Source: an optimization exercise on an open RTL-to-GDS flow (aim: small area and a short achievable clock period). Production flows keep margins and buffers that such runs may drop. In this exercise RTL edits were held to simulation tests only and were not proved equivalent to the original. Not every run is shown, and edits may drop behaviour that the tests do not exercise. The clock cells of runs 4 to 7 come from the design's own scripts or RTL, not from TritonCTS. The clock input has no modelled driver; a real chip could not lean on it and would need a root buffer or a full tree.

`design/flow/design.v`:
```
module sort_top (
  input             clk,
  input      [31:0] a, b, c, d, e, f,
  output reg [31:0] m, n, o, p, q, r
);
  reg  [31:0] a_q, b_q, c_q, d_q, e_q, f_q;
  wire [31:0] m_w, n_w, o_w, p_w, q_w, r_w;
  always @(posedge clk) begin
    a_q <= a; b_q <= b; c_q <= c; d_q <= d; e_q <= e; f_q <= f;
    m <= m_w; n <= n_w; o <= o_w; p <= p_w; q <= q_w; r <= r_w;
  end
  sort u_sort (
    .a(a_q), .b(b_q), .c(c_q), .d(d_q), .e(e_q), .f(f_q),
    .m(m_w), .n(n_w), .o(o_w), .p(p_w), .q(q_w), .r(r_w)
  );
endmodule

module sort(
  input [31:0]a,b,c,d,e,f,
  output reg [31:0]m,n,o,p,q,r);
  reg [31:0]mem[5:0];
  reg [31:0]t;
  always@(*)
    begin
      mem[0]=a;
      mem[1]=b;
      mem[2]=c;
      mem[3]=d;
      mem[4]=e;
      mem[5]=f;
      for(int i=0;i<6;i++)
        begin
          for(int j=0;j<5;j++)
            begin
              if(mem[j]<mem[j+1])
                begin
                  t = mem[j];
                  mem[j]=mem[j+1];
                  mem[j+1]=t;
                end
            end
        end
      m=mem[0];
      n=mem[1];
      o=mem[2];
      p=mem[3];
      q=mem[4];
      r=mem[5];
    end
endmodule
```
`design/flow/run.sh`:
```
#!/bin/bash
# synth_recipe.tcl (not shown) runs the flow's synth.tcl, then flattens the netlist and writes it again
# the make line also repeats each setting of config.mk as NAME=value (left out here)
make -C /OpenROAD-flow-scripts/flow DESIGN_CONFIG=/design/flow/config.mk WORK_HOME=/design/flow/orfs CLKGATE_MAP_FILE= SYNTH_SCRIPT=/design/flow/synth_recipe.tcl finish
```
`design/flow/constraint.sdc`:
```
create_clock -name core_clock -period 44.0 [get_ports {clk}]
set_input_delay 8.8000 -clock core_clock [delete_from_list [all_inputs] [get_ports {clk}]]
set_output_delay 8.8000 -clock core_clock [all_outputs]
set_load 0.01 [all_outputs]
```
`design/flow/config.mk`:
```
export PLATFORM = sky130hd
export DESIGN_NAME = sort_top
export DESIGN_NICKNAME = sort_top
export VERILOG_FILES = /design/flow/design.v
export SDC_FILE = /design/flow/constraint.sdc
export NUM_CORES = 4
export LEC_CHECK = 0
export CAP_MARGIN = 20
export CORE_MARGIN = 2
export CORE_UTILIZATION = 40
export SLEW_MARGIN = 20
```
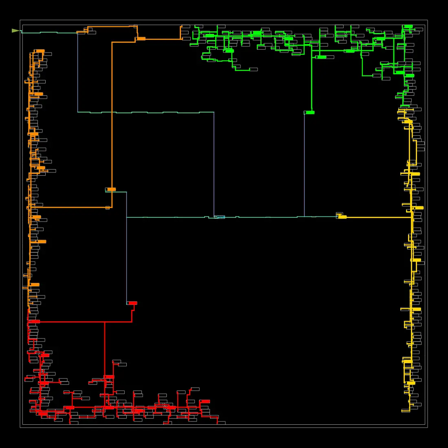
**Above:** run 1 (clock tree branches).
TritonCTS Sinks: 384
CTS H-Tree Depth: 2
library cell used as clock root buffer: sky130_fd_sc_hd__clkbuf_16

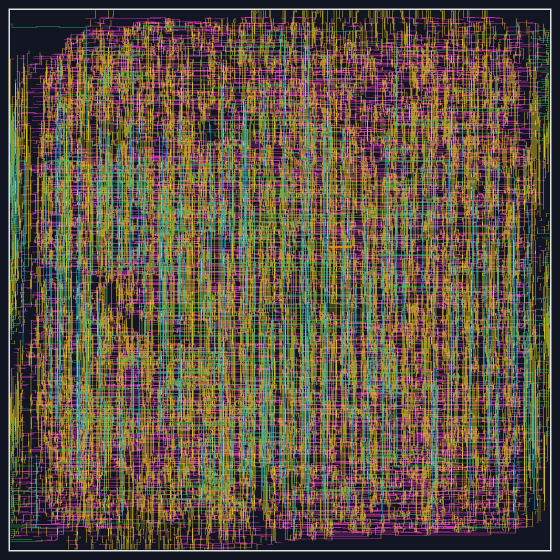
**Above:** run 1 (signal wires by layer).
legend:
  cyan:
    layer: M4
    wire_length: 23.6 mm
  green:
    layer: M3
    wire_length: 19300 um
  yellow:
    layer: M2
    wire_length: 120 mm
  magenta:
    layer: M1
    wire_length: 102 mm
  orange:
    layer: M5
    wire_length: 13.8 um
Vias: 61700
GR Util All Layers: 38.5%
wire length after detailed routing: 265 mm
routed wirelength normalized by instance count: 24.5 um

==> run summary, run 1 <==
* **standard-cell row count** 130
* **kind of start point of the critical path** register
* **Finished Cell Area** 72100 um^2
* **number of port buffers** 384
* **relative slew slack** 17.3%
* **initial core utilization** 40.4%
* **final slew viol count** 0
* **number of nets with antenna violations after routing** 0
* **Syn. warnings** 3
* **kind of cell adding the most delay to the critical path** compound AO/OA/AOI/OAI gates
* **number of antenna violations at the first check in global routing** 9
* **highest clock rate** 23.9 MHz
* **crit path kind** reg2reg
* **syn nets** 8354
* **Area Overhead vs Synth** 41.8%
* **number of buffer and inverter instances along the worst setup path** 33
* **Cells after Synth** 7270
* **proportion of layout cells with a drive suffix above 1** 23.2%
* **gp weighted congestion** 1.09
* **gr ovfl total** 0
* **die width** 361 um
* **asr flop ratio synth** 0%
* **area of placed instances** 68800 um^2
* **final setup violation count** 0
* **Total Die Area** 130000 um^2
* **Maximum Capacitance Violations** 0
* **post-route clock period utilization** 95.2%
* **Post-layout nets** 10200
* **placed wire-length estimate after detailed placement** 231 mm
* **maximum cell stage delay along the critical path** 0.89 ns
* **Syn Std Cell Area** 50900 um^2
* **worst endpoint required time** 44.51 ns
* **maximum number of pins on one net before global-route repair** 67
* **clock latency reported for the late side of the worst-skew pair** 0.62 ns
* **cell with the biggest individual delay on the critical path** sky130_fd_sc_hd__o21ai_0
* **leading cell types in the layout, fill and taps excluded** sky130_fd_sc_hd__buf_4, sky130_fd_sc_hd__a21oi_1, sky130_fd_sc_hd__ha_1
* **number of enable-type register cells in the synthesized netlist** 0
* **Top FF cell, synth** sky130_fd_sc_hd__dfxtp_1
* **CTS tree** yes
* **Worst path most repeated cell** sky130_fd_sc_hd__o21ai_0
* **Min Clock Period, post-route** 41.91 ns
* **number of global-route vias before repair** 56900
* **first-pass GRT wire length** 372 mm
* **Floorplan Core Area** 126000 um^2
* **sequential area share after synthesis** 15.1%
* **run status** no timing/DRC/antenna violations
* **ratio of routed vias to standard cells** 5.71
* **mean cell area of the mapped netlist** 7.00 um^2
* **number of buffers created by CTS** 40
* **DRT Pass-1 Iters** 7
* **DRT iter0 DRCs** 5932
* **I/O pin total** 385
* **most frequent standard cell in the layout excluding fill and tap cells** sky130_fd_sc_hd__buf_4
* **clk buf depth** 3
* **worst clock skew** 0.0290 ns
* **Worst Slack Setup Final** 2.09 ns
* **Yosys top cell area share** 21.9%
* **post-synth cell types** 96
* **CTS Hold Bufs** 0
* **Setup crit end kind** register
* **post-CTS clock slew at the launch and capture registers of the worst setup and hold paths** 0.06 ns
* **chip height** 361 um
* **Arrival @ worst endpoint** 42.42 ns
* **actual slew at the worst max-slew pin** 1.23 ns
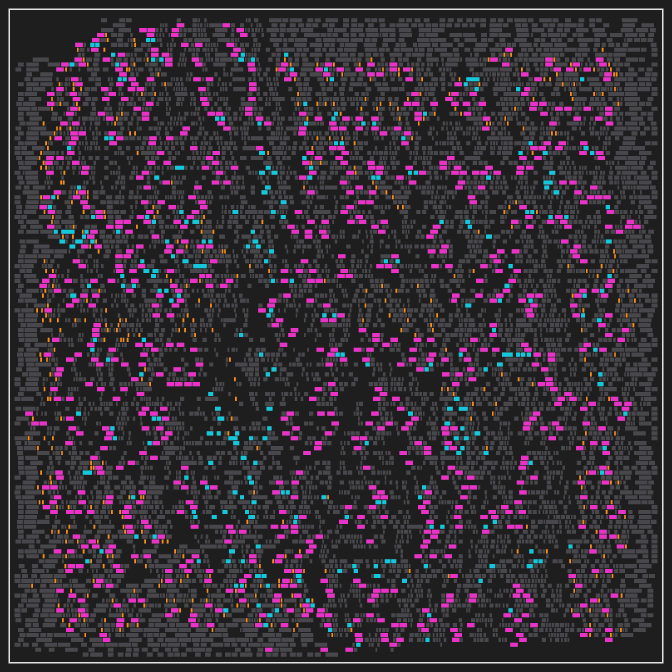
**Above:** run 1 (gate-type map).
legend:
  cyan:
    family: non-inverting ao/oa cells
    cells: 277
    where: spread over the die
  orange:
    family: inv cells
    cells: 459
    where: spread over the die
  magenta:
    family: fa/ha/maj cells
    cells: 895
    where: spread over the die

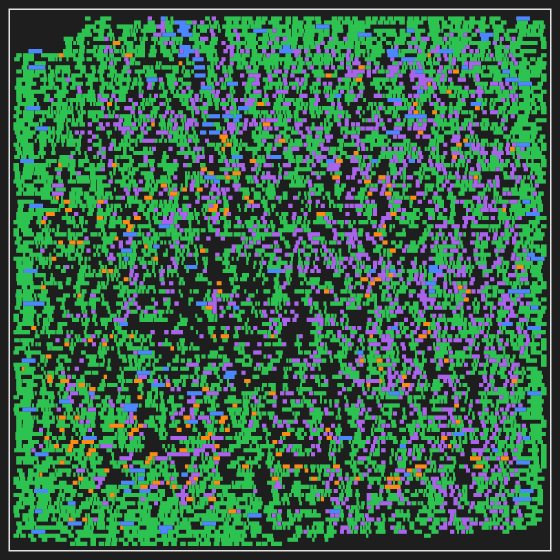
**Above:** run 1 (sizing map).
legend:
  green:
    size: x1 and smaller
    cells: 7025
    share: 77%
    most_used: a21oi_1
  purple:
    size: x3 and x4
    cells: 1760
    share: 19%
    most_used: buf_4
  orange:
    size: x2
    cells: 227
    share: 2.5%
    most_used: a21oi_2
  blue:
    size: x6 and larger
    cells: 140
    share: 1.5%
    most_used: clkbuf_16

run 1: cell type report:
cell class              instances  area [um^2]  share of cell area, %
repair buffers               2156        18000                   25.0
well taps                    1650         2060                   2.86
clock inverters                 8         86.3                  0.120
clock buffers                  62         1220                   1.70
diodes                          5         12.5                 0.0173
flip-flops and latches        384         7690                   10.7
multi-input cells            6083        41300                   57.3
inverters                     459         1720                   2.39
run 1: worst reg2reg max path: cells and delay by family (launching register included):
family                     cells  cell delay [ns]
AOI/OAI and AO/OA            106            21.67
adders and majority gates     15             4.52
buffers and inverters         33             5.61
DFF                            1             0.33
muxes                          4             1.00
and+or+nand+nor               61             8.70
run 1: cells in the mapped netlist (21+ instances only):
cell type,n
sky130_fd_sc_hd__mux2i_1,444
sky130_fd_sc_hd__o21a_1,25
sky130_fd_sc_hd__buf_1,55
sky130_fd_sc_hd__o31ai_1,27
sky130_fd_sc_hd__dfxtp_1,384
sky130_fd_sc_hd__nand4_1,178
sky130_fd_sc_hd__a211oi_1,51
sky130_fd_sc_hd__nor2b_1,135
sky130_fd_sc_hd__and4_1,21
sky130_fd_sc_hd__o21ai_0,863
sky130_fd_sc_hd__a21oi_1,1004
sky130_fd_sc_hd__nand2b_1,114
sky130_fd_sc_hd__a31oi_1,32
sky130_fd_sc_hd__nor4_1,22
sky130_fd_sc_hd__nand2_1,781
sky130_fd_sc_hd__or3_1,22
sky130_fd_sc_hd__mux2_2,25
sky130_fd_sc_hd__nand3_1,47
sky130_fd_sc_hd__a21o_1,166
sky130_fd_sc_hd__clkbuf_1,275
sky130_fd_sc_hd__nor2_1,851
sky130_fd_sc_hd__inv_1,459
sky130_fd_sc_hd__ha_1,891
sky130_fd_sc_hd__nor3_1,43
run 1: kinds of logic after synthesis:
logic type / Yosys count / share of synthesized area (%)
buffers and inverters: 812 / 6.13
multiplexers: 481 / 9.57
adder cells (fa/ha/maj): 895 / 22.0
AND/OR/NAND/NOR: 2285 / 20.1
AO/OA/AOI/OAI: 2413 / 27.1
flip-flops: 384 / 15.1
run 1: sequential cells by signal (all words and copies together), names as in the netlist:
name / count
b_q: 32
c_q: 32
a_q: 32
n: 32
p: 32
d_q: 32
o: 32
f_q: 32
m: 32
r: 32
e_q: 32
q: 32
run 1: layer usage:
metal  GRT usage, %  vias up  part of all wire [%]
met2           64.7     2716                    45
met4           27.1        2                   8.9
met5              0        -                0.0049
li1               -    29800                     -
met1           44.7    28400                    39
met3           5.84      747                   7.3
run 1: worst paths after layout:
kind              startpoint  endpoint  slack (ns)  cells after the start
setup reg to reg     b_q[30]      r[2]        2.09                    219
setup / recovery     b_q[30]      r[2]        2.09                    219
hold reg to reg      f_q[23]     q[23]        1.87                     10
hold / removal       f_q[23]     q[23]        1.87                     10
run 1: through the flow:
stage | cells | utilization [%] | setup TNS [ns] | hold slack (ns)
floorplan | 7270 | - | 0 | 1.19
global placement | 10600 | 54.6 | -11.91 | 1.76
detailed placement | 10600 | 54.6 | -52.22 | 1.79
finish | 10800 | 57.3 | 0 | 1.87
global route | 10800 | 57.3 | -28.58 | 1.95
CTS | 10700 | 55.7 | 0 | 1.82
run 1: what timing repair did:
item                                    in CTS  in global routing
endpoints found under the hold margin        0                  0
gates resized for setup                     17                294
setup buffers                                1                 78
gates cloned                                 0                 17
endpoints found under the setup margin      64                 96
pin swaps                                    1                 37
==> run 2: a larger rewrite; changed files in full <==
==> design/flow/design.v <==
module sort_top (
  input             clk,
  input      [31:0] a, b, c, d, e, f,
  output reg [31:0] m, n, o, p, q, r
);
  reg  [31:0] a_q, b_q, c_q, d_q, e_q, f_q;
  wire [31:0] m_w, n_w, o_w, p_w, q_w, r_w;
  always @(posedge clk) begin
    a_q <= a; b_q <= b; c_q <= c; d_q <= d; e_q <= e; f_q <= f;
    m <= m_w; n <= n_w; o <= o_w; p <= p_w; q <= q_w; r <= r_w;
  end
  sort u_sort (
    .a(a_q), .b(b_q), .c(c_q), .d(d_q), .e(e_q), .f(f_q),
    .m(m_w), .n(n_w), .o(o_w), .p(p_w), .q(q_w), .r(r_w)
  );
endmodule

module sort(
  input  [31:0] a, b, c, d, e, f,
  output [31:0] m, n, o, p, q, r);
  wire [31:0] x [0:5];
  assign x[0] = a; assign x[1] = b; assign x[2] = c;
  assign x[3] = d; assign x[4] = e; assign x[5] = f;
  wire [31:0] nx [0:5];
  genvar gi, gj, gk;
  generate
    for (gi = 0; gi < 6; gi = gi + 1) begin : g_inv
      assign nx[gi] = ~x[gi];
    end
  endgenerate
  wire [5:0] lt [0:5];
  generate
    for (gi = 0; gi < 6; gi = gi + 1) begin : g_row
      for (gj = 0; gj < 6; gj = gj + 1) begin : g_col
        if (gj > gi) begin : g_cmp
          sort_lt32 u_lt (.u(x[gi]), .nu(nx[gi]), .v(x[gj]), .nv(nx[gj]),
                          .lt(lt[gi][gj]));
        end else begin : g_no
          assign lt[gi][gj] = 1'b0;
        end
      end
    end
  endgenerate
  reg [5:0] ahead [0:5];
  reg [5:0] sel [0:5];    
  reg [2:0] pos;
  integer i, j, k;
  always @(*) begin
    for (i = 0; i < 6; i = i + 1) ahead[i] = 6'd0;
    for (i = 0; i < 6; i = i + 1)
      for (j = i + 1; j < 6; j = j + 1) begin
        ahead[i][j] = lt[i][j];
        ahead[j][i] = ~lt[i][j];
      end
    for (k = 0; k < 6; k = k + 1) sel[k] = 6'd0;
    for (i = 0; i < 6; i = i + 1) begin
      pos = 3'd0;
      for (j = 0; j < 6; j = j + 1)
        pos = pos + ahead[i][j];
      for (k = 0; k < 6; k = k + 1)
        sel[k][i] = (pos == k);
    end
  end
  wire [31:0] y [0:5];
  generate
    for (gk = 0; gk < 6; gk = gk + 1) begin : g_out
      for (gi = 0; gi < 32; gi = gi + 1) begin : g_bit
        sort_pick6 u_pick (.s(sel[gk]),
          .x({x[5][gi], x[4][gi], x[3][gi], x[2][gi], x[1][gi], x[0][gi]}),
          .y(y[gk][gi]));
      end
    end
  endgenerate
  assign m = y[0]; assign n = y[1]; assign o = y[2];
  assign p = y[3]; assign q = y[4]; assign r = y[5];
endmodule
module sort_lt32(input [31:0] u, nu, v, nv, output lt);
  wire [32:0] bw;
  sort_nand2 u_b0 (.a(nu[0]), .b(v[0]), .y(bw[1]));
  wire gn1, pn1;
  sort_nor2  u_g1 (.a(nu[1]), .b(v[1]), .y(pn1));
  sort_nand2 u_p1 (.a(nu[1]), .b(v[1]), .y(gn1));
  sort_oai21 u_b1 (.a1(pn1), .a2(bw[1]), .b1(gn1), .y(bw[2]));
  wire g2, p2;
  sort_nor2  u_g2 (.a(u[2]), .b(nv[2]), .y(g2));
  sort_nand2 u_p2 (.a(u[2]), .b(nv[2]), .y(p2));
  sort_oai21 u_b2 (.a1(g2), .a2(bw[2]), .b1(p2), .y(bw[3]));
  wire gn3, pn3;
  sort_nor2  u_g3 (.a(nu[3]), .b(v[3]), .y(pn3));
  sort_nand2 u_p3 (.a(nu[3]), .b(v[3]), .y(gn3));
  sort_oai21 u_b3 (.a1(pn3), .a2(bw[3]), .b1(gn3), .y(bw[4]));
  wire g4, p4;
  sort_nor2  u_g4 (.a(u[4]), .b(nv[4]), .y(g4));
  sort_nand2 u_p4 (.a(u[4]), .b(nv[4]), .y(p4));
  sort_oai21 u_b4 (.a1(g4), .a2(bw[4]), .b1(p4), .y(bw[5]));
  wire gn5, pn5;
  sort_nor2  u_g5 (.a(nu[5]), .b(v[5]), .y(pn5));
  sort_nand2 u_p5 (.a(nu[5]), .b(v[5]), .y(gn5));
  sort_oai21 u_b5 (.a1(pn5), .a2(bw[5]), .b1(gn5), .y(bw[6]));
  wire g6, p6;
  sort_nor2  u_g6 (.a(u[6]), .b(nv[6]), .y(g6));
  sort_nand2 u_p6 (.a(u[6]), .b(nv[6]), .y(p6));
  sort_oai21 u_b6 (.a1(g6), .a2(bw[6]), .b1(p6), .y(bw[7]));
  wire gn7, pn7;
  sort_nor2  u_g7 (.a(nu[7]), .b(v[7]), .y(pn7));
  sort_nand2 u_p7 (.a(nu[7]), .b(v[7]), .y(gn7));
  sort_oai21 u_b7 (.a1(pn7), .a2(bw[7]), .b1(gn7), .y(bw[8]));
  wire g8, p8;
  sort_nor2  u_g8 (.a(u[8]), .b(nv[8]), .y(g8));
  sort_nand2 u_p8 (.a(u[8]), .b(nv[8]), .y(p8));
  sort_oai21 u_b8 (.a1(g8), .a2(bw[8]), .b1(p8), .y(bw[9]));
  wire gn9, pn9;
  sort_nor2  u_g9 (.a(nu[9]), .b(v[9]), .y(pn9));
  sort_nand2 u_p9 (.a(nu[9]), .b(v[9]), .y(gn9));
  sort_oai21 u_b9 (.a1(pn9), .a2(bw[9]), .b1(gn9), .y(bw[10]));
  wire g10, p10;
  sort_nor2  u_g10 (.a(u[10]), .b(nv[10]), .y(g10));
  sort_nand2 u_p10 (.a(u[10]), .b(nv[10]), .y(p10));
  sort_oai21 u_b10 (.a1(g10), .a2(bw[10]), .b1(p10), .y(bw[11]));
  wire gn11, pn11;
  sort_nor2  u_g11 (.a(nu[11]), .b(v[11]), .y(pn11));
  sort_nand2 u_p11 (.a(nu[11]), .b(v[11]), .y(gn11));
  sort_oai21 u_b11 (.a1(pn11), .a2(bw[11]), .b1(gn11), .y(bw[12]));
  wire g12, p12;
  sort_nor2  u_g12 (.a(u[12]), .b(nv[12]), .y(g12));
  sort_nand2 u_p12 (.a(u[12]), .b(nv[12]), .y(p12));
  sort_oai21 u_b12 (.a1(g12), .a2(bw[12]), .b1(p12), .y(bw[13]));
  wire gn13, pn13;
  sort_nor2  u_g13 (.a(nu[13]), .b(v[13]), .y(pn13));
  sort_nand2 u_p13 (.a(nu[13]), .b(v[13]), .y(gn13));
  sort_oai21 u_b13 (.a1(pn13), .a2(bw[13]), .b1(gn13), .y(bw[14]));
  wire g14, p14;
  sort_nor2  u_g14 (.a(u[14]), .b(nv[14]), .y(g14));
  sort_nand2 u_p14 (.a(u[14]), .b(nv[14]), .y(p14));
  sort_oai21 u_b14 (.a1(g14), .a2(bw[14]), .b1(p14), .y(bw[15]));
  wire gn15, pn15;
  sort_nor2  u_g15 (.a(nu[15]), .b(v[15]), .y(pn15));
  sort_nand2 u_p15 (.a(nu[15]), .b(v[15]), .y(gn15));
  sort_oai21 u_b15 (.a1(pn15), .a2(bw[15]), .b1(gn15), .y(bw[16]));
  wire g16, p16;
  sort_nor2  u_g16 (.a(u[16]), .b(nv[16]), .y(g16));
  sort_nand2 u_p16 (.a(u[16]), .b(nv[16]), .y(p16));
  sort_oai21 u_b16 (.a1(g16), .a2(bw[16]), .b1(p16), .y(bw[17]));
  wire gn17, pn17;
  sort_nor2  u_g17 (.a(nu[17]), .b(v[17]), .y(pn17));
  sort_nand2 u_p17 (.a(nu[17]), .b(v[17]), .y(gn17));
  sort_oai21 u_b17 (.a1(pn17), .a2(bw[17]), .b1(gn17), .y(bw[18]));
  wire g18, p18;
  sort_nor2  u_g18 (.a(u[18]), .b(nv[18]), .y(g18));
  sort_nand2 u_p18 (.a(u[18]), .b(nv[18]), .y(p18));
  sort_oai21 u_b18 (.a1(g18), .a2(bw[18]), .b1(p18), .y(bw[19]));
  wire gn19, pn19;
  sort_nor2  u_g19 (.a(nu[19]), .b(v[19]), .y(pn19));
  sort_nand2 u_p19 (.a(nu[19]), .b(v[19]), .y(gn19));
  sort_oai21 u_b19 (.a1(pn19), .a2(bw[19]), .b1(gn19), .y(bw[20]));
  wire g20, p20;
  sort_nor2  u_g20 (.a(u[20]), .b(nv[20]), .y(g20));
  sort_nand2 u_p20 (.a(u[20]), .b(nv[20]), .y(p20));
  sort_oai21 u_b20 (.a1(g20), .a2(bw[20]), .b1(p20), .y(bw[21]));
  wire gn21, pn21;
  sort_nor2  u_g21 (.a(nu[21]), .b(v[21]), .y(pn21));
  sort_nand2 u_p21 (.a(nu[21]), .b(v[21]), .y(gn21));
  sort_oai21 u_b21 (.a1(pn21), .a2(bw[21]), .b1(gn21), .y(bw[22]));
  wire g22, p22;
  sort_nor2  u_g22 (.a(u[22]), .b(nv[22]), .y(g22));
  sort_nand2 u_p22 (.a(u[22]), .b(nv[22]), .y(p22));
  sort_oai21 u_b22 (.a1(g22), .a2(bw[22]), .b1(p22), .y(bw[23]));
  wire gn23, pn23;
  sort_nor2  u_g23 (.a(nu[23]), .b(v[23]), .y(pn23));
  sort_nand2 u_p23 (.a(nu[23]), .b(v[23]), .y(gn23));
  sort_oai21 u_b23 (.a1(pn23), .a2(bw[23]), .b1(gn23), .y(bw[24]));
  wire g24, p24;
  sort_nor2  u_g24 (.a(u[24]), .b(nv[24]), .y(g24));
  sort_nand2 u_p24 (.a(u[24]), .b(nv[24]), .y(p24));
  sort_oai21 u_b24 (.a1(g24), .a2(bw[24]), .b1(p24), .y(bw[25]));
  wire gn25, pn25;
  sort_nor2  u_g25 (.a(nu[25]), .b(v[25]), .y(pn25));
  sort_nand2 u_p25 (.a(nu[25]), .b(v[25]), .y(gn25));
  sort_oai21 u_b25 (.a1(pn25), .a2(bw[25]), .b1(gn25), .y(bw[26]));
  wire g26, p26;
  sort_nor2  u_g26 (.a(u[26]), .b(nv[26]), .y(g26));
  sort_nand2 u_p26 (.a(u[26]), .b(nv[26]), .y(p26));
  sort_oai21 u_b26 (.a1(g26), .a2(bw[26]), .b1(p26), .y(bw[27]));
  wire gn27, pn27;
  sort_nor2  u_g27 (.a(nu[27]), .b(v[27]), .y(pn27));
  sort_nand2 u_p27 (.a(nu[27]), .b(v[27]), .y(gn27));
  sort_oai21 u_b27 (.a1(pn27), .a2(bw[27]), .b1(gn27), .y(bw[28]));
  wire g28, p28;
  sort_nor2  u_g28 (.a(u[28]), .b(nv[28]), .y(g28));
  sort_nand2 u_p28 (.a(u[28]), .b(nv[28]), .y(p28));
  sort_oai21 u_b28 (.a1(g28), .a2(bw[28]), .b1(p28), .y(bw[29]));
  wire gn29, pn29;
  sort_nor2  u_g29 (.a(nu[29]), .b(v[29]), .y(pn29));
  sort_nand2 u_p29 (.a(nu[29]), .b(v[29]), .y(gn29));
  sort_oai21 u_b29 (.a1(pn29), .a2(bw[29]), .b1(gn29), .y(bw[30]));
  wire g30, p30;
  sort_nor2  u_g30 (.a(u[30]), .b(nv[30]), .y(g30));
  sort_nand2 u_p30 (.a(u[30]), .b(nv[30]), .y(p30));
  sort_oai21 u_b30 (.a1(g30), .a2(bw[30]), .b1(p30), .y(bw[31]));
  wire gn31, pn31;
  sort_nor2  u_g31 (.a(nu[31]), .b(v[31]), .y(pn31));
  sort_nand2 u_p31 (.a(nu[31]), .b(v[31]), .y(gn31));
  sort_oai21 u_b31 (.a1(pn31), .a2(bw[31]), .b1(gn31), .y(bw[32]));
  assign lt = bw[32];
endmodule
module sort_pick6(input [5:0] s, input [5:0] x, output y);
  wire lo_n, hi_n;
  sort_aoi222 u_lo (.a1(s[0]), .a2(x[0]), .b1(s[1]), .b2(x[1]), .c1(s[2]), .c2(x[2]), .y(lo_n));
  sort_aoi222 u_hi (.a1(s[3]), .a2(x[3]), .b1(s[4]), .b2(x[4]), .c1(s[5]), .c2(x[5]), .y(hi_n));
  sort_nand2 u_or (.a(lo_n), .b(hi_n), .y(y));
endmodule
module sort_aoi222(input a1, a2, b1, b2, c1, c2, output y);
  assign y = ~((a1 & a2) | (b1 & b2) | (c1 & c2));
endmodule
module sort_oai21(input a1, a2, b1, output y);
  assign y = ~((a1 | a2) & b1);
endmodule
module sort_nand2(input a, b, output y);
  assign y = ~(a & b);
endmodule
module sort_nor2(input a, b, output y);
  assign y = ~(a | b);
endmodule
==> design/flow/config.mk <==
export PLATFORM = sky130hd
export DESIGN_NAME = sort_top
export DESIGN_NICKNAME = sort_top
export VERILOG_FILES = /design/flow/design.v
export SDC_FILE = /design/flow/constraint.sdc
export NUM_CORES = 4
export LEC_CHECK = 0
export CAP_MARGIN = 20
export CORE_MARGIN = 2
export CORE_UTILIZATION = 40
export SLEW_MARGIN = 20
export SYNTH_HIERARCHICAL = 1
export SYNTH_MINIMUM_KEEP_SIZE = 0
==> run 2 against run 1 <==
Register-to-register slack gained 33 ns. Wire length is 63% lower. Global-route usage shrank 1.8 points. Utilization shrank 3.0 points. Critical path depth shrank 218. Via count fell by 61%. Synthesized cell count fell by 64%. Clock-buffer cell count decreased by 13. Flip-flop and latch count is the same. Maximum frequency grew to 4.0 times the previous value. Worst hold slack got worse by 1.2 ns. Still clean.
==> run summary, run 2 <==
* **CTS Hold Bufs** 0
* **Arrival @ worst endpoint** 1.66 ns
* **final setup violation count** 0
* **placed wire-length estimate after detailed placement** 63.4 mm
* **number of gates resized after cts** 0
* **worst hold slack across all endpoints** 0.679 ns
* **clk buf depth** 3
* **Setup TNS Final** 0 ns
* **maximum number of pins on one net before global-route repair** 33
* **post-route clock period utilization** 23.8%
* **number of buffer and inverter instances along the worst setup path** 1
* **routed wirelength normalized by instance count** 26.2 um
* **Total Die Area** 50400 um^2
* **gp weighted congestion** 0.929
* **Maximum Capacitance Violations** 0
* **post-CTS clock slew at the launch and capture registers of the worst setup and hold paths** 0.06 ns
* **wire length after detailed routing** 97.4 mm
* **number of nets with antenna violations after routing** 0
* **highest clock rate** 95.6 MHz
* **Syn Std Cell Area** 19500 um^2
* **Post-layout nets** 3286
* **number of global-route vias before repair** 21900
* **proportion of layout cells with a drive suffix above 1** 4.49%
* **mean cell area of the mapped netlist** 7.47 um^2
* **I/O pin total** 385
* **CTS H-Tree Depth** 2
* **Cells after Synth** 2607
* **TritonCTS Sinks** 384
* **Min Clock Period, post-route** 10.46 ns
* **library cell used as clock root buffer** sky130_fd_sc_hd__clkbuf_16
* **gr ovfl total** 0
* **number of antenna violations at the first check in global routing** 4
* **worst clock skew** 0.0368 ns
* **kind of start point of the critical path** register
* **DRT Pass-1 Iters** 17
* **chip height** 225 um
* **standard-cell row count** 80
* **relative slew slack** 5.90%
* **Setup crit end kind** primary output
* **run status** no timing/DRC/antenna violations
* **first-pass GRT wire length** 139 mm
* **cell with the biggest individual delay on the critical path** sky130_fd_sc_hd__clkdlybuf4s50_1
* **crit path kind** reg2out
* **leading cell types in the layout, fill and taps excluded** sky130_fd_sc_hd__nand2_1, sky130_fd_sc_hd__o21ai_1, sky130_fd_sc_hd__nor2_1
* **syn nets** 2824
* **Vias** 24100
* **DRT iter0 DRCs** 6378
* **actual slew at the worst max-slew pin** 1.41 ns
* **kind of cell adding the most delay to the critical path** buffers and inverters
* **GR Util All Layers** 36.7%
* **final slew viol count** 0
* **maximum cell stage delay along the critical path** 0.60 ns
[run 2: per-stage QoR]
stage                     std cells  cell area [um^2]  utilization [%]
after global placement         3639             24500             51.2
after detailed placement       3641             24600             51.3
final                          3714             26000             54.3
after floorplan                2607             19500                -
after CTS                      3710             25900             54.2
after global routing           3712             26000             54.3
[run 2: worst paths after layout]
check        cells after the start  slack, ns    end    from
max reg2reg                     41      34.86   n[1]  f_q[0]
max                              1      33.54  o[10]   o[10]
min reg2reg                      2       0.68   p[2]  f_q[2]
min                              2       0.68   p[2]  f_q[2]
[run 2: layout make-up]
| class | count | area share [%] |
|---|---|---|
| well taps | 615 | 2.96 |
| multi-input cells | 2046 | 43.6 |
| clock inverters | 20 | 0.968 |
| repair buffers | 420 | 15.9 |
| flip-flops and latches | 384 | 29.6 |
| inverters | 177 | 2.56 |
| diodes | 3 | 0.0289 |
| clock buffers | 49 | 4.30 |
[run 2: routing by layer]
layer / track usage, % / up-vias / share of wire, %
met1: 48.5 / 11000 / 38
li1: - / 10700 / -
met2: 54.8 / 2064 / 42
met4: 17.2 / 0 / 5.1
met3: 11.0 / 388 / 15
met5: 0.880 / - / 0
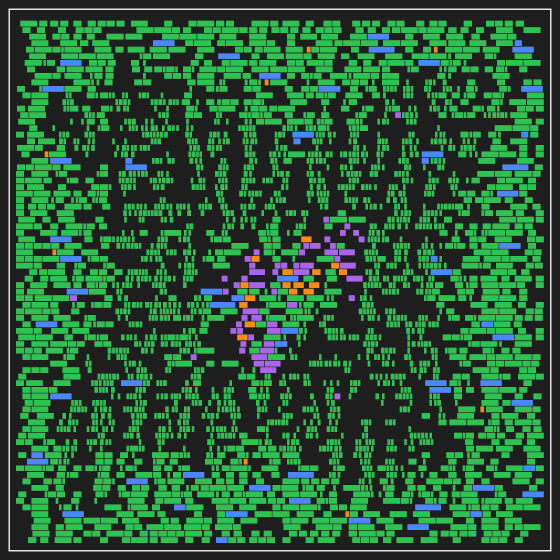
**Above:** run 2 (sizing map).
legend:
  purple:
    size: x3 and x4
    cells: 54
    share: 1.7%
    most_used: buf_4
  orange:
    size: x2
    cells: 24
    share: 0.78%
  green:
    size: x1 and smaller
    cells: 2957
    share: 96%
    most_used: nand2_1
  blue:
    size: x6 and larger
    cells: 61
    share: 2.0%
    most_used: clkbuf_16
Area Overhead vs Synth: 33.4%
number of non-clock buffers: 420
Worst Slack Setup Final: 33.54 ns
Finished Cell Area: 26000 um^2

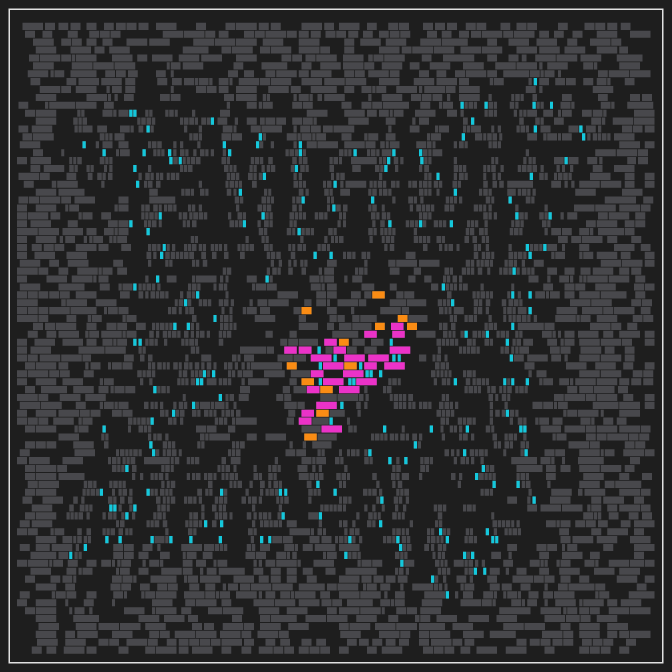
**Above:** run 2 (gate-type map).
legend:
  orange:
    family: and/or cells
    cells: 12
    where: centre
  cyan:
    family: inv cells
    cells: 177
  magenta:
    family: fa/ha/maj cells
    cells: 24
    where: centre
most frequent standard cell in the layout excluding fill and tap cells: sky130_fd_sc_hd__nand2_1
final non-filler cell total: 3714

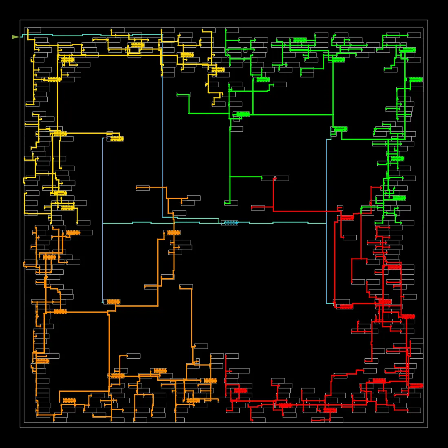
**Above:** run 2 (clock tree branches).
number of buffers created by CTS: 40
num sequential: 384

--- run 3 (changed files replaced; the others as in run 2) ---
removed: design/flow/run.sh
==> design/flow/design.v <==
module sort_top (
  input             clk,
  input      [31:0] a, b, c, d, e, f,
  output reg [31:0] m, n, o, p, q, r
);
  reg  [31:0] a_q, b_q, c_q, d_q, e_q, f_q;
  wire [31:0] m_w, n_w, o_w, p_w, q_w, r_w;
  always @(posedge clk) begin
    a_q <= a; b_q <= b; c_q <= c; d_q <= d; e_q <= e; f_q <= f;
    m <= m_w; n <= n_w; o <= o_w; p <= p_w; q <= q_w; r <= r_w;
  end
  sort u_sort (
    .a(a_q), .b(b_q), .c(c_q), .d(d_q), .e(e_q), .f(f_q),
    .m(m_w), .n(n_w), .o(o_w), .p(p_w), .q(q_w), .r(r_w)
  );
endmodule

module sort(
  input  [31:0] a, b, c, d, e, f,
  output [31:0] m, n, o, p, q, r);
  wire [31:0] x [0:5];
  assign x[0] = a; assign x[1] = b; assign x[2] = c;
  assign x[3] = d; assign x[4] = e; assign x[5] = f;
  localparam [31:0] INV_U = 32'hbaebaebb;
  wire [31:0] nx [0:5];
  genvar gi, gj, gk;
  generate
    for (gi = 0; gi < 6; gi = gi + 1) begin : g_inv
      assign nx[gi] = ~x[gi];
    end
  endgenerate
  wire [5:0] lt [0:5];
  generate
    for (gi = 0; gi < 6; gi = gi + 1) begin : g_row
      for (gj = 0; gj < 6; gj = gj + 1) begin : g_col
        if (gj > gi) begin : g_cmp
          sort_lt32 u_lt (.u(x[gi]), .v(x[gj]),
                          .n((nx[gi] & INV_U) | (nx[gj] & ~INV_U)),
                          .lt(lt[gi][gj]));
        end else begin : g_no
          assign lt[gi][gj] = 1'b0;
        end
      end
    end
  endgenerate
  reg [5:0] ahead [0:5];
  reg [5:0] sel [0:5];    
  reg [2:0] pos;
  integer i, j, k;
  always @(*) begin
    for (i = 0; i < 6; i = i + 1) ahead[i] = 6'd0;
    for (i = 0; i < 6; i = i + 1)
      for (j = i + 1; j < 6; j = j + 1) begin
        ahead[i][j] = lt[i][j];
        ahead[j][i] = ~lt[i][j];
      end
    for (k = 0; k < 6; k = k + 1) sel[k] = 6'd0;
    for (i = 0; i < 6; i = i + 1) begin
      pos = 3'd0;
      for (j = 0; j < 6; j = j + 1)
        pos = pos + ahead[i][j];
      for (k = 0; k < 6; k = k + 1)
        sel[k][i] = (pos == k);
    end
  end
  wire [31:0] y [0:5];
  generate
    for (gk = 0; gk < 6; gk = gk + 1) begin : g_out
      for (gi = 0; gi < 32; gi = gi + 1) begin : g_bit
        sort_pick6 u_pick (.s(sel[gk]),
          .x({x[5][gi], x[4][gi], x[3][gi], x[2][gi], x[1][gi], x[0][gi]}),
          .y(y[gk][gi]));
      end
    end
  endgenerate
  assign m = y[0]; assign n = y[1]; assign o = y[2];
  assign p = y[3]; assign q = y[4]; assign r = y[5];
endmodule
module sort_lt32(input [31:0] u, v, n, output lt);
  wire [32:0] bw;
  sort_nand2 u_b0 (.a(n[0]), .b(v[0]), .y(bw[1]));
  wire gn1, pn1;
  sort_nor2  u_g1 (.a(n[1]), .b(v[1]), .y(pn1));
  sort_nand2 u_p1 (.a(n[1]), .b(v[1]), .y(gn1));
  sort_oai21 u_b1 (.a1(pn1), .a2(bw[1]), .b1(gn1), .y(bw[2]));
  wire g2, p2;
  sort_nor2  u_g2 (.a(u[2]), .b(n[2]), .y(g2));
  sort_nand2 u_p2 (.a(u[2]), .b(n[2]), .y(p2));
  sort_oai21 u_b2 (.a1(g2), .a2(bw[2]), .b1(p2), .y(bw[3]));
  wire gn3, pn3;
  sort_nor2  u_g3 (.a(n[3]), .b(v[3]), .y(pn3));
  sort_nand2 u_p3 (.a(n[3]), .b(v[3]), .y(gn3));
  sort_oai21 u_b3 (.a1(pn3), .a2(bw[3]), .b1(gn3), .y(bw[4]));
  sort_aoi222 u_b4 (.a1(n[4]), .a2(v[4]), .b1(n[4]), .b2(bw[4]), .c1(v[4]), .c2(bw[4]), .y(bw[5]));
  wire gn5, pn5;
  sort_nor2  u_g5 (.a(n[5]), .b(v[5]), .y(pn5));
  sort_nand2 u_p5 (.a(n[5]), .b(v[5]), .y(gn5));
  sort_oai21 u_b5 (.a1(pn5), .a2(bw[5]), .b1(gn5), .y(bw[6]));
  wire g6, p6;
  sort_nor2  u_g6 (.a(u[6]), .b(n[6]), .y(g6));
  sort_nand2 u_p6 (.a(u[6]), .b(n[6]), .y(p6));
  sort_oai21 u_b6 (.a1(g6), .a2(bw[6]), .b1(p6), .y(bw[7]));
  wire gn7, pn7;
  sort_nor2  u_g7 (.a(n[7]), .b(v[7]), .y(pn7));
  sort_nand2 u_p7 (.a(n[7]), .b(v[7]), .y(gn7));
  sort_oai21 u_b7 (.a1(pn7), .a2(bw[7]), .b1(gn7), .y(bw[8]));
  wire g8, p8;
  sort_nor2  u_g8 (.a(u[8]), .b(n[8]), .y(g8));
  sort_nand2 u_p8 (.a(u[8]), .b(n[8]), .y(p8));
  sort_oai21 u_b8 (.a1(g8), .a2(bw[8]), .b1(p8), .y(bw[9]));
  wire gn9, pn9;
  sort_nor2  u_g9 (.a(n[9]), .b(v[9]), .y(pn9));
  sort_nand2 u_p9 (.a(n[9]), .b(v[9]), .y(gn9));
  sort_oai21 u_b9 (.a1(pn9), .a2(bw[9]), .b1(gn9), .y(bw[10]));
  sort_aoi222 u_b10 (.a1(n[10]), .a2(v[10]), .b1(n[10]), .b2(bw[10]), .c1(v[10]), .c2(bw[10]), .y(bw[11]));
  wire gn11, pn11;
  sort_nor2  u_g11 (.a(n[11]), .b(v[11]), .y(pn11));
  sort_nand2 u_p11 (.a(n[11]), .b(v[11]), .y(gn11));
  sort_oai21 u_b11 (.a1(pn11), .a2(bw[11]), .b1(gn11), .y(bw[12]));
  wire g12, p12;
  sort_nor2  u_g12 (.a(u[12]), .b(n[12]), .y(g12));
  sort_nand2 u_p12 (.a(u[12]), .b(n[12]), .y(p12));
  sort_oai21 u_b12 (.a1(g12), .a2(bw[12]), .b1(p12), .y(bw[13]));
  wire gn13, pn13;
  sort_nor2  u_g13 (.a(n[13]), .b(v[13]), .y(pn13));
  sort_nand2 u_p13 (.a(n[13]), .b(v[13]), .y(gn13));
  sort_oai21 u_b13 (.a1(pn13), .a2(bw[13]), .b1(gn13), .y(bw[14]));
  wire g14, p14;
  sort_nor2  u_g14 (.a(u[14]), .b(n[14]), .y(g14));
  sort_nand2 u_p14 (.a(u[14]), .b(n[14]), .y(p14));
  sort_oai21 u_b14 (.a1(g14), .a2(bw[14]), .b1(p14), .y(bw[15]));
  wire gn15, pn15;
  sort_nor2  u_g15 (.a(n[15]), .b(v[15]), .y(pn15));
  sort_nand2 u_p15 (.a(n[15]), .b(v[15]), .y(gn15));
  sort_oai21 u_b15 (.a1(pn15), .a2(bw[15]), .b1(gn15), .y(bw[16]));
  sort_aoi222 u_b16 (.a1(n[16]), .a2(v[16]), .b1(n[16]), .b2(bw[16]), .c1(v[16]), .c2(bw[16]), .y(bw[17]));
  wire gn17, pn17;
  sort_nor2  u_g17 (.a(n[17]), .b(v[17]), .y(pn17));
  sort_nand2 u_p17 (.a(n[17]), .b(v[17]), .y(gn17));
  sort_oai21 u_b17 (.a1(pn17), .a2(bw[17]), .b1(gn17), .y(bw[18]));
  wire g18, p18;
  sort_nor2  u_g18 (.a(u[18]), .b(n[18]), .y(g18));
  sort_nand2 u_p18 (.a(u[18]), .b(n[18]), .y(p18));
  sort_oai21 u_b18 (.a1(g18), .a2(bw[18]), .b1(p18), .y(bw[19]));
  wire gn19, pn19;
  sort_nor2  u_g19 (.a(n[19]), .b(v[19]), .y(pn19));
  sort_nand2 u_p19 (.a(n[19]), .b(v[19]), .y(gn19));
  sort_oai21 u_b19 (.a1(pn19), .a2(bw[19]), .b1(gn19), .y(bw[20]));
  wire g20, p20;
  sort_nor2  u_g20 (.a(u[20]), .b(n[20]), .y(g20));
  sort_nand2 u_p20 (.a(u[20]), .b(n[20]), .y(p20));
  sort_oai21 u_b20 (.a1(g20), .a2(bw[20]), .b1(p20), .y(bw[21]));
  wire gn21, pn21;
  sort_nor2  u_g21 (.a(n[21]), .b(v[21]), .y(pn21));
  sort_nand2 u_p21 (.a(n[21]), .b(v[21]), .y(gn21));
  sort_oai21 u_b21 (.a1(pn21), .a2(bw[21]), .b1(gn21), .y(bw[22]));
  sort_aoi222 u_b22 (.a1(n[22]), .a2(v[22]), .b1(n[22]), .b2(bw[22]), .c1(v[22]), .c2(bw[22]), .y(bw[23]));
  wire gn23, pn23;
  sort_nor2  u_g23 (.a(n[23]), .b(v[23]), .y(pn23));
  sort_nand2 u_p23 (.a(n[23]), .b(v[23]), .y(gn23));
  sort_oai21 u_b23 (.a1(pn23), .a2(bw[23]), .b1(gn23), .y(bw[24]));
  wire g24, p24;
  sort_nor2  u_g24 (.a(u[24]), .b(n[24]), .y(g24));
  sort_nand2 u_p24 (.a(u[24]), .b(n[24]), .y(p24));
  sort_oai21 u_b24 (.a1(g24), .a2(bw[24]), .b1(p24), .y(bw[25]));
  wire gn25, pn25;
  sort_nor2  u_g25 (.a(n[25]), .b(v[25]), .y(pn25));
  sort_nand2 u_p25 (.a(n[25]), .b(v[25]), .y(gn25));
  sort_oai21 u_b25 (.a1(pn25), .a2(bw[25]), .b1(gn25), .y(bw[26]));
  wire g26, p26;
  sort_nor2  u_g26 (.a(u[26]), .b(n[26]), .y(g26));
  sort_nand2 u_p26 (.a(u[26]), .b(n[26]), .y(p26));
  sort_oai21 u_b26 (.a1(g26), .a2(bw[26]), .b1(p26), .y(bw[27]));
  wire gn27, pn27;
  sort_nor2  u_g27 (.a(n[27]), .b(v[27]), .y(pn27));
  sort_nand2 u_p27 (.a(n[27]), .b(v[27]), .y(gn27));
  sort_oai21 u_b27 (.a1(pn27), .a2(bw[27]), .b1(gn27), .y(bw[28]));
  sort_aoi222 u_b28 (.a1(n[28]), .a2(v[28]), .b1(n[28]), .b2(bw[28]), .c1(v[28]), .c2(bw[28]), .y(bw[29]));
  wire gn29, pn29;
  sort_nor2  u_g29 (.a(n[29]), .b(v[29]), .y(pn29));
  sort_nand2 u_p29 (.a(n[29]), .b(v[29]), .y(gn29));
  sort_oai21 u_b29 (.a1(pn29), .a2(bw[29]), .b1(gn29), .y(bw[30]));
  wire g30, p30;
  sort_nor2  u_g30 (.a(u[30]), .b(n[30]), .y(g30));
  sort_nand2 u_p30 (.a(u[30]), .b(n[30]), .y(p30));
  sort_oai21 u_b30 (.a1(g30), .a2(bw[30]), .b1(p30), .y(bw[31]));
  wire gn31, pn31;
  sort_nor2  u_g31 (.a(n[31]), .b(v[31]), .y(pn31));
  sort_nand2 u_p31 (.a(n[31]), .b(v[31]), .y(gn31));
  sort_oai21 u_b31 (.a1(pn31), .a2(bw[31]), .b1(gn31), .y(bw[32]));
  assign lt = bw[32];
endmodule
module sort_pick6(input [5:0] s, input [5:0] x, output y);
  wire lo_n, hi_n;
  sort_aoi222 u_lo (.a1(s[0]), .a2(x[0]), .b1(s[1]), .b2(x[1]), .c1(s[2]), .c2(x[2]), .y(lo_n));
  sort_aoi222 u_hi (.a1(s[3]), .a2(x[3]), .b1(s[4]), .b2(x[4]), .c1(s[5]), .c2(x[5]), .y(hi_n));
  sort_nand2 u_or (.a(lo_n), .b(hi_n), .y(y));
endmodule
module sort_aoi222(input a1, a2, b1, b2, c1, c2, output y);
  assign y = ~((a1 & a2) | (b1 & b2) | (c1 & c2));
endmodule
module sort_oai21(input a1, a2, b1, output y);
  assign y = ~((a1 | a2) & b1);
endmodule
module sort_nand2(input a, b, output y);
  assign y = ~(a & b);
endmodule
module sort_nor2(input a, b, output y);
  assign y = ~(a | b);
endmodule
==> design/flow/flow/run.sh <==
#!/bin/bash
# Layout flow: the standard flow (standard.sh), with
#  - the smallest buffer (buf_1) as the port buffers,
#  - CTS without dummy loads and with larger sink clusters.
# Each tool's output goes to the ORFS logs under orfs/logs; make's to standard.log.
set -e
cat >> config.mk <<'EOC'
export BUFFER_PORTS_ARGS = -buffer_cell sky130_fd_sc_hd__buf_1
export CTS_ARGS = -sink_clustering_enable -repair_clock_nets -dont_use_dummy_load -sink_clustering_size 25 -sink_clustering_max_diameter 150
EOC
bash standard.sh > standard.log 2>&1
==> design/flow/standard.sh <==
#!/bin/bash
# synth_recipe.tcl (not shown) runs the flow's synth.tcl, then flattens the netlist and writes it again
# the make line also repeats each setting of config.mk as NAME=value (left out here)
make -C /OpenROAD-flow-scripts/flow DESIGN_CONFIG=/design/flow/config.mk WORK_HOME=/design/flow/orfs CLKGATE_MAP_FILE= SYNTH_SCRIPT=/design/flow/synth_recipe.tcl "${@:-finish}"
==> design/flow/config.mk <==
export PLATFORM = sky130hd
export DESIGN_NAME = sort_top
export DESIGN_NICKNAME = sort_top
export VERILOG_FILES = /design/flow/design.v
export SDC_FILE = /design/flow/constraint.sdc
export NUM_CORES = 4
export LEC_CHECK = 0
export CAP_MARGIN = 20
export CORE_MARGIN = 2
export CORE_UTILIZATION = 40
export SLEW_MARGIN = 20
export SYNTH_HIERARCHICAL = 1
export SYNTH_MINIMUM_KEEP_SIZE = 0
export BUFFER_PORTS_ARGS = -buffer_cell sky130_fd_sc_hd__buf_1
export CTS_ARGS = -sink_clustering_enable -repair_clock_nets -dont_use_dummy_load -sink_clustering_size 25 -sink_clustering_max_diameter 150
==> run 3 against run 2 <==
Worst setup slack better by 0.42 ns. Global-route usage down 2.0 points. Synthesized area down 0.96%. First-iteration DRC count shrank 2.2%. Clock-buffer cell count decreased by 30. Synthesized cell count decreased by 5.8%. Still clean. Flip-flop and latch count stayed put. Die area fell by 0.95%. Non-clock buffer count is 4 higher. Critical path type unchanged. Register-to-register slack got worse by 0.44 ns.
==> run summary, run 3 <==
* **Arrival @ worst endpoint** 1.24 ns
* **Area Overhead vs Synth** 16.5%
* **chip height** 224 um
* **number of nets with antenna violations after routing** 0
* **die width** 224 um
* **Total Die Area** 50000 um^2
* **library cell used as clock root buffer** sky130_fd_sc_hd__clkbuf_16
* **Cells after Synth** 2457
* **Vias** 23000
* **asr flop ratio synth** 0%
* **ratio of routed vias to standard cells** 6.54
* **logic depth of the worst path, buffers included** 1
* **run status** no timing/DRC/antenna violations
* **launch instance of the worst min-delay path** a_q[4]
* **critical path endpoint** o[3]
* **library cell with the highest instance count after synthesis** sky130_fd_sc_hd__nand2_1
* **initial core utilization** 40.5%
* **number of buffer and inverter instances along the worst setup path** 1
* **number of enable-type register cells in the synthesized netlist** 0
* **top cells by count, synth** sky130_fd_sc_hd__nand2_1, sky130_fd_sc_hd__a222oi_1, sky130_fd_sc_hd__nor2_1, sky130_fd_sc_hd__o21ai_1, sky130_fd_sc_hd__dfxtp_1
* **mean cell area of the mapped netlist** 7.85 um^2
* **number of antenna violations at the first check in global routing** 0
* **highest clock rate** 99.6 MHz
* **launching element of the worst setup path** o[3]
* **final slew viol count** 0
* **GR Util All Layers** 34.7%
* **number of port buffers** 384
* **post-route clock period utilization** 22.8%
* **cell with the biggest individual delay on the critical path** sky130_fd_sc_hd__dfxtp_1
* **number of gates resized after cts** 0
* **gr ovfl total** 0
* **Syn. warnings** 12
* **Maximum Capacitance Violations** 0
* **Floorplan Core Area** 47600 um^2
* **placed wire-length estimate after detailed placement** 59.8 mm
* **endpoint of the most critical register-to-register path** q[3]
* **DRT Pass-1 Iters** 22
* **number of global-route vias before repair** 20800
* **Post-layout nets** 3119
* **proportion of layout cells with a drive suffix above 1** 3.24%
* **kind of cell adding the most delay to the critical path** flip-flops
* **worst clock skew** 0.0598 ns
* **most frequent standard cell in the layout excluding fill and tap cells** sky130_fd_sc_hd__nand2_1
* **kind of start point of the critical path** register
* **Min Clock Period, post-route** 10.04 ns
* **TritonCTS Sinks** 384
* **crit path kind** reg2out
* **maximum number of pins on one net before global-route repair** 33
* **register-to-register setup slack** 34.42 ns
* **Finished Cell Area** 22400 um^2
* **sequential area share after synthesis** 39.9%
* **number of buffers inserted by post-CTS setup repair** 0
* **gp weighted congestion** 0.923
* **maximum cell stage delay along the critical path** 0.48 ns
* **final setup violation count** 0
* **relative slew slack** 8.93%
* **CTS tree** yes
* **routed wirelength normalized by instance count** 26.1 um
run 3: how the worst min path moves through the flow:
stage / to / slack [ns] / depth (start not counted)
after global placement: n[12] / 0.64 / 2
after floorplan: m[12] / 0.57 / 2
after global routing: n[7] / 0.70 / 2
final: n[4] / 0.69 / 2
after detailed placement: o[26] / 0.64 / 2
after CTS: n[7] / 0.67 / 2
run 3: cells by family (layout without fill, tap and decap cells):
family / after synthesis / count (layout) / synth area share [%]
buffers and inverters: 177 / 620 / 3.45
AO/OA/AOI/OAI: 849 / 849 / 34.0
AND/OR/NAND/NOR: 1023 / 1023 / 20.7
other: 0 / 1 / 0
adder cells (fa/ha/maj): 24 / 24 / 2.03
flip-flops: 384 / 384 / 39.9
run 3: area by class of cell:
class | count | area [um^2]
Sequential cell | 384 | 7690
Fill cell | 4747 | 25200
Tap cell | 615 | 769
Inverter | 177 | 664
Antenna cell | 1 | 2.50
Multi-Input combinational cell | 1896 | 11100
Clock buffer | 19 | 475
Timing Repair Buffer | 424 | 1740
run 3: through the flow:
stage / setup WS, ns / hold slack (ns)
3_5_place_dp: 34.62 / 0.643
6_report: 33.96 / 0.688
4_1_cts: 34.00 / 0.669
2_1_floorplan: 34.87 / 0.570
5_1_grt: 33.86 / 0.701
3_3_place_gp: 34.61 / 0.635
run 3: per-module statistics from Yosys, one instance, submodules excluded, a selection:
module	cell area, um^2	cells inside	flops+latches	copies in the design
sort_oai21	5.00	1	0	390
sort	1340	237	0	1
sort_nand2	3.75	1	0	597
sort_aoi222	10.0	1	0	459
sort_nor2	3.75	1	0	390
sort_top	7690	384	384	1
run 3: layer usage:
layer  part of all wire, %  wire length, um  vias to the layer above  GRT usage (%)
met3                    13            12100                      315           8.68
met5                     0                0                        -              0
li1                      -                -                    10400              -
met1                    38            34700                    10500           45.1
met2                    44            40200                     1828           54.6
met4                   5.1             4670                        0           15.1
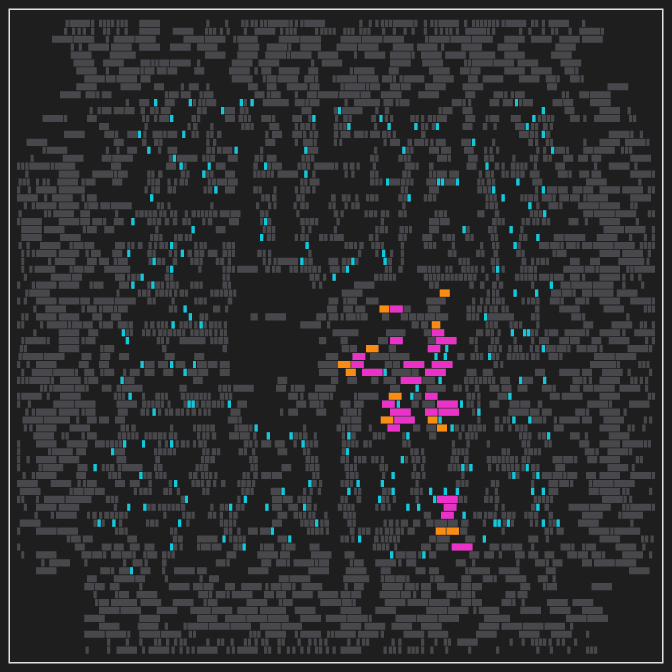
**Above:** run 3 (gate-type map).
legend:
  orange:
    family: and/or cells
    cells: 12
  cyan:
    family: inv cells
    cells: 177
  magenta:
    family: fa/ha/maj cells
    cells: 24
final non-filler cell total: 3516
fraction of standard cell area in multi-input logic: 49.5%

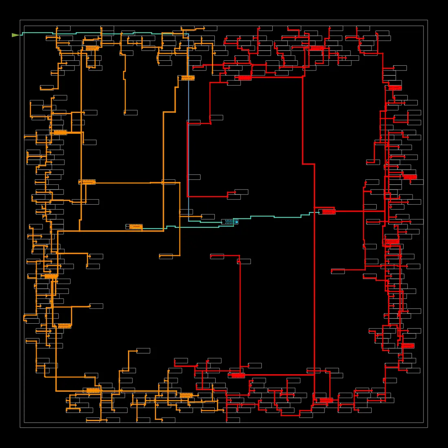
**Above:** run 3 (clock tree branches).
CTS H-Tree Depth: 1
number of buffers created by CTS: 19

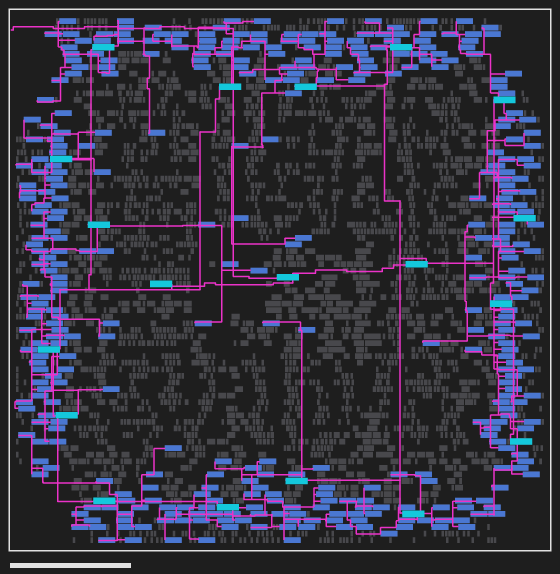
**Above:** run 3 (clock network drawn from the DEF).
The bar under the picture is 50 um long.
legend:
  cyan:
    item: clock-net drivers
    count: 19
  blue:
    item: flip-flops
    count: 384
  magenta:
    item: clock wires
    length: 4180 um
routed clock nets: 20
flops lie: spread over the die
clock latency reported for the late side of the worst-skew pair: 0.57 ns

==> run 3 -> run 4 <==
==> design/flow/flow/run.sh (replaced) <==
#!/bin/bash
# Layout flow: the standard flow (standard.sh) with two changes:
#  - the port buffers are the smallest buffer, buf_1;
#  - the clock tree is a two-level tree of clkbuf_16 built by flow/cts_hook.tcl
#    (run as ORFS's PRE_CTS hook) instead of TritonCTS.
# ORFS writes each tool's log under orfs/logs/; make's output goes to standard.log.
set -e
HERE=$(pwd)
cat >> config.mk <<EOC
export BUFFER_PORTS_ARGS = -buffer_cell sky130_fd_sc_hd__buf_1
export PRE_CTS_TCL = $HERE/flow/cts_hook.tcl
EOC
bash standard.sh > standard.log 2>&1
==> design/flow/flow/clock_tree.tcl (new file) <==
# Two-level clock tree built by hand, in place of TritonCTS.
# The clock port drives NROOT root buffers; each root buffer drives a group of
# leaf buffers; each leaf buffer drives a cluster of flip-flops. Clusters come
# from k-means on the flip-flops' placed positions, so every flip-flop sees
# the same two buffer stages.
proc ct_kmeans {pts k iters} {
  # pts: list of {x y}; returns list of cluster index per point
  set n [llength $pts]
  set sorted [lsort -real -index 0 $pts]
  set cents {}
  for {set i 0} {$i < $k} {incr i} {
    lappend cents [lindex $sorted [expr {int(($i + 0.5) * $n / $k)}]]
  }
  set asg {}
  for {set it 0} {$it < $iters} {incr it} {
    set asg {}
    foreach p $pts {
      set best 0; set bd 1e30; set ci 0
      foreach c $cents {
        set d [expr {abs([lindex $p 0] - [lindex $c 0]) + abs([lindex $p 1] - [lindex $c 1])}]
        if {$d < $bd} { set bd $d; set best $ci }
        incr ci
      }
      lappend asg $best
    }
    set sx [lrepeat $k 0.0]; set sy [lrepeat $k 0.0]; set sn [lrepeat $k 0]
    foreach p $pts a $asg {
      lset sx $a [expr {[lindex $sx $a] + [lindex $p 0]}]
      lset sy $a [expr {[lindex $sy $a] + [lindex $p 1]}]
      lset sn $a [expr {[lindex $sn $a] + 1}]
    }
    set nc {}
    for {set i 0} {$i < $k} {incr i} {
      if {[lindex $sn $i] > 0} {
        lappend nc [list [expr {[lindex $sx $i] / [lindex $sn $i]}] [expr {[lindex $sy $i] / [lindex $sn $i]}]]
      } else { lappend nc [lindex $cents $i] }
    }
    set cents $nc
  }
  return [list $asg $cents]
}

# Assign each point to the nearest centre that still has room (at most cap
# points per centre), most constrained points first.
proc ct_balance {pts cents cap} {
  set k [llength $cents]
  set order {}
  set i 0
  foreach p $pts {
    set ds {}
    foreach c $cents {
      lappend ds [expr {abs([lindex $p 0] - [lindex $c 0]) + abs([lindex $p 1] - [lindex $c 1])}]
    }
    set s [lsort -real $ds]
    lappend order [list $i [expr {[lindex $s 1] - [lindex $s 0]}] $ds]
    incr i
  }
  set asg [lrepeat [llength $pts] 0]
  set cnt [lrepeat $k 0]
  foreach e [lsort -real -decreasing -index 1 $order] {
    lassign $e i regret ds
    set best -1; set bd 1e30
    for {set c 0} {$c < $k} {incr c} {
      if {[lindex $cnt $c] < $cap && [lindex $ds $c] < $bd} { set bd [lindex $ds $c]; set best $c }
    }
    lset asg $i $best
    lset cnt $best [expr {[lindex $cnt $best] + 1}]
  }
  return $asg
}

proc ct_build {nleaf nroot rootcell leafcell} {
  set db [ord::get_db]
  set block [ord::get_db_block]
  set clknet [$block findNet clk]
  set sinks {}
  set pts {}
  foreach it [$clknet getITerms] {
    lappend sinks $it
    set inst [$it getInst]
    set bb [$inst getBBox]
    lappend pts [list [expr {([$bb xMin] + [$bb xMax]) / 2.0}] [expr {([$bb yMin] + [$bb yMax]) / 2.0}]]
  }
  puts "clock_tree: [llength $sinks] sinks"
  lassign [ct_kmeans $pts $nleaf 30] asg cents
  set asg [ct_balance $pts $cents [expr {int(ceil(1.15 * [llength $pts] / $nleaf))}]]
  # move each leaf to the centroid of the flip-flops it ended up with
  set sx [lrepeat $nleaf 0.0]; set sy [lrepeat $nleaf 0.0]; set sn [lrepeat $nleaf 0]
  foreach p $pts a $asg {
    lset sx $a [expr {[lindex $sx $a] + [lindex $p 0]}]
    lset sy $a [expr {[lindex $sy $a] + [lindex $p 1]}]
    lset sn $a [expr {[lindex $sn $a] + 1}]
  }
  set cents {}
  for {set i 0} {$i < $nleaf} {incr i} {
    lappend cents [list [expr {[lindex $sx $i] / max(1, [lindex $sn $i])}] [expr {[lindex $sy $i] / max(1, [lindex $sn $i])}]]
  }
  lassign [ct_kmeans $cents $nroot 30] rasg rcents
  set rm [$db findMaster $rootcell]
  set lm [$db findMaster $leafcell]
  set roots {}
  for {set r 0} {$r < $nroot} {incr r} {
    set inst [odb::dbInst_create $block $rm "ctree_root_$r"]
    set c [lindex $rcents $r]
    $inst setLocation [expr {int([lindex $c 0])}] [expr {int([lindex $c 1])}]
    $inst setPlacementStatus PLACED
    set net [odb::dbNet_create $block "ctree_rnet_$r"]
    $net setSigType CLOCK
    [$inst findITerm A] connect $clknet
    [$inst findITerm X] connect $net
    lappend roots $net
  }
  set leaves {}
  for {set l 0} {$l < $nleaf} {incr l} {
    set inst [odb::dbInst_create $block $lm "ctree_leaf_$l"]
    set c [lindex $cents $l]
    $inst setLocation [expr {int([lindex $c 0])}] [expr {int([lindex $c 1])}]
    $inst setPlacementStatus PLACED
    set net [odb::dbNet_create $block "ctree_lnet_$l"]
    $net setSigType CLOCK
    [$inst findITerm A] connect [lindex $roots [lindex $rasg $l]]
    [$inst findITerm X] connect $net
    lappend leaves $net
  }
  foreach it $sinks a $asg {
    $it disconnect
    $it connect [lindex $leaves $a]
  }
  set counts [lrepeat $nleaf 0]
  foreach a $asg { lset counts $a [expr {[lindex $counts $a] + 1}] }
  puts "clock_tree: $nroot roots, $nleaf leaves, flops per leaf: $counts"
}
==> design/flow/flow/cts_hook.tcl (new file) <==
# PRE_CTS hook: build a two-level clock tree by hand (clock_tree.tcl) and
# skip TritonCTS. The clock port drives 4 root clkbuf_16, each driving a
# group of the 20 leaf clkbuf_16; each leaf drives a balanced cluster of
# flip-flops. Every flip-flop's clock goes through exactly two buffers.
source [file join [file dirname [info script]] clock_tree.tcl]
ct_build 20 4 sky130_fd_sc_hd__clkbuf_16 sky130_fd_sc_hd__clkbuf_16
set_propagated_clock [all_clocks]
proc clock_tree_synthesis {args} {
  puts "clock_tree_synthesis skipped: the clock tree was built by cts_hook.tcl"
}
--- a/design/flow/config.mk
+++ b/design/flow/config.mk
@@ -13,3 +13,3 @@
 export SYNTH_MINIMUM_KEEP_SIZE = 0
 export BUFFER_PORTS_ARGS = -buffer_cell sky130_fd_sc_hd__buf_1
-export CTS_ARGS = -sink_clustering_enable -repair_clock_nets -dont_use_dummy_load -sink_clustering_size 25 -sink_clustering_max_diameter 150
+export PRE_CTS_TCL = /design/flow/flow/cts_hook.tcl
==> run 4 against run 3 <==
Final cell count increased by 0.11%. Synthesized cell count unchanged. Global-route usage decreased by 0.42 points. Synthesized area unchanged. Worst setup slack improved by 0.27 ns. Register-to-register slack got worse by 0.06 ns. Clock skew decreased by 0.023 ns. Critical endpoint unchanged.
==> run summary, run 4 <==
* **Area Overhead vs Synth** 17.1%
* **worst hold slack across all endpoints** 0.665 ns
* **wire length after detailed routing** 91.2 mm
* **GR Util All Layers** 34.2%
* **number of enable-type register cells in the synthesized netlist** 0
* **Setup crit end kind** primary output
* **most frequent standard cell in the layout excluding fill and tap cells** sky130_fd_sc_hd__nand2_1
* **worst endpoint required time** 35.20 ns
* **chip height** 224 um
* **final hold vios** 0
* **post-CTS clock slew at the launch and capture registers of the worst setup and hold paths** 0.09 ns
* **ratio of routed vias to standard cells** 6.54
* **asr flop ratio synth** 0%
* **Syn. warnings** 12
* **first-pass GRT wire length** 131 mm
* **number of buffers inserted by post-CTS setup repair** 0
* **number of antenna violations at the first check in global routing** 0
* **r2r worst-path depth** 41
* **flip-flop and latch area** 7690 um^2
* **Arrival @ worst endpoint** 0.97 ns
* **highest clock rate** 102 MHz
* **DRT iter0 DRCs** 6045
* **placed wire-length estimate after detailed placement** 59.8 mm
* **worst clock skew** 0.0368 ns
* **post-placement worst setup slack** 34.62 ns
* **proportion of layout cells with a drive suffix above 1** 3.41%
* **run status** no timing/DRC/antenna violations
* **Vias** 23000
* **Top FF cell, synth** sky130_fd_sc_hd__dfxtp_1
* **area of placed instances** 22000 um^2
* **CTS Hold Bufs** 0
* **number of port buffers** 384
* **clock latency reported for the late side of the worst-skew pair** 0.34 ns
* **number of global-route vias before repair** 20800
* **total area of multi-input combinational cells** 11100 um^2
* **actual slew at the worst max-slew pin** 1.33 ns
* **leading cell types in the layout, fill and taps excluded** sky130_fd_sc_hd__nand2_1, sky130_fd_sc_hd__a222oi_1, sky130_fd_sc_hd__o21ai_1, sky130_fd_sc_hd__nor2_1
* **number of gates resized after cts** 0
* **Total Die Area** 50000 um^2
* **Post-layout nets** 3124
* **top cells by count, synth** sky130_fd_sc_hd__nand2_1, sky130_fd_sc_hd__a222oi_1, sky130_fd_sc_hd__nor2_1, sky130_fd_sc_hd__o21ai_1, sky130_fd_sc_hd__dfxtp_1
* **Setup TNS Final** 0 ns
* **Min Clock Period, post-route** 9.77 ns
* **gr ovfl total** 0
* **sequential area share after synthesis** 39.9%
* **mean cell area of the mapped netlist** 7.85 um^2
* **Yosys top cell area share** 39.9%
* **Maximum Capacitance Violations** 0
* **Floorplan Core Area** 47600 um^2
* **relative slew slack** 11.6%
* **final slew viol count** 0
* **gp weighted congestion** 0.923
* **standard-cell row count** 80
* **placed cell count** 3496
* **final setup violation count** 0
* **die width** 224 um
* **kind of cell adding the most delay to the critical path** flip-flops
* **library cell with the highest instance count after synthesis** sky130_fd_sc_hd__nand2_1
* **cell with the biggest individual delay on the critical path** sky130_fd_sc_hd__dfxtp_1
* **critical path fanouts, max** 1
* **dominant cell type by area after synthesis** sky130_fd_sc_hd__dfxtp_1
* **worst hold stages** 2
* **routed wirelength normalized by instance count** 25.9 um
* **number of buffer and inverter instances along the worst setup path** 1
* **logic depth of the worst path, buffers included** 1
* **DRT Pass-1 Iters** 19
* **final non-filler cell total** 3520
* **number of diodes** 0
* **post-route clock period utilization** 22.2%
* **maximum number of pins on one net before global-route repair** 33
* **Cells after Synth** 2457
* **crit path kind** reg2out
* **post-synth cell types** 12
* **layout filler cell count** 4731
* **number of remaining DRC errors** 0
* **I/O pin total** 385
* **number of nets with antenna violations after routing** 0
run 4: changes by cell type in the layout (fill, tap and decap cells not counted), sizes merged:
cell	change
clkbuf	+5
diode	-1
run 4: routing by layer:
layer | track usage [%] | up-vias | routed length, um
met5 | 0 | - | 0
met4 | 13.9 | 0 | 4390
met3 | 8.09 | 307 | 12300
met2 | 54.3 | 1805 | 39900
met1 | 44.9 | 10500 | 34600
li1 | - | 10400 | -
run 4: per-stage QoR:
step,util (%)
after floorplan,-
after global placement,46.1
after detailed placement,46.1
after CTS,47.3
after global routing,47.4
final,47.4
run 4: path summary, 6_finish.rpt:
| path | start | end | slack [ns] |
|---|---|---|---|
| min reg2reg | f_q[14] | n[14] | 0.66 |
| max | o[3] | o[3] | 34.23 |
| max reg2reg | b_q[1] | q[3] | 34.36 |
| min | f_q[14] | n[14] | 0.66 |
run 4: layout make-up:
| cell class | count | share of cell area [%] |
|---|---|---|
| multi-input cells | 1896 | 49.2 |
| plain buffers | 24 | 2.66 |
| flip-flops and latches | 384 | 34.1 |
| well taps | 615 | 3.41 |
| inverters | 177 | 2.94 |
| repair buffers | 424 | 7.72 |
run 4: kinds of logic (layout without fill, tap and decap cells):
family	Yosys count	in the layout	synth area share [%]
AOI/OAI and AO/OA	849	849	34.0
adders and majority gates	24	24	2.03
and+or+nand+nor	1023	1023	20.7
DFF	384	384	39.9
buffers and inverters	177	625	3.45
run 4: per-module statistics from Yosys (local to each module, per instance), a selection:
module	copies in the design	flip-flops and latches	cell area [um^2]	cells
sort	1	0	1340	237
sort_top	1	384	7690	384
sort_oai21	390	0	5.00	1
sort_aoi222	459	0	10.0	1
sort_nor2	390	0	3.75	1
sort_nand2	597	0	3.75	1
run 4: worst min-delay path, delay by kind of cell, from the launching register on:
kind             cells  cell delay (ns)
flip-flops           1             0.46
AND/OR/NAND/NOR      1             0.07
AO/OA/AOI/OAI        1             0.13
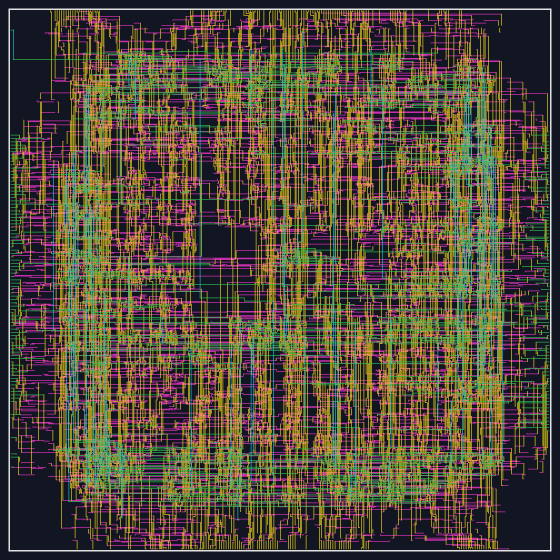
**Above:** run 4 (signal wires by layer).
legend:
  cyan:
    layer: M4
    wire_length: 4390 um
  magenta:
    layer: M1
    wire_length: 34.6 mm
  green:
    layer: M3
    wire_length: 12300 um
  yellow:
    layer: M2
    wire_length: 39.9 mm

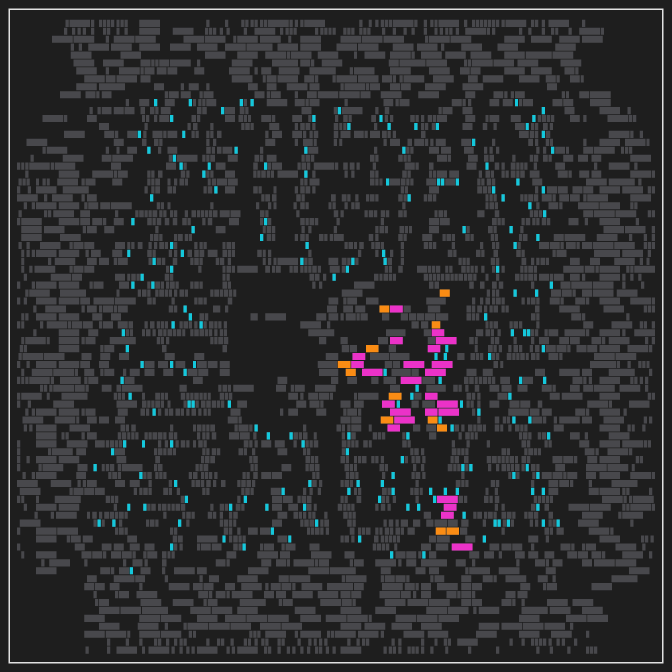
**Above:** run 4 (gate-type map).
legend:
  magenta:
    family: fa/ha/maj cells
    cells: 24
  orange:
    family: and/or cells
    cells: 12
  cyan:
    family: inv cells
    cells: 177

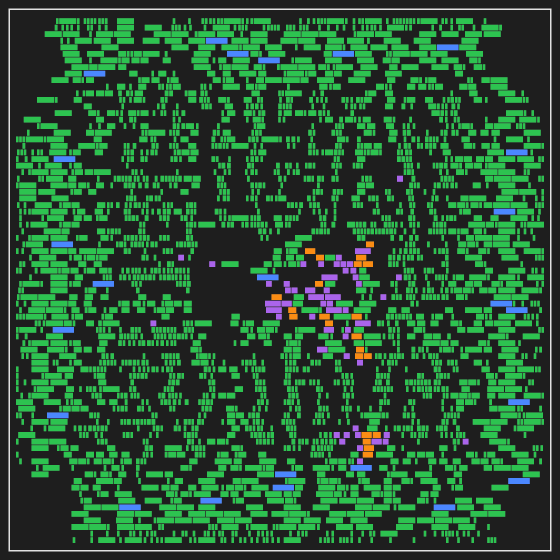
**Above:** run 4 (sizing map).
Worst Slack Setup Final: 34.23 ns
Finished Cell Area: 22600 um^2

==> run 4 -> run 5 <==
==> design/flow/flow/run.sh (replaced) <==
#!/bin/bash
# Layout flow: the standard flow (standard.sh) with three changes:
#  - the port buffers are the smallest buffer, buf_1;
#  - before detailed placement, each output flip-flop and its port buffer are
#    moved next to their port (flow/place_io_flops.tcl, ORFS's PRE_DETAIL_PLACE
#    hook); detailed placement then legalizes them;
#  - the clock tree is a two-level tree of clkbuf_16 built by flow/cts_hook.tcl
#    (ORFS's PRE_CTS hook) instead of TritonCTS.
# ORFS writes each tool's log under orfs/logs/; make's output goes to standard.log.
set -e
HERE=$(pwd)
cat >> config.mk <<EOC
export BUFFER_PORTS_ARGS = -buffer_cell sky130_fd_sc_hd__buf_1
export PRE_DETAIL_PLACE_TCL = $HERE/flow/place_io_flops.tcl
export PRE_CTS_TCL = $HERE/flow/cts_hook.tcl
EOC
bash standard.sh > standard.log 2>&1
==> design/flow/flow/place_io_flops.tcl (new file) <==
# Put each output port's buffer at the port, just inside the core, and the
# flip-flop that drives it right next to the buffer, so that the path from
# the flip-flop to the port is short. Detailed placement then legalizes.
proc io_flops_place {} {
  set block [ord::get_db_block]
  set core [$block getCoreArea]
  set cx0 [$core xMin]; set cy0 [$core yMin]; set cx1 [$core xMax]; set cy1 [$core yMax]
  set n 0
  foreach bterm [$block getBTerms] {
    if {[$bterm getIoType] != "OUTPUT"} { continue }
    set net [$bterm getNet]
    set buf ""
    foreach it [$net getITerms] { if {[$it isOutputSignal]} { set buf [$it getInst] } }
    if {$buf == ""} { continue }
    set ff ""
    foreach it [$buf getITerms] {
      if {[$it isInputSignal]} {
        foreach it2 [[$it getNet] getITerms] { if {[$it2 isOutputSignal]} { set ff [$it2 getInst] } }
      }
    }
    if {$ff == "" || ![[$ff getMaster] isSequential]} { continue }
    set bb [$bterm getBBox]
    set px [expr {([$bb xMin] + [$bb xMax]) / 2}]
    set py [expr {([$bb yMin] + [$bb yMax]) / 2}]
    set bw [[$buf getMaster] getWidth]
    set fw [[$ff getMaster] getWidth]
    # clamp the port into the core; step inwards from the edge it sits on
    set x [expr {min(max($px, $cx0), $cx1 - $bw - $fw)}]
    set y [expr {min(max($py, $cy0), $cy1 - 2720)}]
    if {$px <= $cx0} {
      $buf setLocation $cx0 $y; $ff setLocation [expr {$cx0 + $bw}] $y
    } elseif {$px >= $cx1} {
      $buf setLocation [expr {$cx1 - $bw}] $y; $ff setLocation [expr {$cx1 - $bw - $fw}] $y
    } elseif {$py <= $cy0} {
      $buf setLocation $x $cy0; $ff setLocation [expr {$x + $bw}] $cy0
    } else {
      $buf setLocation $x [expr {$cy1 - 2720}]; $ff setLocation [expr {$x + $bw}] [expr {$cy1 - 2720}]
    }
    incr n
  }
  puts "io_flops_place: moved $n output flip-flops and buffers"
}
io_flops_place
--- a/design/flow/config.mk
+++ b/design/flow/config.mk
@@ -13,3 +13,4 @@
 export SYNTH_MINIMUM_KEEP_SIZE = 0
 export BUFFER_PORTS_ARGS = -buffer_cell sky130_fd_sc_hd__buf_1
+export PRE_DETAIL_PLACE_TCL = /design/flow/flow/place_io_flops.tcl
 export PRE_CTS_TCL = /design/flow/flow/cts_hook.tcl
==> run 5 against run 4 <==
Still clean. Maximum frequency up 0.91%. Final cell count unchanged. Register-to-register slack worse by 0.04 ns. Worst hold slack better by 0.013 ns. Sequential share of layout area unchanged. Design area unchanged. First-iteration DRC count up 6.2%. Critical path depth up 40. Clock skew up 0.024 ns. Critical endpoint is now q[3]. Highest routed layer is now met5.
==> run summary, run 5 <==
* **number of remaining DRC errors** 0
* **Top FF cell, synth** sky130_fd_sc_hd__dfxtp_1
* **final setup violation count** 0
* **clock latency reported for the late side of the worst-skew pair** 0.37 ns
* **wire length after detailed routing** 93.6 mm
* **number of global-route vias before repair** 21000
* **area of placed instances** 22000 um^2
* **I/O pin total** 385
* **kind of start point of the critical path** register
* **Vias** 23300
* **Area Overhead vs Synth** 17.1%
* **Yosys top cell area share** 39.9%
* **maximum cell stage delay along the critical path** 0.84 ns
* **highest clock rate** 103 MHz
* **first-pass GRT wire length** 134 mm
* **Worst path most repeated cell** sky130_fd_sc_hd__o21ai_1
* **kind of cell adding the most delay to the critical path** compound AO/OA/AOI/OAI gates
* **Setup crit end kind** register
* **routed wirelength normalized by instance count** 26.6 um
* **total area of multi-input combinational cells** 11100 um^2
* **initial core utilization** 40.5%
* **number of buffers inserted by post-CTS setup repair** 0
* **number of nets with antenna violations after routing** 0
* **final slew viol count** 0
* **Setup TNS Final** 0 ns
* **post-route clock period utilization** 22.0%
* **Syn Std Cell Area** 19300 um^2
* **worst clock skew** 0.0610 ns
* **DRT Pass-1 Iters** 20
* **standard-cell row count** 80
* **number of enable-type register cells in the synthesized netlist** 0
* **Finished Cell Area** 22600 um^2
* **run status** no timing/DRC/antenna violations
* **Floorplan Core Area** 47600 um^2
* **placed cell count** 3496
* **flip-flop and latch area** 7690 um^2
* **CTS Hold Bufs** 0
* **mean cell area of the mapped netlist** 7.85 um^2
* **relative slew slack** 13.0%
* **chip height** 224 um
* **worst endpoint required time** 44.26 ns
* **asr flop ratio synth** 0%
* **Maximum Capacitance Violations** 0
* **Hold Crit Class** reg2reg
* **cell with the biggest individual delay on the critical path** sky130_fd_sc_hd__nor3b_4
* **final hold vios** 0
* **critical path fanouts, max** 20
* **number of port buffers** 384
* **library cell with the highest instance count after synthesis** sky130_fd_sc_hd__nand2_1
* **leading cell types in the layout, fill and taps excluded** sky130_fd_sc_hd__nand2_1, sky130_fd_sc_hd__a222oi_1, sky130_fd_sc_hd__o21ai_1, sky130_fd_sc_hd__nor2_1
* **dominant cell type by area after synthesis** sky130_fd_sc_hd__dfxtp_1
* **Post-layout nets** 3124
* **number of antenna violations at the first check in global routing** 5
* **sequential area share after synthesis** 39.9%
* **DRT iter0 DRCs** 6420
* **gp weighted congestion** 0.923
* **gr ovfl total** 0
* **proportion of layout cells with a drive suffix above 1** 3.41%
* **number of buffer and inverter instances along the worst setup path** 3
* **layout filler cell count** 4663
* **maximum number of pins on one net before global-route repair** 33
* **Arrival @ worst endpoint** 9.94 ns
* **post-CTS clock slew at the launch and capture registers of the worst setup and hold paths** 0.11 ns
* **actual slew at the worst max-slew pin** 1.31 ns
[run 5: cell counts after synthesis]
Identical to the previous run, type by type.
[run 5: path summary, 6_finish.rpt]
path | cells past startpoint | slack, ns | start | to
max | 41 | 34.32 | a_q[1] | q[3]
min | 2 | 0.68 | f_q[20] | r[20]
max reg2reg | 41 | 34.32 | a_q[1] | q[3]
min reg2reg | 2 | 0.68 | f_q[20] | r[20]
[run 5: logic make-up (layout without fill, tap and decap cells)]
kind of cell	count (synthesis)	in the layout	synth area share, %
AOI/OAI and AO/OA	849	849	34.0
and+or+nand+nor	1023	1023	20.7
adders and majority gates	24	24	2.03
DFF	384	384	39.9
buffers and inverters	177	625	3.45
[run 5: metrics by stage]
stage	setup WS (ns)	hold slack [ns]	util (%)
2_1_floorplan	34.87	0.570	-
3_3_place_gp	34.61	0.635	46.1
3_5_place_dp	34.73	0.633	46.1
4_1_cts	34.33	0.638	47.3
5_1_grt	33.91	0.706	47.4
6_report	34.32	0.678	47.4
[run 5: modules after synthesis (local to each module, per instance), a selection]
module	area, um^2	times used	cells inside	flops+latches
sort	1340	1	237	0
sort_oai21	5.00	390	1	0
sort_top	7690	1	384	384
sort_nor2	3.75	390	1	0
sort_nand2	3.75	597	1	0
sort_aoi222	10.0	459	1	0
[run 5: worst min-delay path, stage by stage (launching register included)]
cell	delay, ns
sky130_fd_sc_hd__dfxtp_1	0.46
sky130_fd_sc_hd__a222oi_1	0.14
sky130_fd_sc_hd__nand2_1	0.08
[run 5: metal layers]
| metal | track usage (%) | vias to the layer above | part of all wire, % |
|---|---|---|---|
| met4 | 16.9 | 4 | 6.1 |
| met3 | 8.37 | 397 | 13 |
| met2 | 56.1 | 1937 | 44 |
| met5 | 0 | - | 0.026 |
| met1 | 44.7 | 10600 | 37 |
| li1 | - | 10400 | - |
[run 5: area by class of cell]
class | instances | area share [%]
Multi-Input combinational cell | 1896 | 49.2
Sequential cell | 384 | 34.1
Timing Repair Buffer | 424 | 7.72
Tap cell | 615 | 3.41
Inverter | 177 | 2.94
Buffer | 24 | 2.66
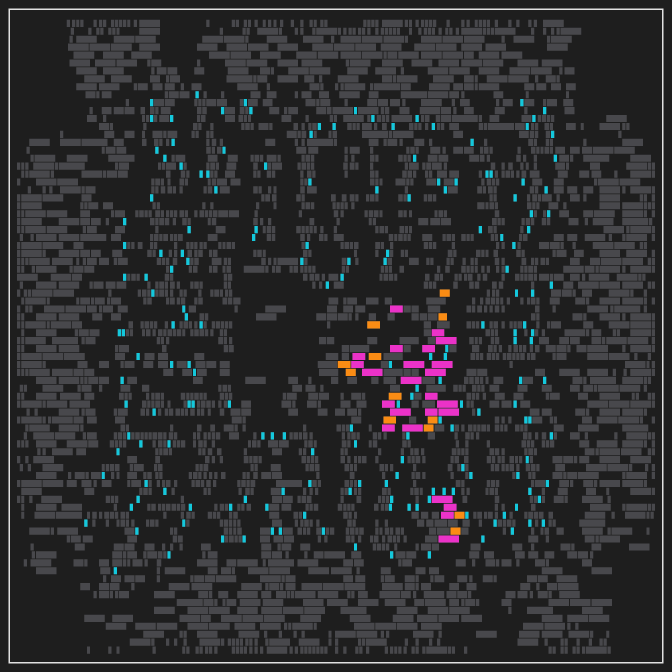
**Above:** run 5 (gate-type map).
legend:
  cyan:
    family: inv cells
    cells: 177
  orange:
    family: and/or cells
    cells: 12
    where: centre
  magenta:
    family: fa/ha/maj cells
    cells: 24
fraction of standard cell area in multi-input logic: 49.2%
final non-filler cell total: 3520

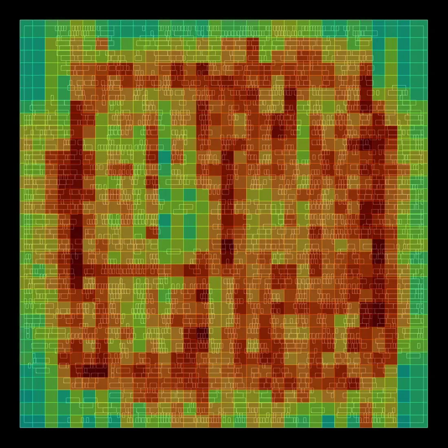
**Above:** run 5 (routing congestion).
Core Util, Final: 47.4%
GR Util All Layers: 35.1%
layer with the highest usage: met2
global-route met2 utilization: 56.1%

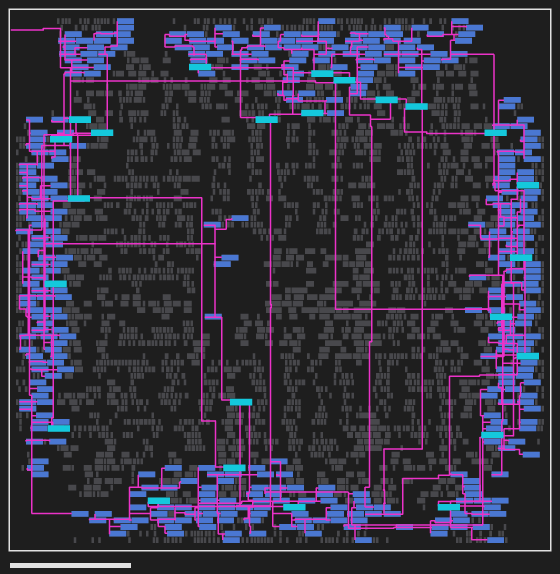
**Above:** run 5 (clock network drawn from the DEF).
The bar under the picture is 50 um long.
legend:
  cyan:
    item: clock-net drivers
    count: 24
  blue:
    item: flip-flops
    count: 384
  magenta:
    item: clock wires
    length: 5120 um
routed clock nets: 25
flops lie: spread over the die

==> run 5 -> run 6 <==
--- a/design/flow/design.v
+++ b/design/flow/design.v
@@ -64,9 +64,17 @@
     end
   end
+  wire [5:0] seld [0:5];
+  generate
+    for (gk = 0; gk < 6; gk = gk + 1) begin : g_sd
+      for (gi = 0; gi < 6; gi = gi + 1) begin : g_si
+        sort_inv u_sd (.a(~sel[gk][gi]), .y(seld[gk][gi]));
+      end
+    end
+  endgenerate
   wire [31:0] y [0:5];
   generate
     for (gk = 0; gk < 6; gk = gk + 1) begin : g_out
       for (gi = 0; gi < 32; gi = gi + 1) begin : g_bit
-        sort_pick6 u_pick (.s(sel[gk]),
+        sort_pick6 u_pick (.s(seld[gk]),
           .x({x[5][gi], x[4][gi], x[3][gi], x[2][gi], x[1][gi], x[0][gi]}),
           .y(y[gk][gi]));
@@ -206,4 +214,7 @@
   assign y = ~(a & b);
 endmodule
+module sort_inv(input a, output y);
+  assign y = ~a;
+endmodule
 module sort_nor2(input a, b, output y);
   assign y = ~(a | b);
==> run 6 against run 5 <==
Still clean on timing, DRC and antenna. Design area fell by 1.5%. Maximum frequency increased by 0.17%. Via count decreased by 0.84%. Utilization is 0.91 points lower.
==> run summary, run 6 <==
* **run status** no timing/DRC/antenna violations
* **launch instance of the worst min-delay path** f_q[2]
* **Vias** 23100
* **Setup crit end kind** primary output
* **Cells after Synth** 2493
* **crit path kind** reg2out
* **maximum number of pins on one net before global-route repair** 33
* **number of synthesized register bits** 384
* **chip height** 224 um
* **number of remaining DRC errors** 0
* **cell types with the largest area share after synthesis** sky130_fd_sc_hd__dfxtp_1, sky130_fd_sc_hd__a222oi_1, sky130_fd_sc_hd__nand2_1, sky130_fd_sc_hd__o21ai_1, sky130_fd_sc_hd__nor2_1
* **actual slew at the worst max-slew pin** 1.23 ns
* **Hold Crit Class** reg2reg
* **leading cell types in the layout, fill and taps excluded** sky130_fd_sc_hd__nand2_1, sky130_fd_sc_hd__a222oi_1, sky130_fd_sc_hd__o21ai_1, sky130_fd_sc_hd__nor2_1
* **register-to-register setup slack** 34.42 ns
* **number of buffers inserted by post-CTS setup repair** 0
* **r2r worst-path depth** 41
* **number of enable-type register cells in the synthesized netlist** 0
* **post-placement worst setup slack** 34.72 ns
* **CTS Hold Bufs** 0
* **highest clock rate** 103 MHz
* **number of global-route vias before repair** 20900
* **post-synth cell types** 11
* **Total Die Area** 50300 um^2
* **post-CTS clock slew at the launch and capture registers of the worst setup and hold paths** 0.08 ns
* **clock latency reported for the late side of the worst-skew pair** 0.35 ns
* **initial core utilization** 40.6%
* **worst clock skew** 0.0556 ns
* **Maximum Capacitance Violations** 0
* **wire length on met1** 34.4 mm
* **die width** 224 um
* **Post-layout nets** 3120
* **cell-by-cell listing of the critical path** buf_1
* **gp weighted congestion** 0.893
* **critical path fanouts, max** 1
* **number of antenna violations at the first check in global routing** 2
* **Top FF cell, synth** sky130_fd_sc_hd__dfxtp_1
* **dominant cell type by area after synthesis** sky130_fd_sc_hd__dfxtp_1
* **launching element of the worst setup path** p[9]
* **top routing layer in use** met4
* **Area Overhead vs Synth** 14.5%
* **DRT Pass-1 Iters** 17
* **met2 layer wire length in the routed design** 37.8 mm
* **final setup violation count** 0
* **number of buffer and inverter instances along the worst setup path** 1
* **worst hold slack across all endpoints** 0.671 ns
* **RSZ-0062 raised after global routing** false
* **Yosys top cell area share** 39.6%
* **gr ovfl total** 0
* **top cells by count, synth** sky130_fd_sc_hd__nand2_1, sky130_fd_sc_hd__a222oi_1, sky130_fd_sc_hd__nor2_1, sky130_fd_sc_hd__o21ai_1, sky130_fd_sc_hd__dfxtp_1
* **kind of cell adding the most delay to the critical path** flip-flops
* **Setup TNS Final** 0 ns
* **Arrival @ worst endpoint** 0.86 ns
* **number of port buffers** 384
* **relative slew slack** 17.6%
* **first-pass GRT wire length** 127 mm
* **placed wire-length estimate after detailed placement** 53.6 mm
* **number of nets with antenna violations after routing** 0
* **number of gates resized after cts** 0
* **syn nets** 2710
* **Floorplan Core Area** 47800 um^2
* **most frequent standard cell in the layout excluding fill and tap cells** sky130_fd_sc_hd__nand2_1
* **I/O pin total** 385
* **sequential area share after synthesis** 39.6%
* **mean cell area of the mapped netlist** 7.79 um^2
* **cell with the biggest individual delay on the critical path** sky130_fd_sc_hd__dfxtp_1
* **kind of start point of the critical path** register
* **library cell with the highest instance count after synthesis** sky130_fd_sc_hd__nand2_1
* **final hold vios** 0
* **post-route clock period utilization** 22.0%
* **critical path endpoint** p[9]
* **Syn Std Cell Area** 19400 um^2
* **Worst R2R Start** a_q[1]
* **final slew viol count** 0
* **worst endpoint required time** 35.20 ns
* **maximum cell stage delay along the critical path** 0.33 ns
* **endpoint of the most critical register-to-register path** q[3]
* **Min Clock Period, post-route** 9.66 ns
* **total length of routed met3 wires** 12.2 mm
* **DRT iter0 DRCs** 6315
* **proportion of layout cells with a drive suffix above 1** 2.07%
* **wire length after detailed routing** 88.6 mm
* **ratio of routed vias to standard cells** 6.57
* **asr flop ratio synth** 0%
* **logic depth of the worst path, buffers included** 1
* **Syn. warnings** 12
* **standard-cell row count** 80
==> run 6: cell types whose count changed after synthesis, sizes merged <==
| cell | delta |
|---|---|
| nor3b | -18 |
| or3 | +6 |
| nor3 | -6 |
| or3b | +18 |
| inv | +36 |
| and3b | -12 |
| nand3b | +12 |
==> run 6: cells by family (layout without fill, tap and decap cells) <==
group / after synthesis / in the layout / synth area share [%]
AOI/OAI and AO/OA: 849 / 849 / 33.7
adders and majority gates: 24 / 24 / 2.01
buffers and inverters: 213 / 621 / 4.12
DFF: 384 / 384 / 39.6
other: 0 / 3 / 0
and+or+nand+nor: 1023 / 1023 / 20.6
==> run 6: layer usage <==
layer  up-vias  track usage, %
li1      10400               -
met1     10500            43.5
met2      1881            50.7
met3       350            7.89
met4         0            13.8
met5         -               0
==> run 6: per-stage QoR <==
stage,std cells,instance area (um^2)
after floorplan,2493,19400
after global placement,3492,21600
after detailed placement,3492,21600
after CTS,3516,22200
after global routing,3516,22200
final,3519,22200
==> run 6: area by class of cell <==
type	instances	area, um^2
Fill cell	4669	25600
Multi-Input combinational cell	1896	10900
Sequential cell	384	7690
Timing Repair Buffer	384	1440
Inverter	213	800
Tap cell	615	769
Buffer	24	601
Antenna cell	3	7.51
==> run 6: how the worst min path moves through the flow <==
stage | end | slack [ns] | cells past startpoint
after global placement | m[2] | 0.64 | 2
after CTS | r[2] | 0.65 | 2
final | r[2] | 0.67 | 2
after floorplan | m[12] | 0.57 | 2
after detailed placement | r[2] | 0.63 | 2
after global routing | r[2] | 0.71 | 2
==> run 6: Yosys stat by module, one instance, submodules excluded, a selection <==
| module | times used | area (um^2) | flops+latches |
|---|---|---|---|
| sort_nor2 | 390 | 3.75 | 0 |
| sort | 1 | 1340 | 0 |
| sort_top | 1 | 7690 | 384 |
| sort_aoi222 | 459 | 10.0 | 0 |
| sort_oai21 | 390 | 5.00 | 0 |
| sort_inv | 36 | 3.75 | 0 |
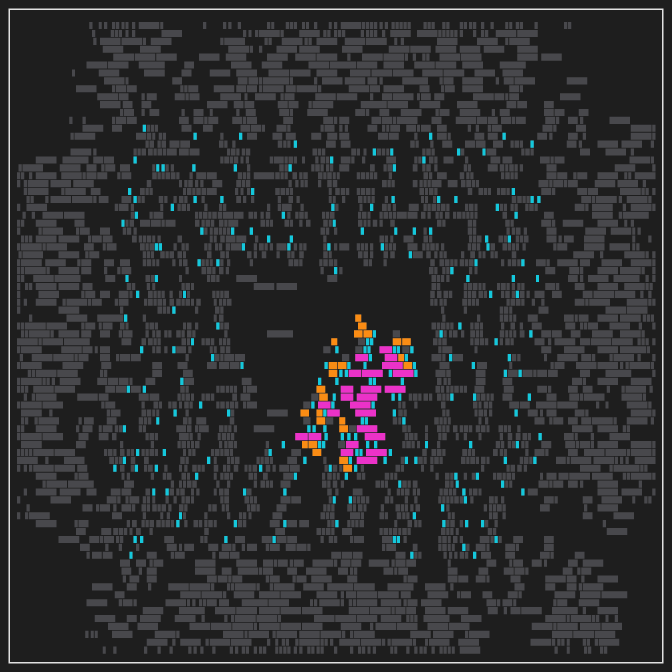
**Above:** run 6 (gate-type map).
final non-filler cell total: 3519
fraction of standard cell area in multi-input logic: 49.1%

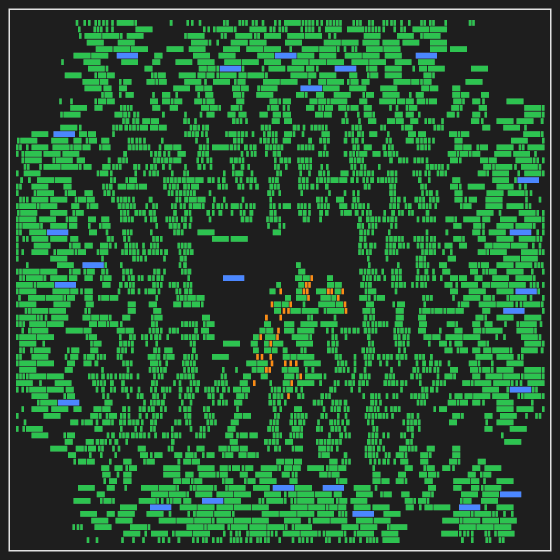
**Above:** run 6 (sizing map).
legend:
  blue:
    size: x6 and larger
    cells: 24
    share: 0.83%
    most_used: clkbuf_16
  orange:
    size: x2
    cells: 36
    share: 1.2%
    most_used: inv_2
  green:
    size: x1 and smaller
    cells: 2841
    share: 98%
    most_used: nand2_1
Worst Slack Setup Final: 34.34 ns
Finished Cell Area: 22200 um^2

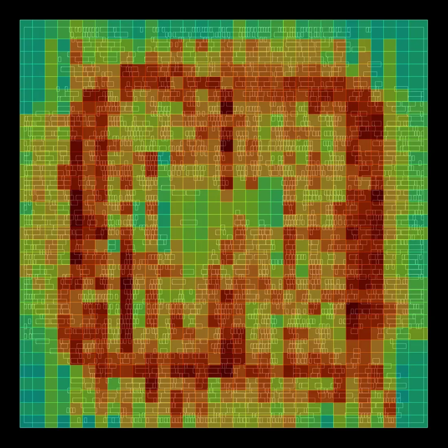
**Above:** run 6 (routing congestion).
met1 Use GR: 43.5%
routed wirelength normalized by instance count: 25.2 um
Core Util, Final: 46.5%
GR Util All Layers: 32.7%

==> run 6 -> run 7 <==
--- a/design/flow/design.v
+++ b/design/flow/design.v
@@ -22,5 +22,5 @@
   assign x[0] = a; assign x[1] = b; assign x[2] = c;
   assign x[3] = d; assign x[4] = e; assign x[5] = f;
-  localparam [31:0] INV_U = 32'hbaebaebb;
+  localparam [31:0] INV_U = 32'haaeaaeab;
   wire [31:0] nx [0:5];
   genvar gi, gj, gk;
@@ -100,5 +100,8 @@
   sort_nand2 u_p3 (.a(n[3]), .b(v[3]), .y(gn3));
   sort_oai21 u_b3 (.a1(pn3), .a2(bw[3]), .b1(gn3), .y(bw[4]));
-  sort_aoi222 u_b4 (.a1(n[4]), .a2(v[4]), .b1(n[4]), .b2(bw[4]), .c1(v[4]), .c2(bw[4]), .y(bw[5]));
+  wire g4, p4;
+  sort_nor2  u_g4 (.a(u[4]), .b(n[4]), .y(g4));
+  sort_nand2 u_p4 (.a(u[4]), .b(n[4]), .y(p4));
+  sort_oai21 u_b4 (.a1(g4), .a2(bw[4]), .b1(p4), .y(bw[5]));
   wire gn5, pn5;
   sort_nor2  u_g5 (.a(n[5]), .b(v[5]), .y(pn5));
@@ -142,5 +145,8 @@
   sort_nand2 u_p15 (.a(n[15]), .b(v[15]), .y(gn15));
   sort_oai21 u_b15 (.a1(pn15), .a2(bw[15]), .b1(gn15), .y(bw[16]));
-  sort_aoi222 u_b16 (.a1(n[16]), .a2(v[16]), .b1(n[16]), .b2(bw[16]), .c1(v[16]), .c2(bw[16]), .y(bw[17]));
+  wire g16, p16;
+  sort_nor2  u_g16 (.a(u[16]), .b(n[16]), .y(g16));
+  sort_nand2 u_p16 (.a(u[16]), .b(n[16]), .y(p16));
+  sort_oai21 u_b16 (.a1(g16), .a2(bw[16]), .b1(p16), .y(bw[17]));
   wire gn17, pn17;
   sort_nor2  u_g17 (.a(n[17]), .b(v[17]), .y(pn17));
@@ -184,5 +190,8 @@
   sort_nand2 u_p27 (.a(n[27]), .b(v[27]), .y(gn27));
   sort_oai21 u_b27 (.a1(pn27), .a2(bw[27]), .b1(gn27), .y(bw[28]));
-  sort_aoi222 u_b28 (.a1(n[28]), .a2(v[28]), .b1(n[28]), .b2(bw[28]), .c1(v[28]), .c2(bw[28]), .y(bw[29]));
+  wire g28, p28;
+  sort_nor2  u_g28 (.a(u[28]), .b(n[28]), .y(g28));
+  sort_nand2 u_p28 (.a(u[28]), .b(n[28]), .y(p28));
+  sort_oai21 u_b28 (.a1(g28), .a2(bw[28]), .b1(p28), .y(bw[29]));
   wire gn29, pn29;
   sort_nor2  u_g29 (.a(n[29]), .b(v[29]), .y(pn29));
==> design/flow/flow/run.sh (replaced) <==
#!/bin/bash
# Layout flow: the standard flow (standard.sh) with these changes:
#  - the port buffers are the smallest buffer, buf_1;
#  - before global placement, the inverters that drive the mux selects
#    (fanout 32) are set to inv_2 (flow/size_fanout.tcl, ORFS's
#    PRE_GLOBAL_PLACE hook), so placement's slew repair need not buffer them;
#  - before detailed placement, each output flip-flop and its port buffer are
#    moved next to their port (flow/place_io_flops.tcl, PRE_DETAIL_PLACE
#    hook); detailed placement then legalizes them;
#  - the clock tree is a two-level buffer tree built by flow/cts_hook.tcl
#    (PRE_CTS hook) instead of TritonCTS.
# ORFS writes each tool's log under orfs/logs/; make's output goes to standard.log.
set -e
HERE=$(pwd)
cat >> config.mk <<EOC
export BUFFER_PORTS_ARGS = -buffer_cell sky130_fd_sc_hd__buf_1
export PRE_GLOBAL_PLACE_TCL = $HERE/flow/size_fanout.tcl
export PRE_DETAIL_PLACE_TCL = $HERE/flow/place_io_flops.tcl
export PRE_CTS_TCL = $HERE/flow/cts_hook.tcl
EOC
bash standard.sh > standard.log 2>&1
--- a/design/flow/flow/clock_tree.tcl
+++ b/design/flow/flow/clock_tree.tcl
@@ -131,2 +131,48 @@
   puts "clock_tree: $nroot roots, $nleaf leaves, flops per leaf: $counts"
 }
+
+# Undo ct_build: flip-flops back on the clock net, tree buffers and nets removed.
+proc ct_teardown {} {
+  set block [ord::get_db_block]
+  set clknet [$block findNet clk]
+  foreach inst [$block getInsts] {
+    if {![string match "ctree_leaf_*" [$inst getName]]} { continue }
+    set net [[$inst findITerm X] getNet]
+    foreach it [$net getITerms] {
+      if {[$it getInst] != $inst} { $it disconnect; $it connect $clknet }
+    }
+  }
+  foreach inst [$block getInsts] {
+    if {[string match "ctree_*" [$inst getName]]} { odb::dbInst_destroy $inst }
+  }
+  foreach net [$block getNets] {
+    if {[string match "ctree_*" [$net getName]]} { odb::dbNet_destroy $net }
+  }
+}
+
+proc ct_max_clk_slew {} {
+  estimate_parasitics -placement
+  set mx 0
+  foreach p [get_pins -hierarchical */CLK] {
+    set s [get_property $p slew_max]
+    if {$s > $mx} { set mx $s }
+  }
+  return $mx
+}
+
+# Try tree shapes in order; keep the first whose worst flip-flop clock slew,
+# estimated from placement, is at most limit (ns). The last one is kept anyway.
+proc ct_build_best {configs limit} {
+  set n [llength $configs]
+  set i 0
+  foreach cfg $configs {
+    incr i
+    lassign $cfg nleaf nroot rootcell leafcell
+    ct_build $nleaf $nroot $rootcell $leafcell
+    set_propagated_clock [all_clocks]
+    set s [ct_max_clk_slew]
+    puts "clock_tree: $cfg: worst clock slew [format %.4f $s] ns"
+    if {$s <= $limit || $i == $n} { return }
+    ct_teardown
+  }
+}
==> design/flow/flow/cts_hook.tcl (replaced) <==
# PRE_CTS hook: build a two-level clock tree by hand (clock_tree.tcl) and
# skip TritonCTS. The clock port drives 4 root clkbuf_16, each driving a
# group of leaf buffers; each leaf drives a balanced cluster of flip-flops.
# Every flip-flop's clock goes through exactly two buffers. The first tree
# shape whose worst clock slew (estimated from placement) is at most 0.1 ns
# is kept.
source [file join [file dirname [info script]] clock_tree.tcl]
ct_build_best {
  {28 4 sky130_fd_sc_hd__clkbuf_16 sky130_fd_sc_hd__clkbuf_8}
  {30 4 sky130_fd_sc_hd__clkbuf_16 sky130_fd_sc_hd__clkbuf_8}
  {26 4 sky130_fd_sc_hd__clkbuf_16 sky130_fd_sc_hd__clkbuf_8}
  {20 4 sky130_fd_sc_hd__clkbuf_16 sky130_fd_sc_hd__clkbuf_16}
  {22 4 sky130_fd_sc_hd__clkbuf_16 sky130_fd_sc_hd__clkbuf_16}
  {24 4 sky130_fd_sc_hd__clkbuf_16 sky130_fd_sc_hd__clkbuf_16}
} 0.1
set_propagated_clock [all_clocks]
proc clock_tree_synthesis {args} {
  puts "clock_tree_synthesis skipped: the clock tree was built by cts_hook.tcl"
}
==> design/flow/flow/size_fanout.tcl (new file) <==
# PRE_GLOBAL_PLACE hook: give the inverters that drive the mux selects (32
# loads each) a stronger size up front, so that placement's slew repair has
# nothing left to fix on those nets.
proc size_fanout_drivers {minfanout cell} {
  set n 0
  foreach inst [get_cells *] {
    set m [get_property $inst ref_name]
    if {$m ne "sky130_fd_sc_hd__inv_1"} { continue }
    set pin [get_pins -of_objects $inst -filter "direction == output"]
    set net [get_nets -of_objects $pin]
    set fo [llength [get_pins -of_objects $net -filter "direction == input"]]
    if {$fo >= $minfanout} { replace_cell $inst $cell; incr n }
  }
  puts "size_fanout_drivers: $n inverters set to $cell"
}
size_fanout_drivers 24 sky130_fd_sc_hd__inv_2
--- a/design/flow/config.mk
+++ b/design/flow/config.mk
@@ -13,4 +13,5 @@
 export SYNTH_MINIMUM_KEEP_SIZE = 0
 export BUFFER_PORTS_ARGS = -buffer_cell sky130_fd_sc_hd__buf_1
+export PRE_GLOBAL_PLACE_TCL = /design/flow/flow/size_fanout.tcl
 export PRE_DETAIL_PLACE_TCL = /design/flow/flow/place_io_flops.tcl
 export PRE_CTS_TCL = /design/flow/flow/cts_hook.tcl
==> run 7 against run 6 <==
Still clean on timing, DRC and antenna. Register-to-register slack gained 0.49 ns. Utilization grew 0.38 points. Clock skew is essentially flat. Final cell count grew 2.6%. Via count grew 1.7%. Synthesized cell count grew 3.6%. Critical path type unchanged. Highest routed layer unchanged.
==> run summary, run 7 <==
* **Post-layout nets** 3215
* **number of global-route vias before repair** 21000
* **number of remaining DRC errors** 0
* **kind of cell adding the most delay to the critical path** flip-flops
* **cell types with the largest area share after synthesis** sky130_fd_sc_hd__dfxtp_1, sky130_fd_sc_hd__a222oi_1, sky130_fd_sc_hd__nand2_1, sky130_fd_sc_hd__o21ai_1, sky130_fd_sc_hd__nor2_1
* **maximum cell stage delay along the critical path** 0.34 ns
* **DRT iter0 DRCs** 6116
* **number of buffers inserted by post-CTS setup repair** 0
* **crit path kind** reg2out
* **CTS Hold Bufs** 0
* **launching element of the worst setup path** r[11]
* **most frequent standard cell in the layout excluding fill and tap cells** sky130_fd_sc_hd__nand2_1
* **Hold Crit Class** reg2reg
* **register-to-register setup slack** 34.91 ns
* **final setup violation count** 0
* **first-pass GRT wire length** 131 mm
* **Finished Cell Area** 22500 um^2
* **cell with the biggest individual delay on the critical path** sky130_fd_sc_hd__dfxtp_1
* **top cells by count, synth** sky130_fd_sc_hd__nand2_1, sky130_fd_sc_hd__nor2_1, sky130_fd_sc_hd__o21ai_1
* **wire length after detailed routing** 91.5 mm
* **I/O pin total** 385
* **r2r worst-path depth** 42
* **critical path endpoint** r[11]
* **number of synthesized register bits** 384
* **initial core utilization** 40.7%
* **mean cell area of the mapped netlist** 7.56 um^2
* **Setup TNS Final** 0 ns
* **Syn. warnings** 12
* **syn nets** 2800
* **final hold vios** 0
* **Area Overhead vs Synth** 15.0%
* **Cells after Synth** 2583
* **critical path fanouts, max** 1
* **number of buffer and inverter instances along the worst setup path** 1
* **Floorplan Core Area** 47900 um^2
* **Top FF cell, synth** sky130_fd_sc_hd__dfxtp_1
* **relative slew slack** 16.8%
* **number of nets with antenna violations after routing** 0
* **kind of start point of the critical path** register
* **worst hold slack across all endpoints** 0.677 ns
* **chip height** 225 um
* **gp weighted congestion** 0.919
* **final slew viol count** 0
* **Worst R2R Start** a_q[1]
* **endpoint of the most critical register-to-register path** r[19]
* **number of antenna violations at the first check in global routing** 5
* **gr ovfl total** 0
* **maximum number of pins on one net before global-route repair** 33
* **logic depth of the worst path, buffers included** 1
* **routed wirelength normalized by instance count** 25.3 um
* **number of enable-type register cells in the synthesized netlist** 0
* **Setup crit end kind** primary output
* **sequential area share after synthesis** 39.4%
* **Arrival @ worst endpoint** 0.85 ns
* **run status** no timing/DRC/antenna violations
* **dominant cell type by area after synthesis** sky130_fd_sc_hd__dfxtp_1
* **leading cell types in the layout, fill and taps excluded** sky130_fd_sc_hd__nand2_1, sky130_fd_sc_hd__o21ai_1, sky130_fd_sc_hd__nor2_1
* **Total Die Area** 50600 um^2
* **cell-by-cell listing of the critical path** buf_1
* **standard-cell row count** 80
* **Yosys top cell area share** 39.4%
* **library cell with the highest instance count after synthesis** sky130_fd_sc_hd__nand2_1
* **RSZ-0062 raised after global routing** false
* **layout filler cell count** 4690
* **die width** 225 um
* **area of placed instances** 21700 um^2
* **post-CTS clock slew at the launch and capture registers of the worst setup and hold paths** 0.10 ns
* **Vias** 23500
* **proportion of layout cells with a drive suffix above 1** 2.17%
* **number of port buffers** 384
* **Syn Std Cell Area** 19500 um^2
* **placed wire-length estimate after detailed placement** 54.6 mm
* **Maximum Capacitance Violations** 0
* **highest clock rate** 104 MHz
* **DRT Pass-1 Iters** 17
* **asr flop ratio synth** 0%
* **post-synth cell types** 11
* **Min Clock Period, post-route** 9.65 ns
* **actual slew at the worst max-slew pin** 1.25 ns
* **post-route clock period utilization** 21.9%
* **ratio of routed vias to standard cells** 6.51
* **worst endpoint required time** 35.20 ns
* **number of gates resized after cts** 0
[run 7: cell families after synthesis]
logic type / Yosys count / synth area share, %
compound gates: 849 / 32.4
fa+ha+maj: 24 / 2.00
buf+inv: 213 / 4.09
flops: 384 / 39.4
simple gates: 1113 / 22.2
[run 7: Yosys stat by module, one instance, submodules excluded, excerpt]
module       area, um^2  cells  flops+latches  times used
sort_nor2          3.75      1              0         435
sort_aoi222        10.0      1              0         414
sort_nand2         3.75      1              0         642
sort_top           7690    384            384           1
sort_oai21         5.00      1              0         435
sort_inv           3.75      1              0          36
sort               1340    237              0           1
[run 7: stage by stage]
| stage | instances | setup WS (ns) | util (%) |
|---|---|---|---|
| after CTS | 3608 | 34.34 | 46.7 |
| final | 3612 | 34.35 | 46.8 |
| after global routing | 3611 | 34.31 | 46.8 |
| after global placement | 3582 | 34.67 | 45.3 |
| after floorplan | 2583 | 34.87 | - |
| after detailed placement | 3582 | 34.73 | 45.3 |
[run 7: worst reg2reg max path: cells and delay by family (launching register included)]
family	cells	cell delay, ns
flops	1	0.48
buf+inv	4	1.19
fa+ha+maj	3	1.17
simple gates	3	0.76
compound gates	32	5.37
[run 7: how the worst min path moves through the flow]
stage | start | endpoint | slack [ns] | depth (start not counted)
after global placement | f_q[18] | m[18] | 0.64 | 2
final | f_q[18] | p[18] | 0.68 | 2
after floorplan | f_q[12] | m[12] | 0.57 | 2
after global routing | f_q[18] | r[18] | 0.68 | 2
after CTS | f_q[18] | p[18] | 0.65 | 2
after detailed placement | f_q[2] | q[2] | 0.65 | 2
[run 7: layer usage]
layer	wire (um)	GRT usage, %	share of wire (%)	up-vias
li1	-	-	-	10500
met1	34800	44.7	38	10700
met2	39500	53.0	43	1910
met3	12700	9.27	14	352
met4	4500	13.0	4.9	0
met5	0	0	0	-
[run 7: cell type report]
| class | instances | area (um^2) | area share (%) |
|---|---|---|---|
| antenna | 1 | 2.50 | 0.0111 |
| buffer | 26 | 651 | 2.90 |
| inverter | 213 | 803 | 3.58 |
| multi-input combinational | 1986 | 11000 | 49.1 |
| sequential | 384 | 7690 | 34.2 |
| tap | 615 | 769 | 3.43 |
| timing repair buffer | 387 | 1510 | 6.72 |
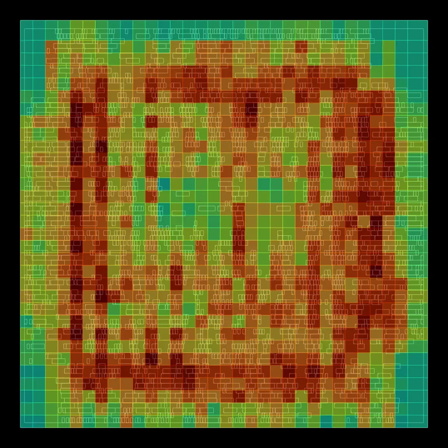
**Above:** run 7 (routing congestion).
Core Util, Final: 46.8%
GR Util All Layers: 34.0%
global-route met2 utilization: 53.0%

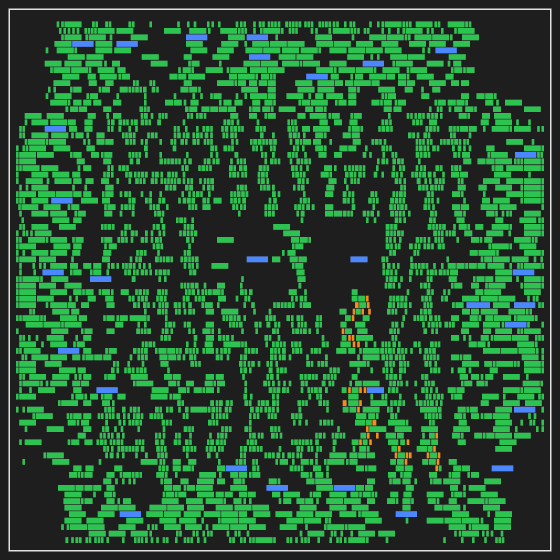
**Above:** run 7 (sizing map).
legend:
  green:
    size: x1 and smaller
    cells: 2931
    share: 98%
    most_used: nand2_1
  orange:
    size: x2
    cells: 36
    share: 1.2%
    most_used: inv_2
  blue:
    size: x6 and larger
    cells: 29
    share: 0.97%
    most_used: clkbuf_16

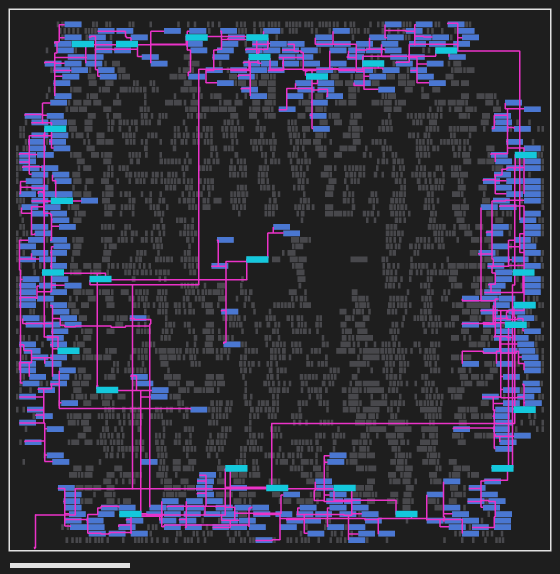
**Above:** run 7 (clock network drawn from the DEF).
The bar under the picture is 50 um long.
clock latency reported for the late side of the worst-skew pair: 0.36 ns
worst clock skew: 0.0552 ns


==> screenshots <==
Routing congestion.
image #1
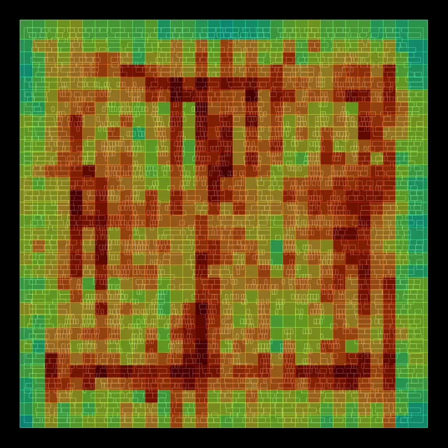
image #2
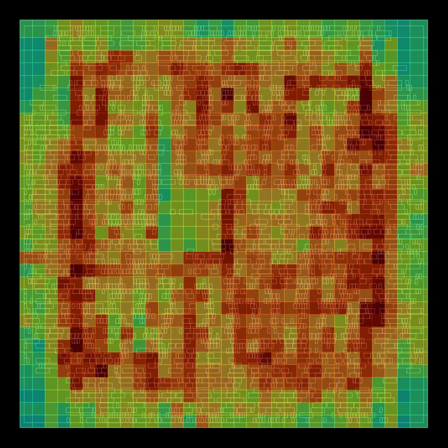
image #3
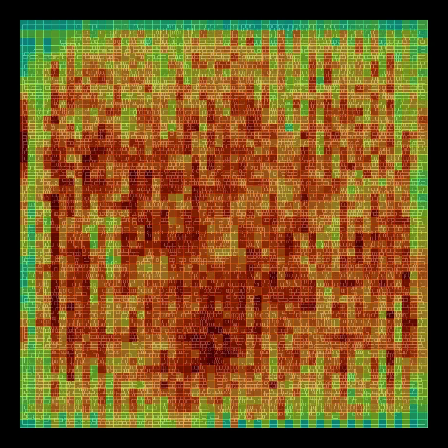
image #1 -> run 2
image #2 -> run 3
image #3 -> run 1


==> gallery <==
Signal wires by layer.
panel A
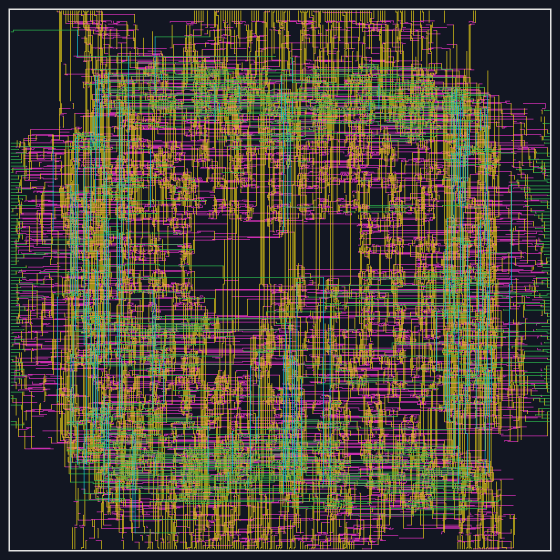
panel B
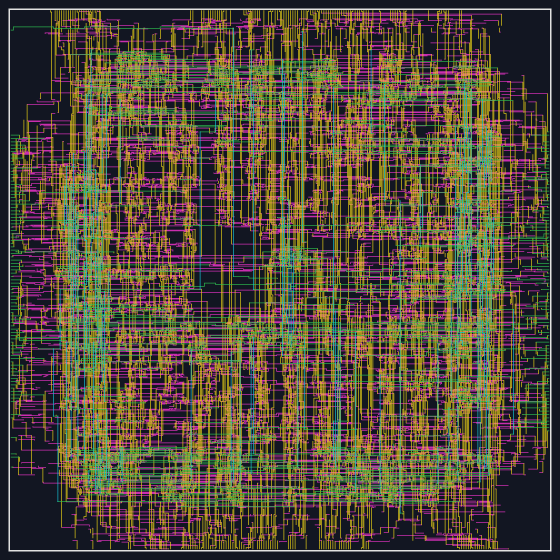
panel C
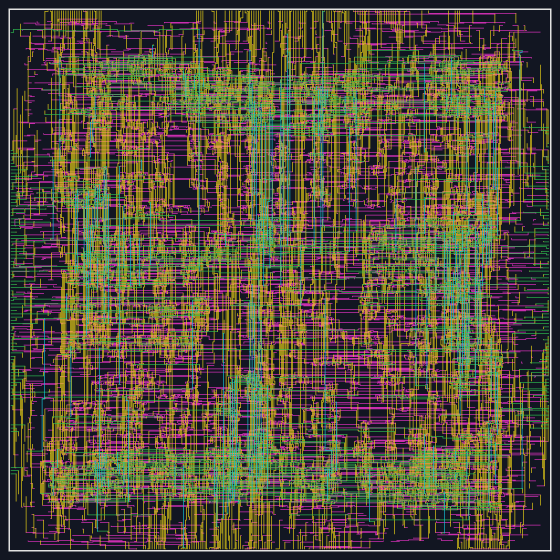
| picture | from |
|---|---|
| panel C | run 2 |
| panel B | run 3 |
| panel A | run 6 |

==> static timing again, ports no longer ideal <==
The results above use ideal ports. As a check the final layouts listed here were re-extracted and re-timed, cells and wires unchanged. Step 1, drivers: a clkbuf_16 drives clk and a buf_2 each remaining input, both assumed. Step 2 moves the port delays by t, midway between the first and last clock arrival at a register: inputs arrive t later, outputs are due t later. That takes back most of the time a late clock gives input paths. a / b / c = ideal / step 1 / step 2; a / b = the first two.
run	t, ns	setup WS [ns]	worst register clock-pin slew, ns	worst slew at a driven data input, ns
run 1	0.684	2.094 / 2.094 / 2.094	0.06 / 0.06	0.10
run 2	0.633	33.538 / 33.479 / 34.112	0.08 / 0.08	0.10
run 3	0.604	33.960 / 33.901 / 34.417	0.11 / 0.11	0.06
run 4	0.452	34.232 / 34.099 / 34.358	0.09 / 0.09	0.06
run 5	0.486	34.320 / 34.182 / 34.320	0.11 / 0.11	0.06
run 6	0.453	34.337 / 34.202 / 34.418	0.09 / 0.09	0.05
run 7	0.490	34.345 / 34.192 / 34.682	0.10 / 0.10	0.07
After both steps setup and hold are still met in every run listed.
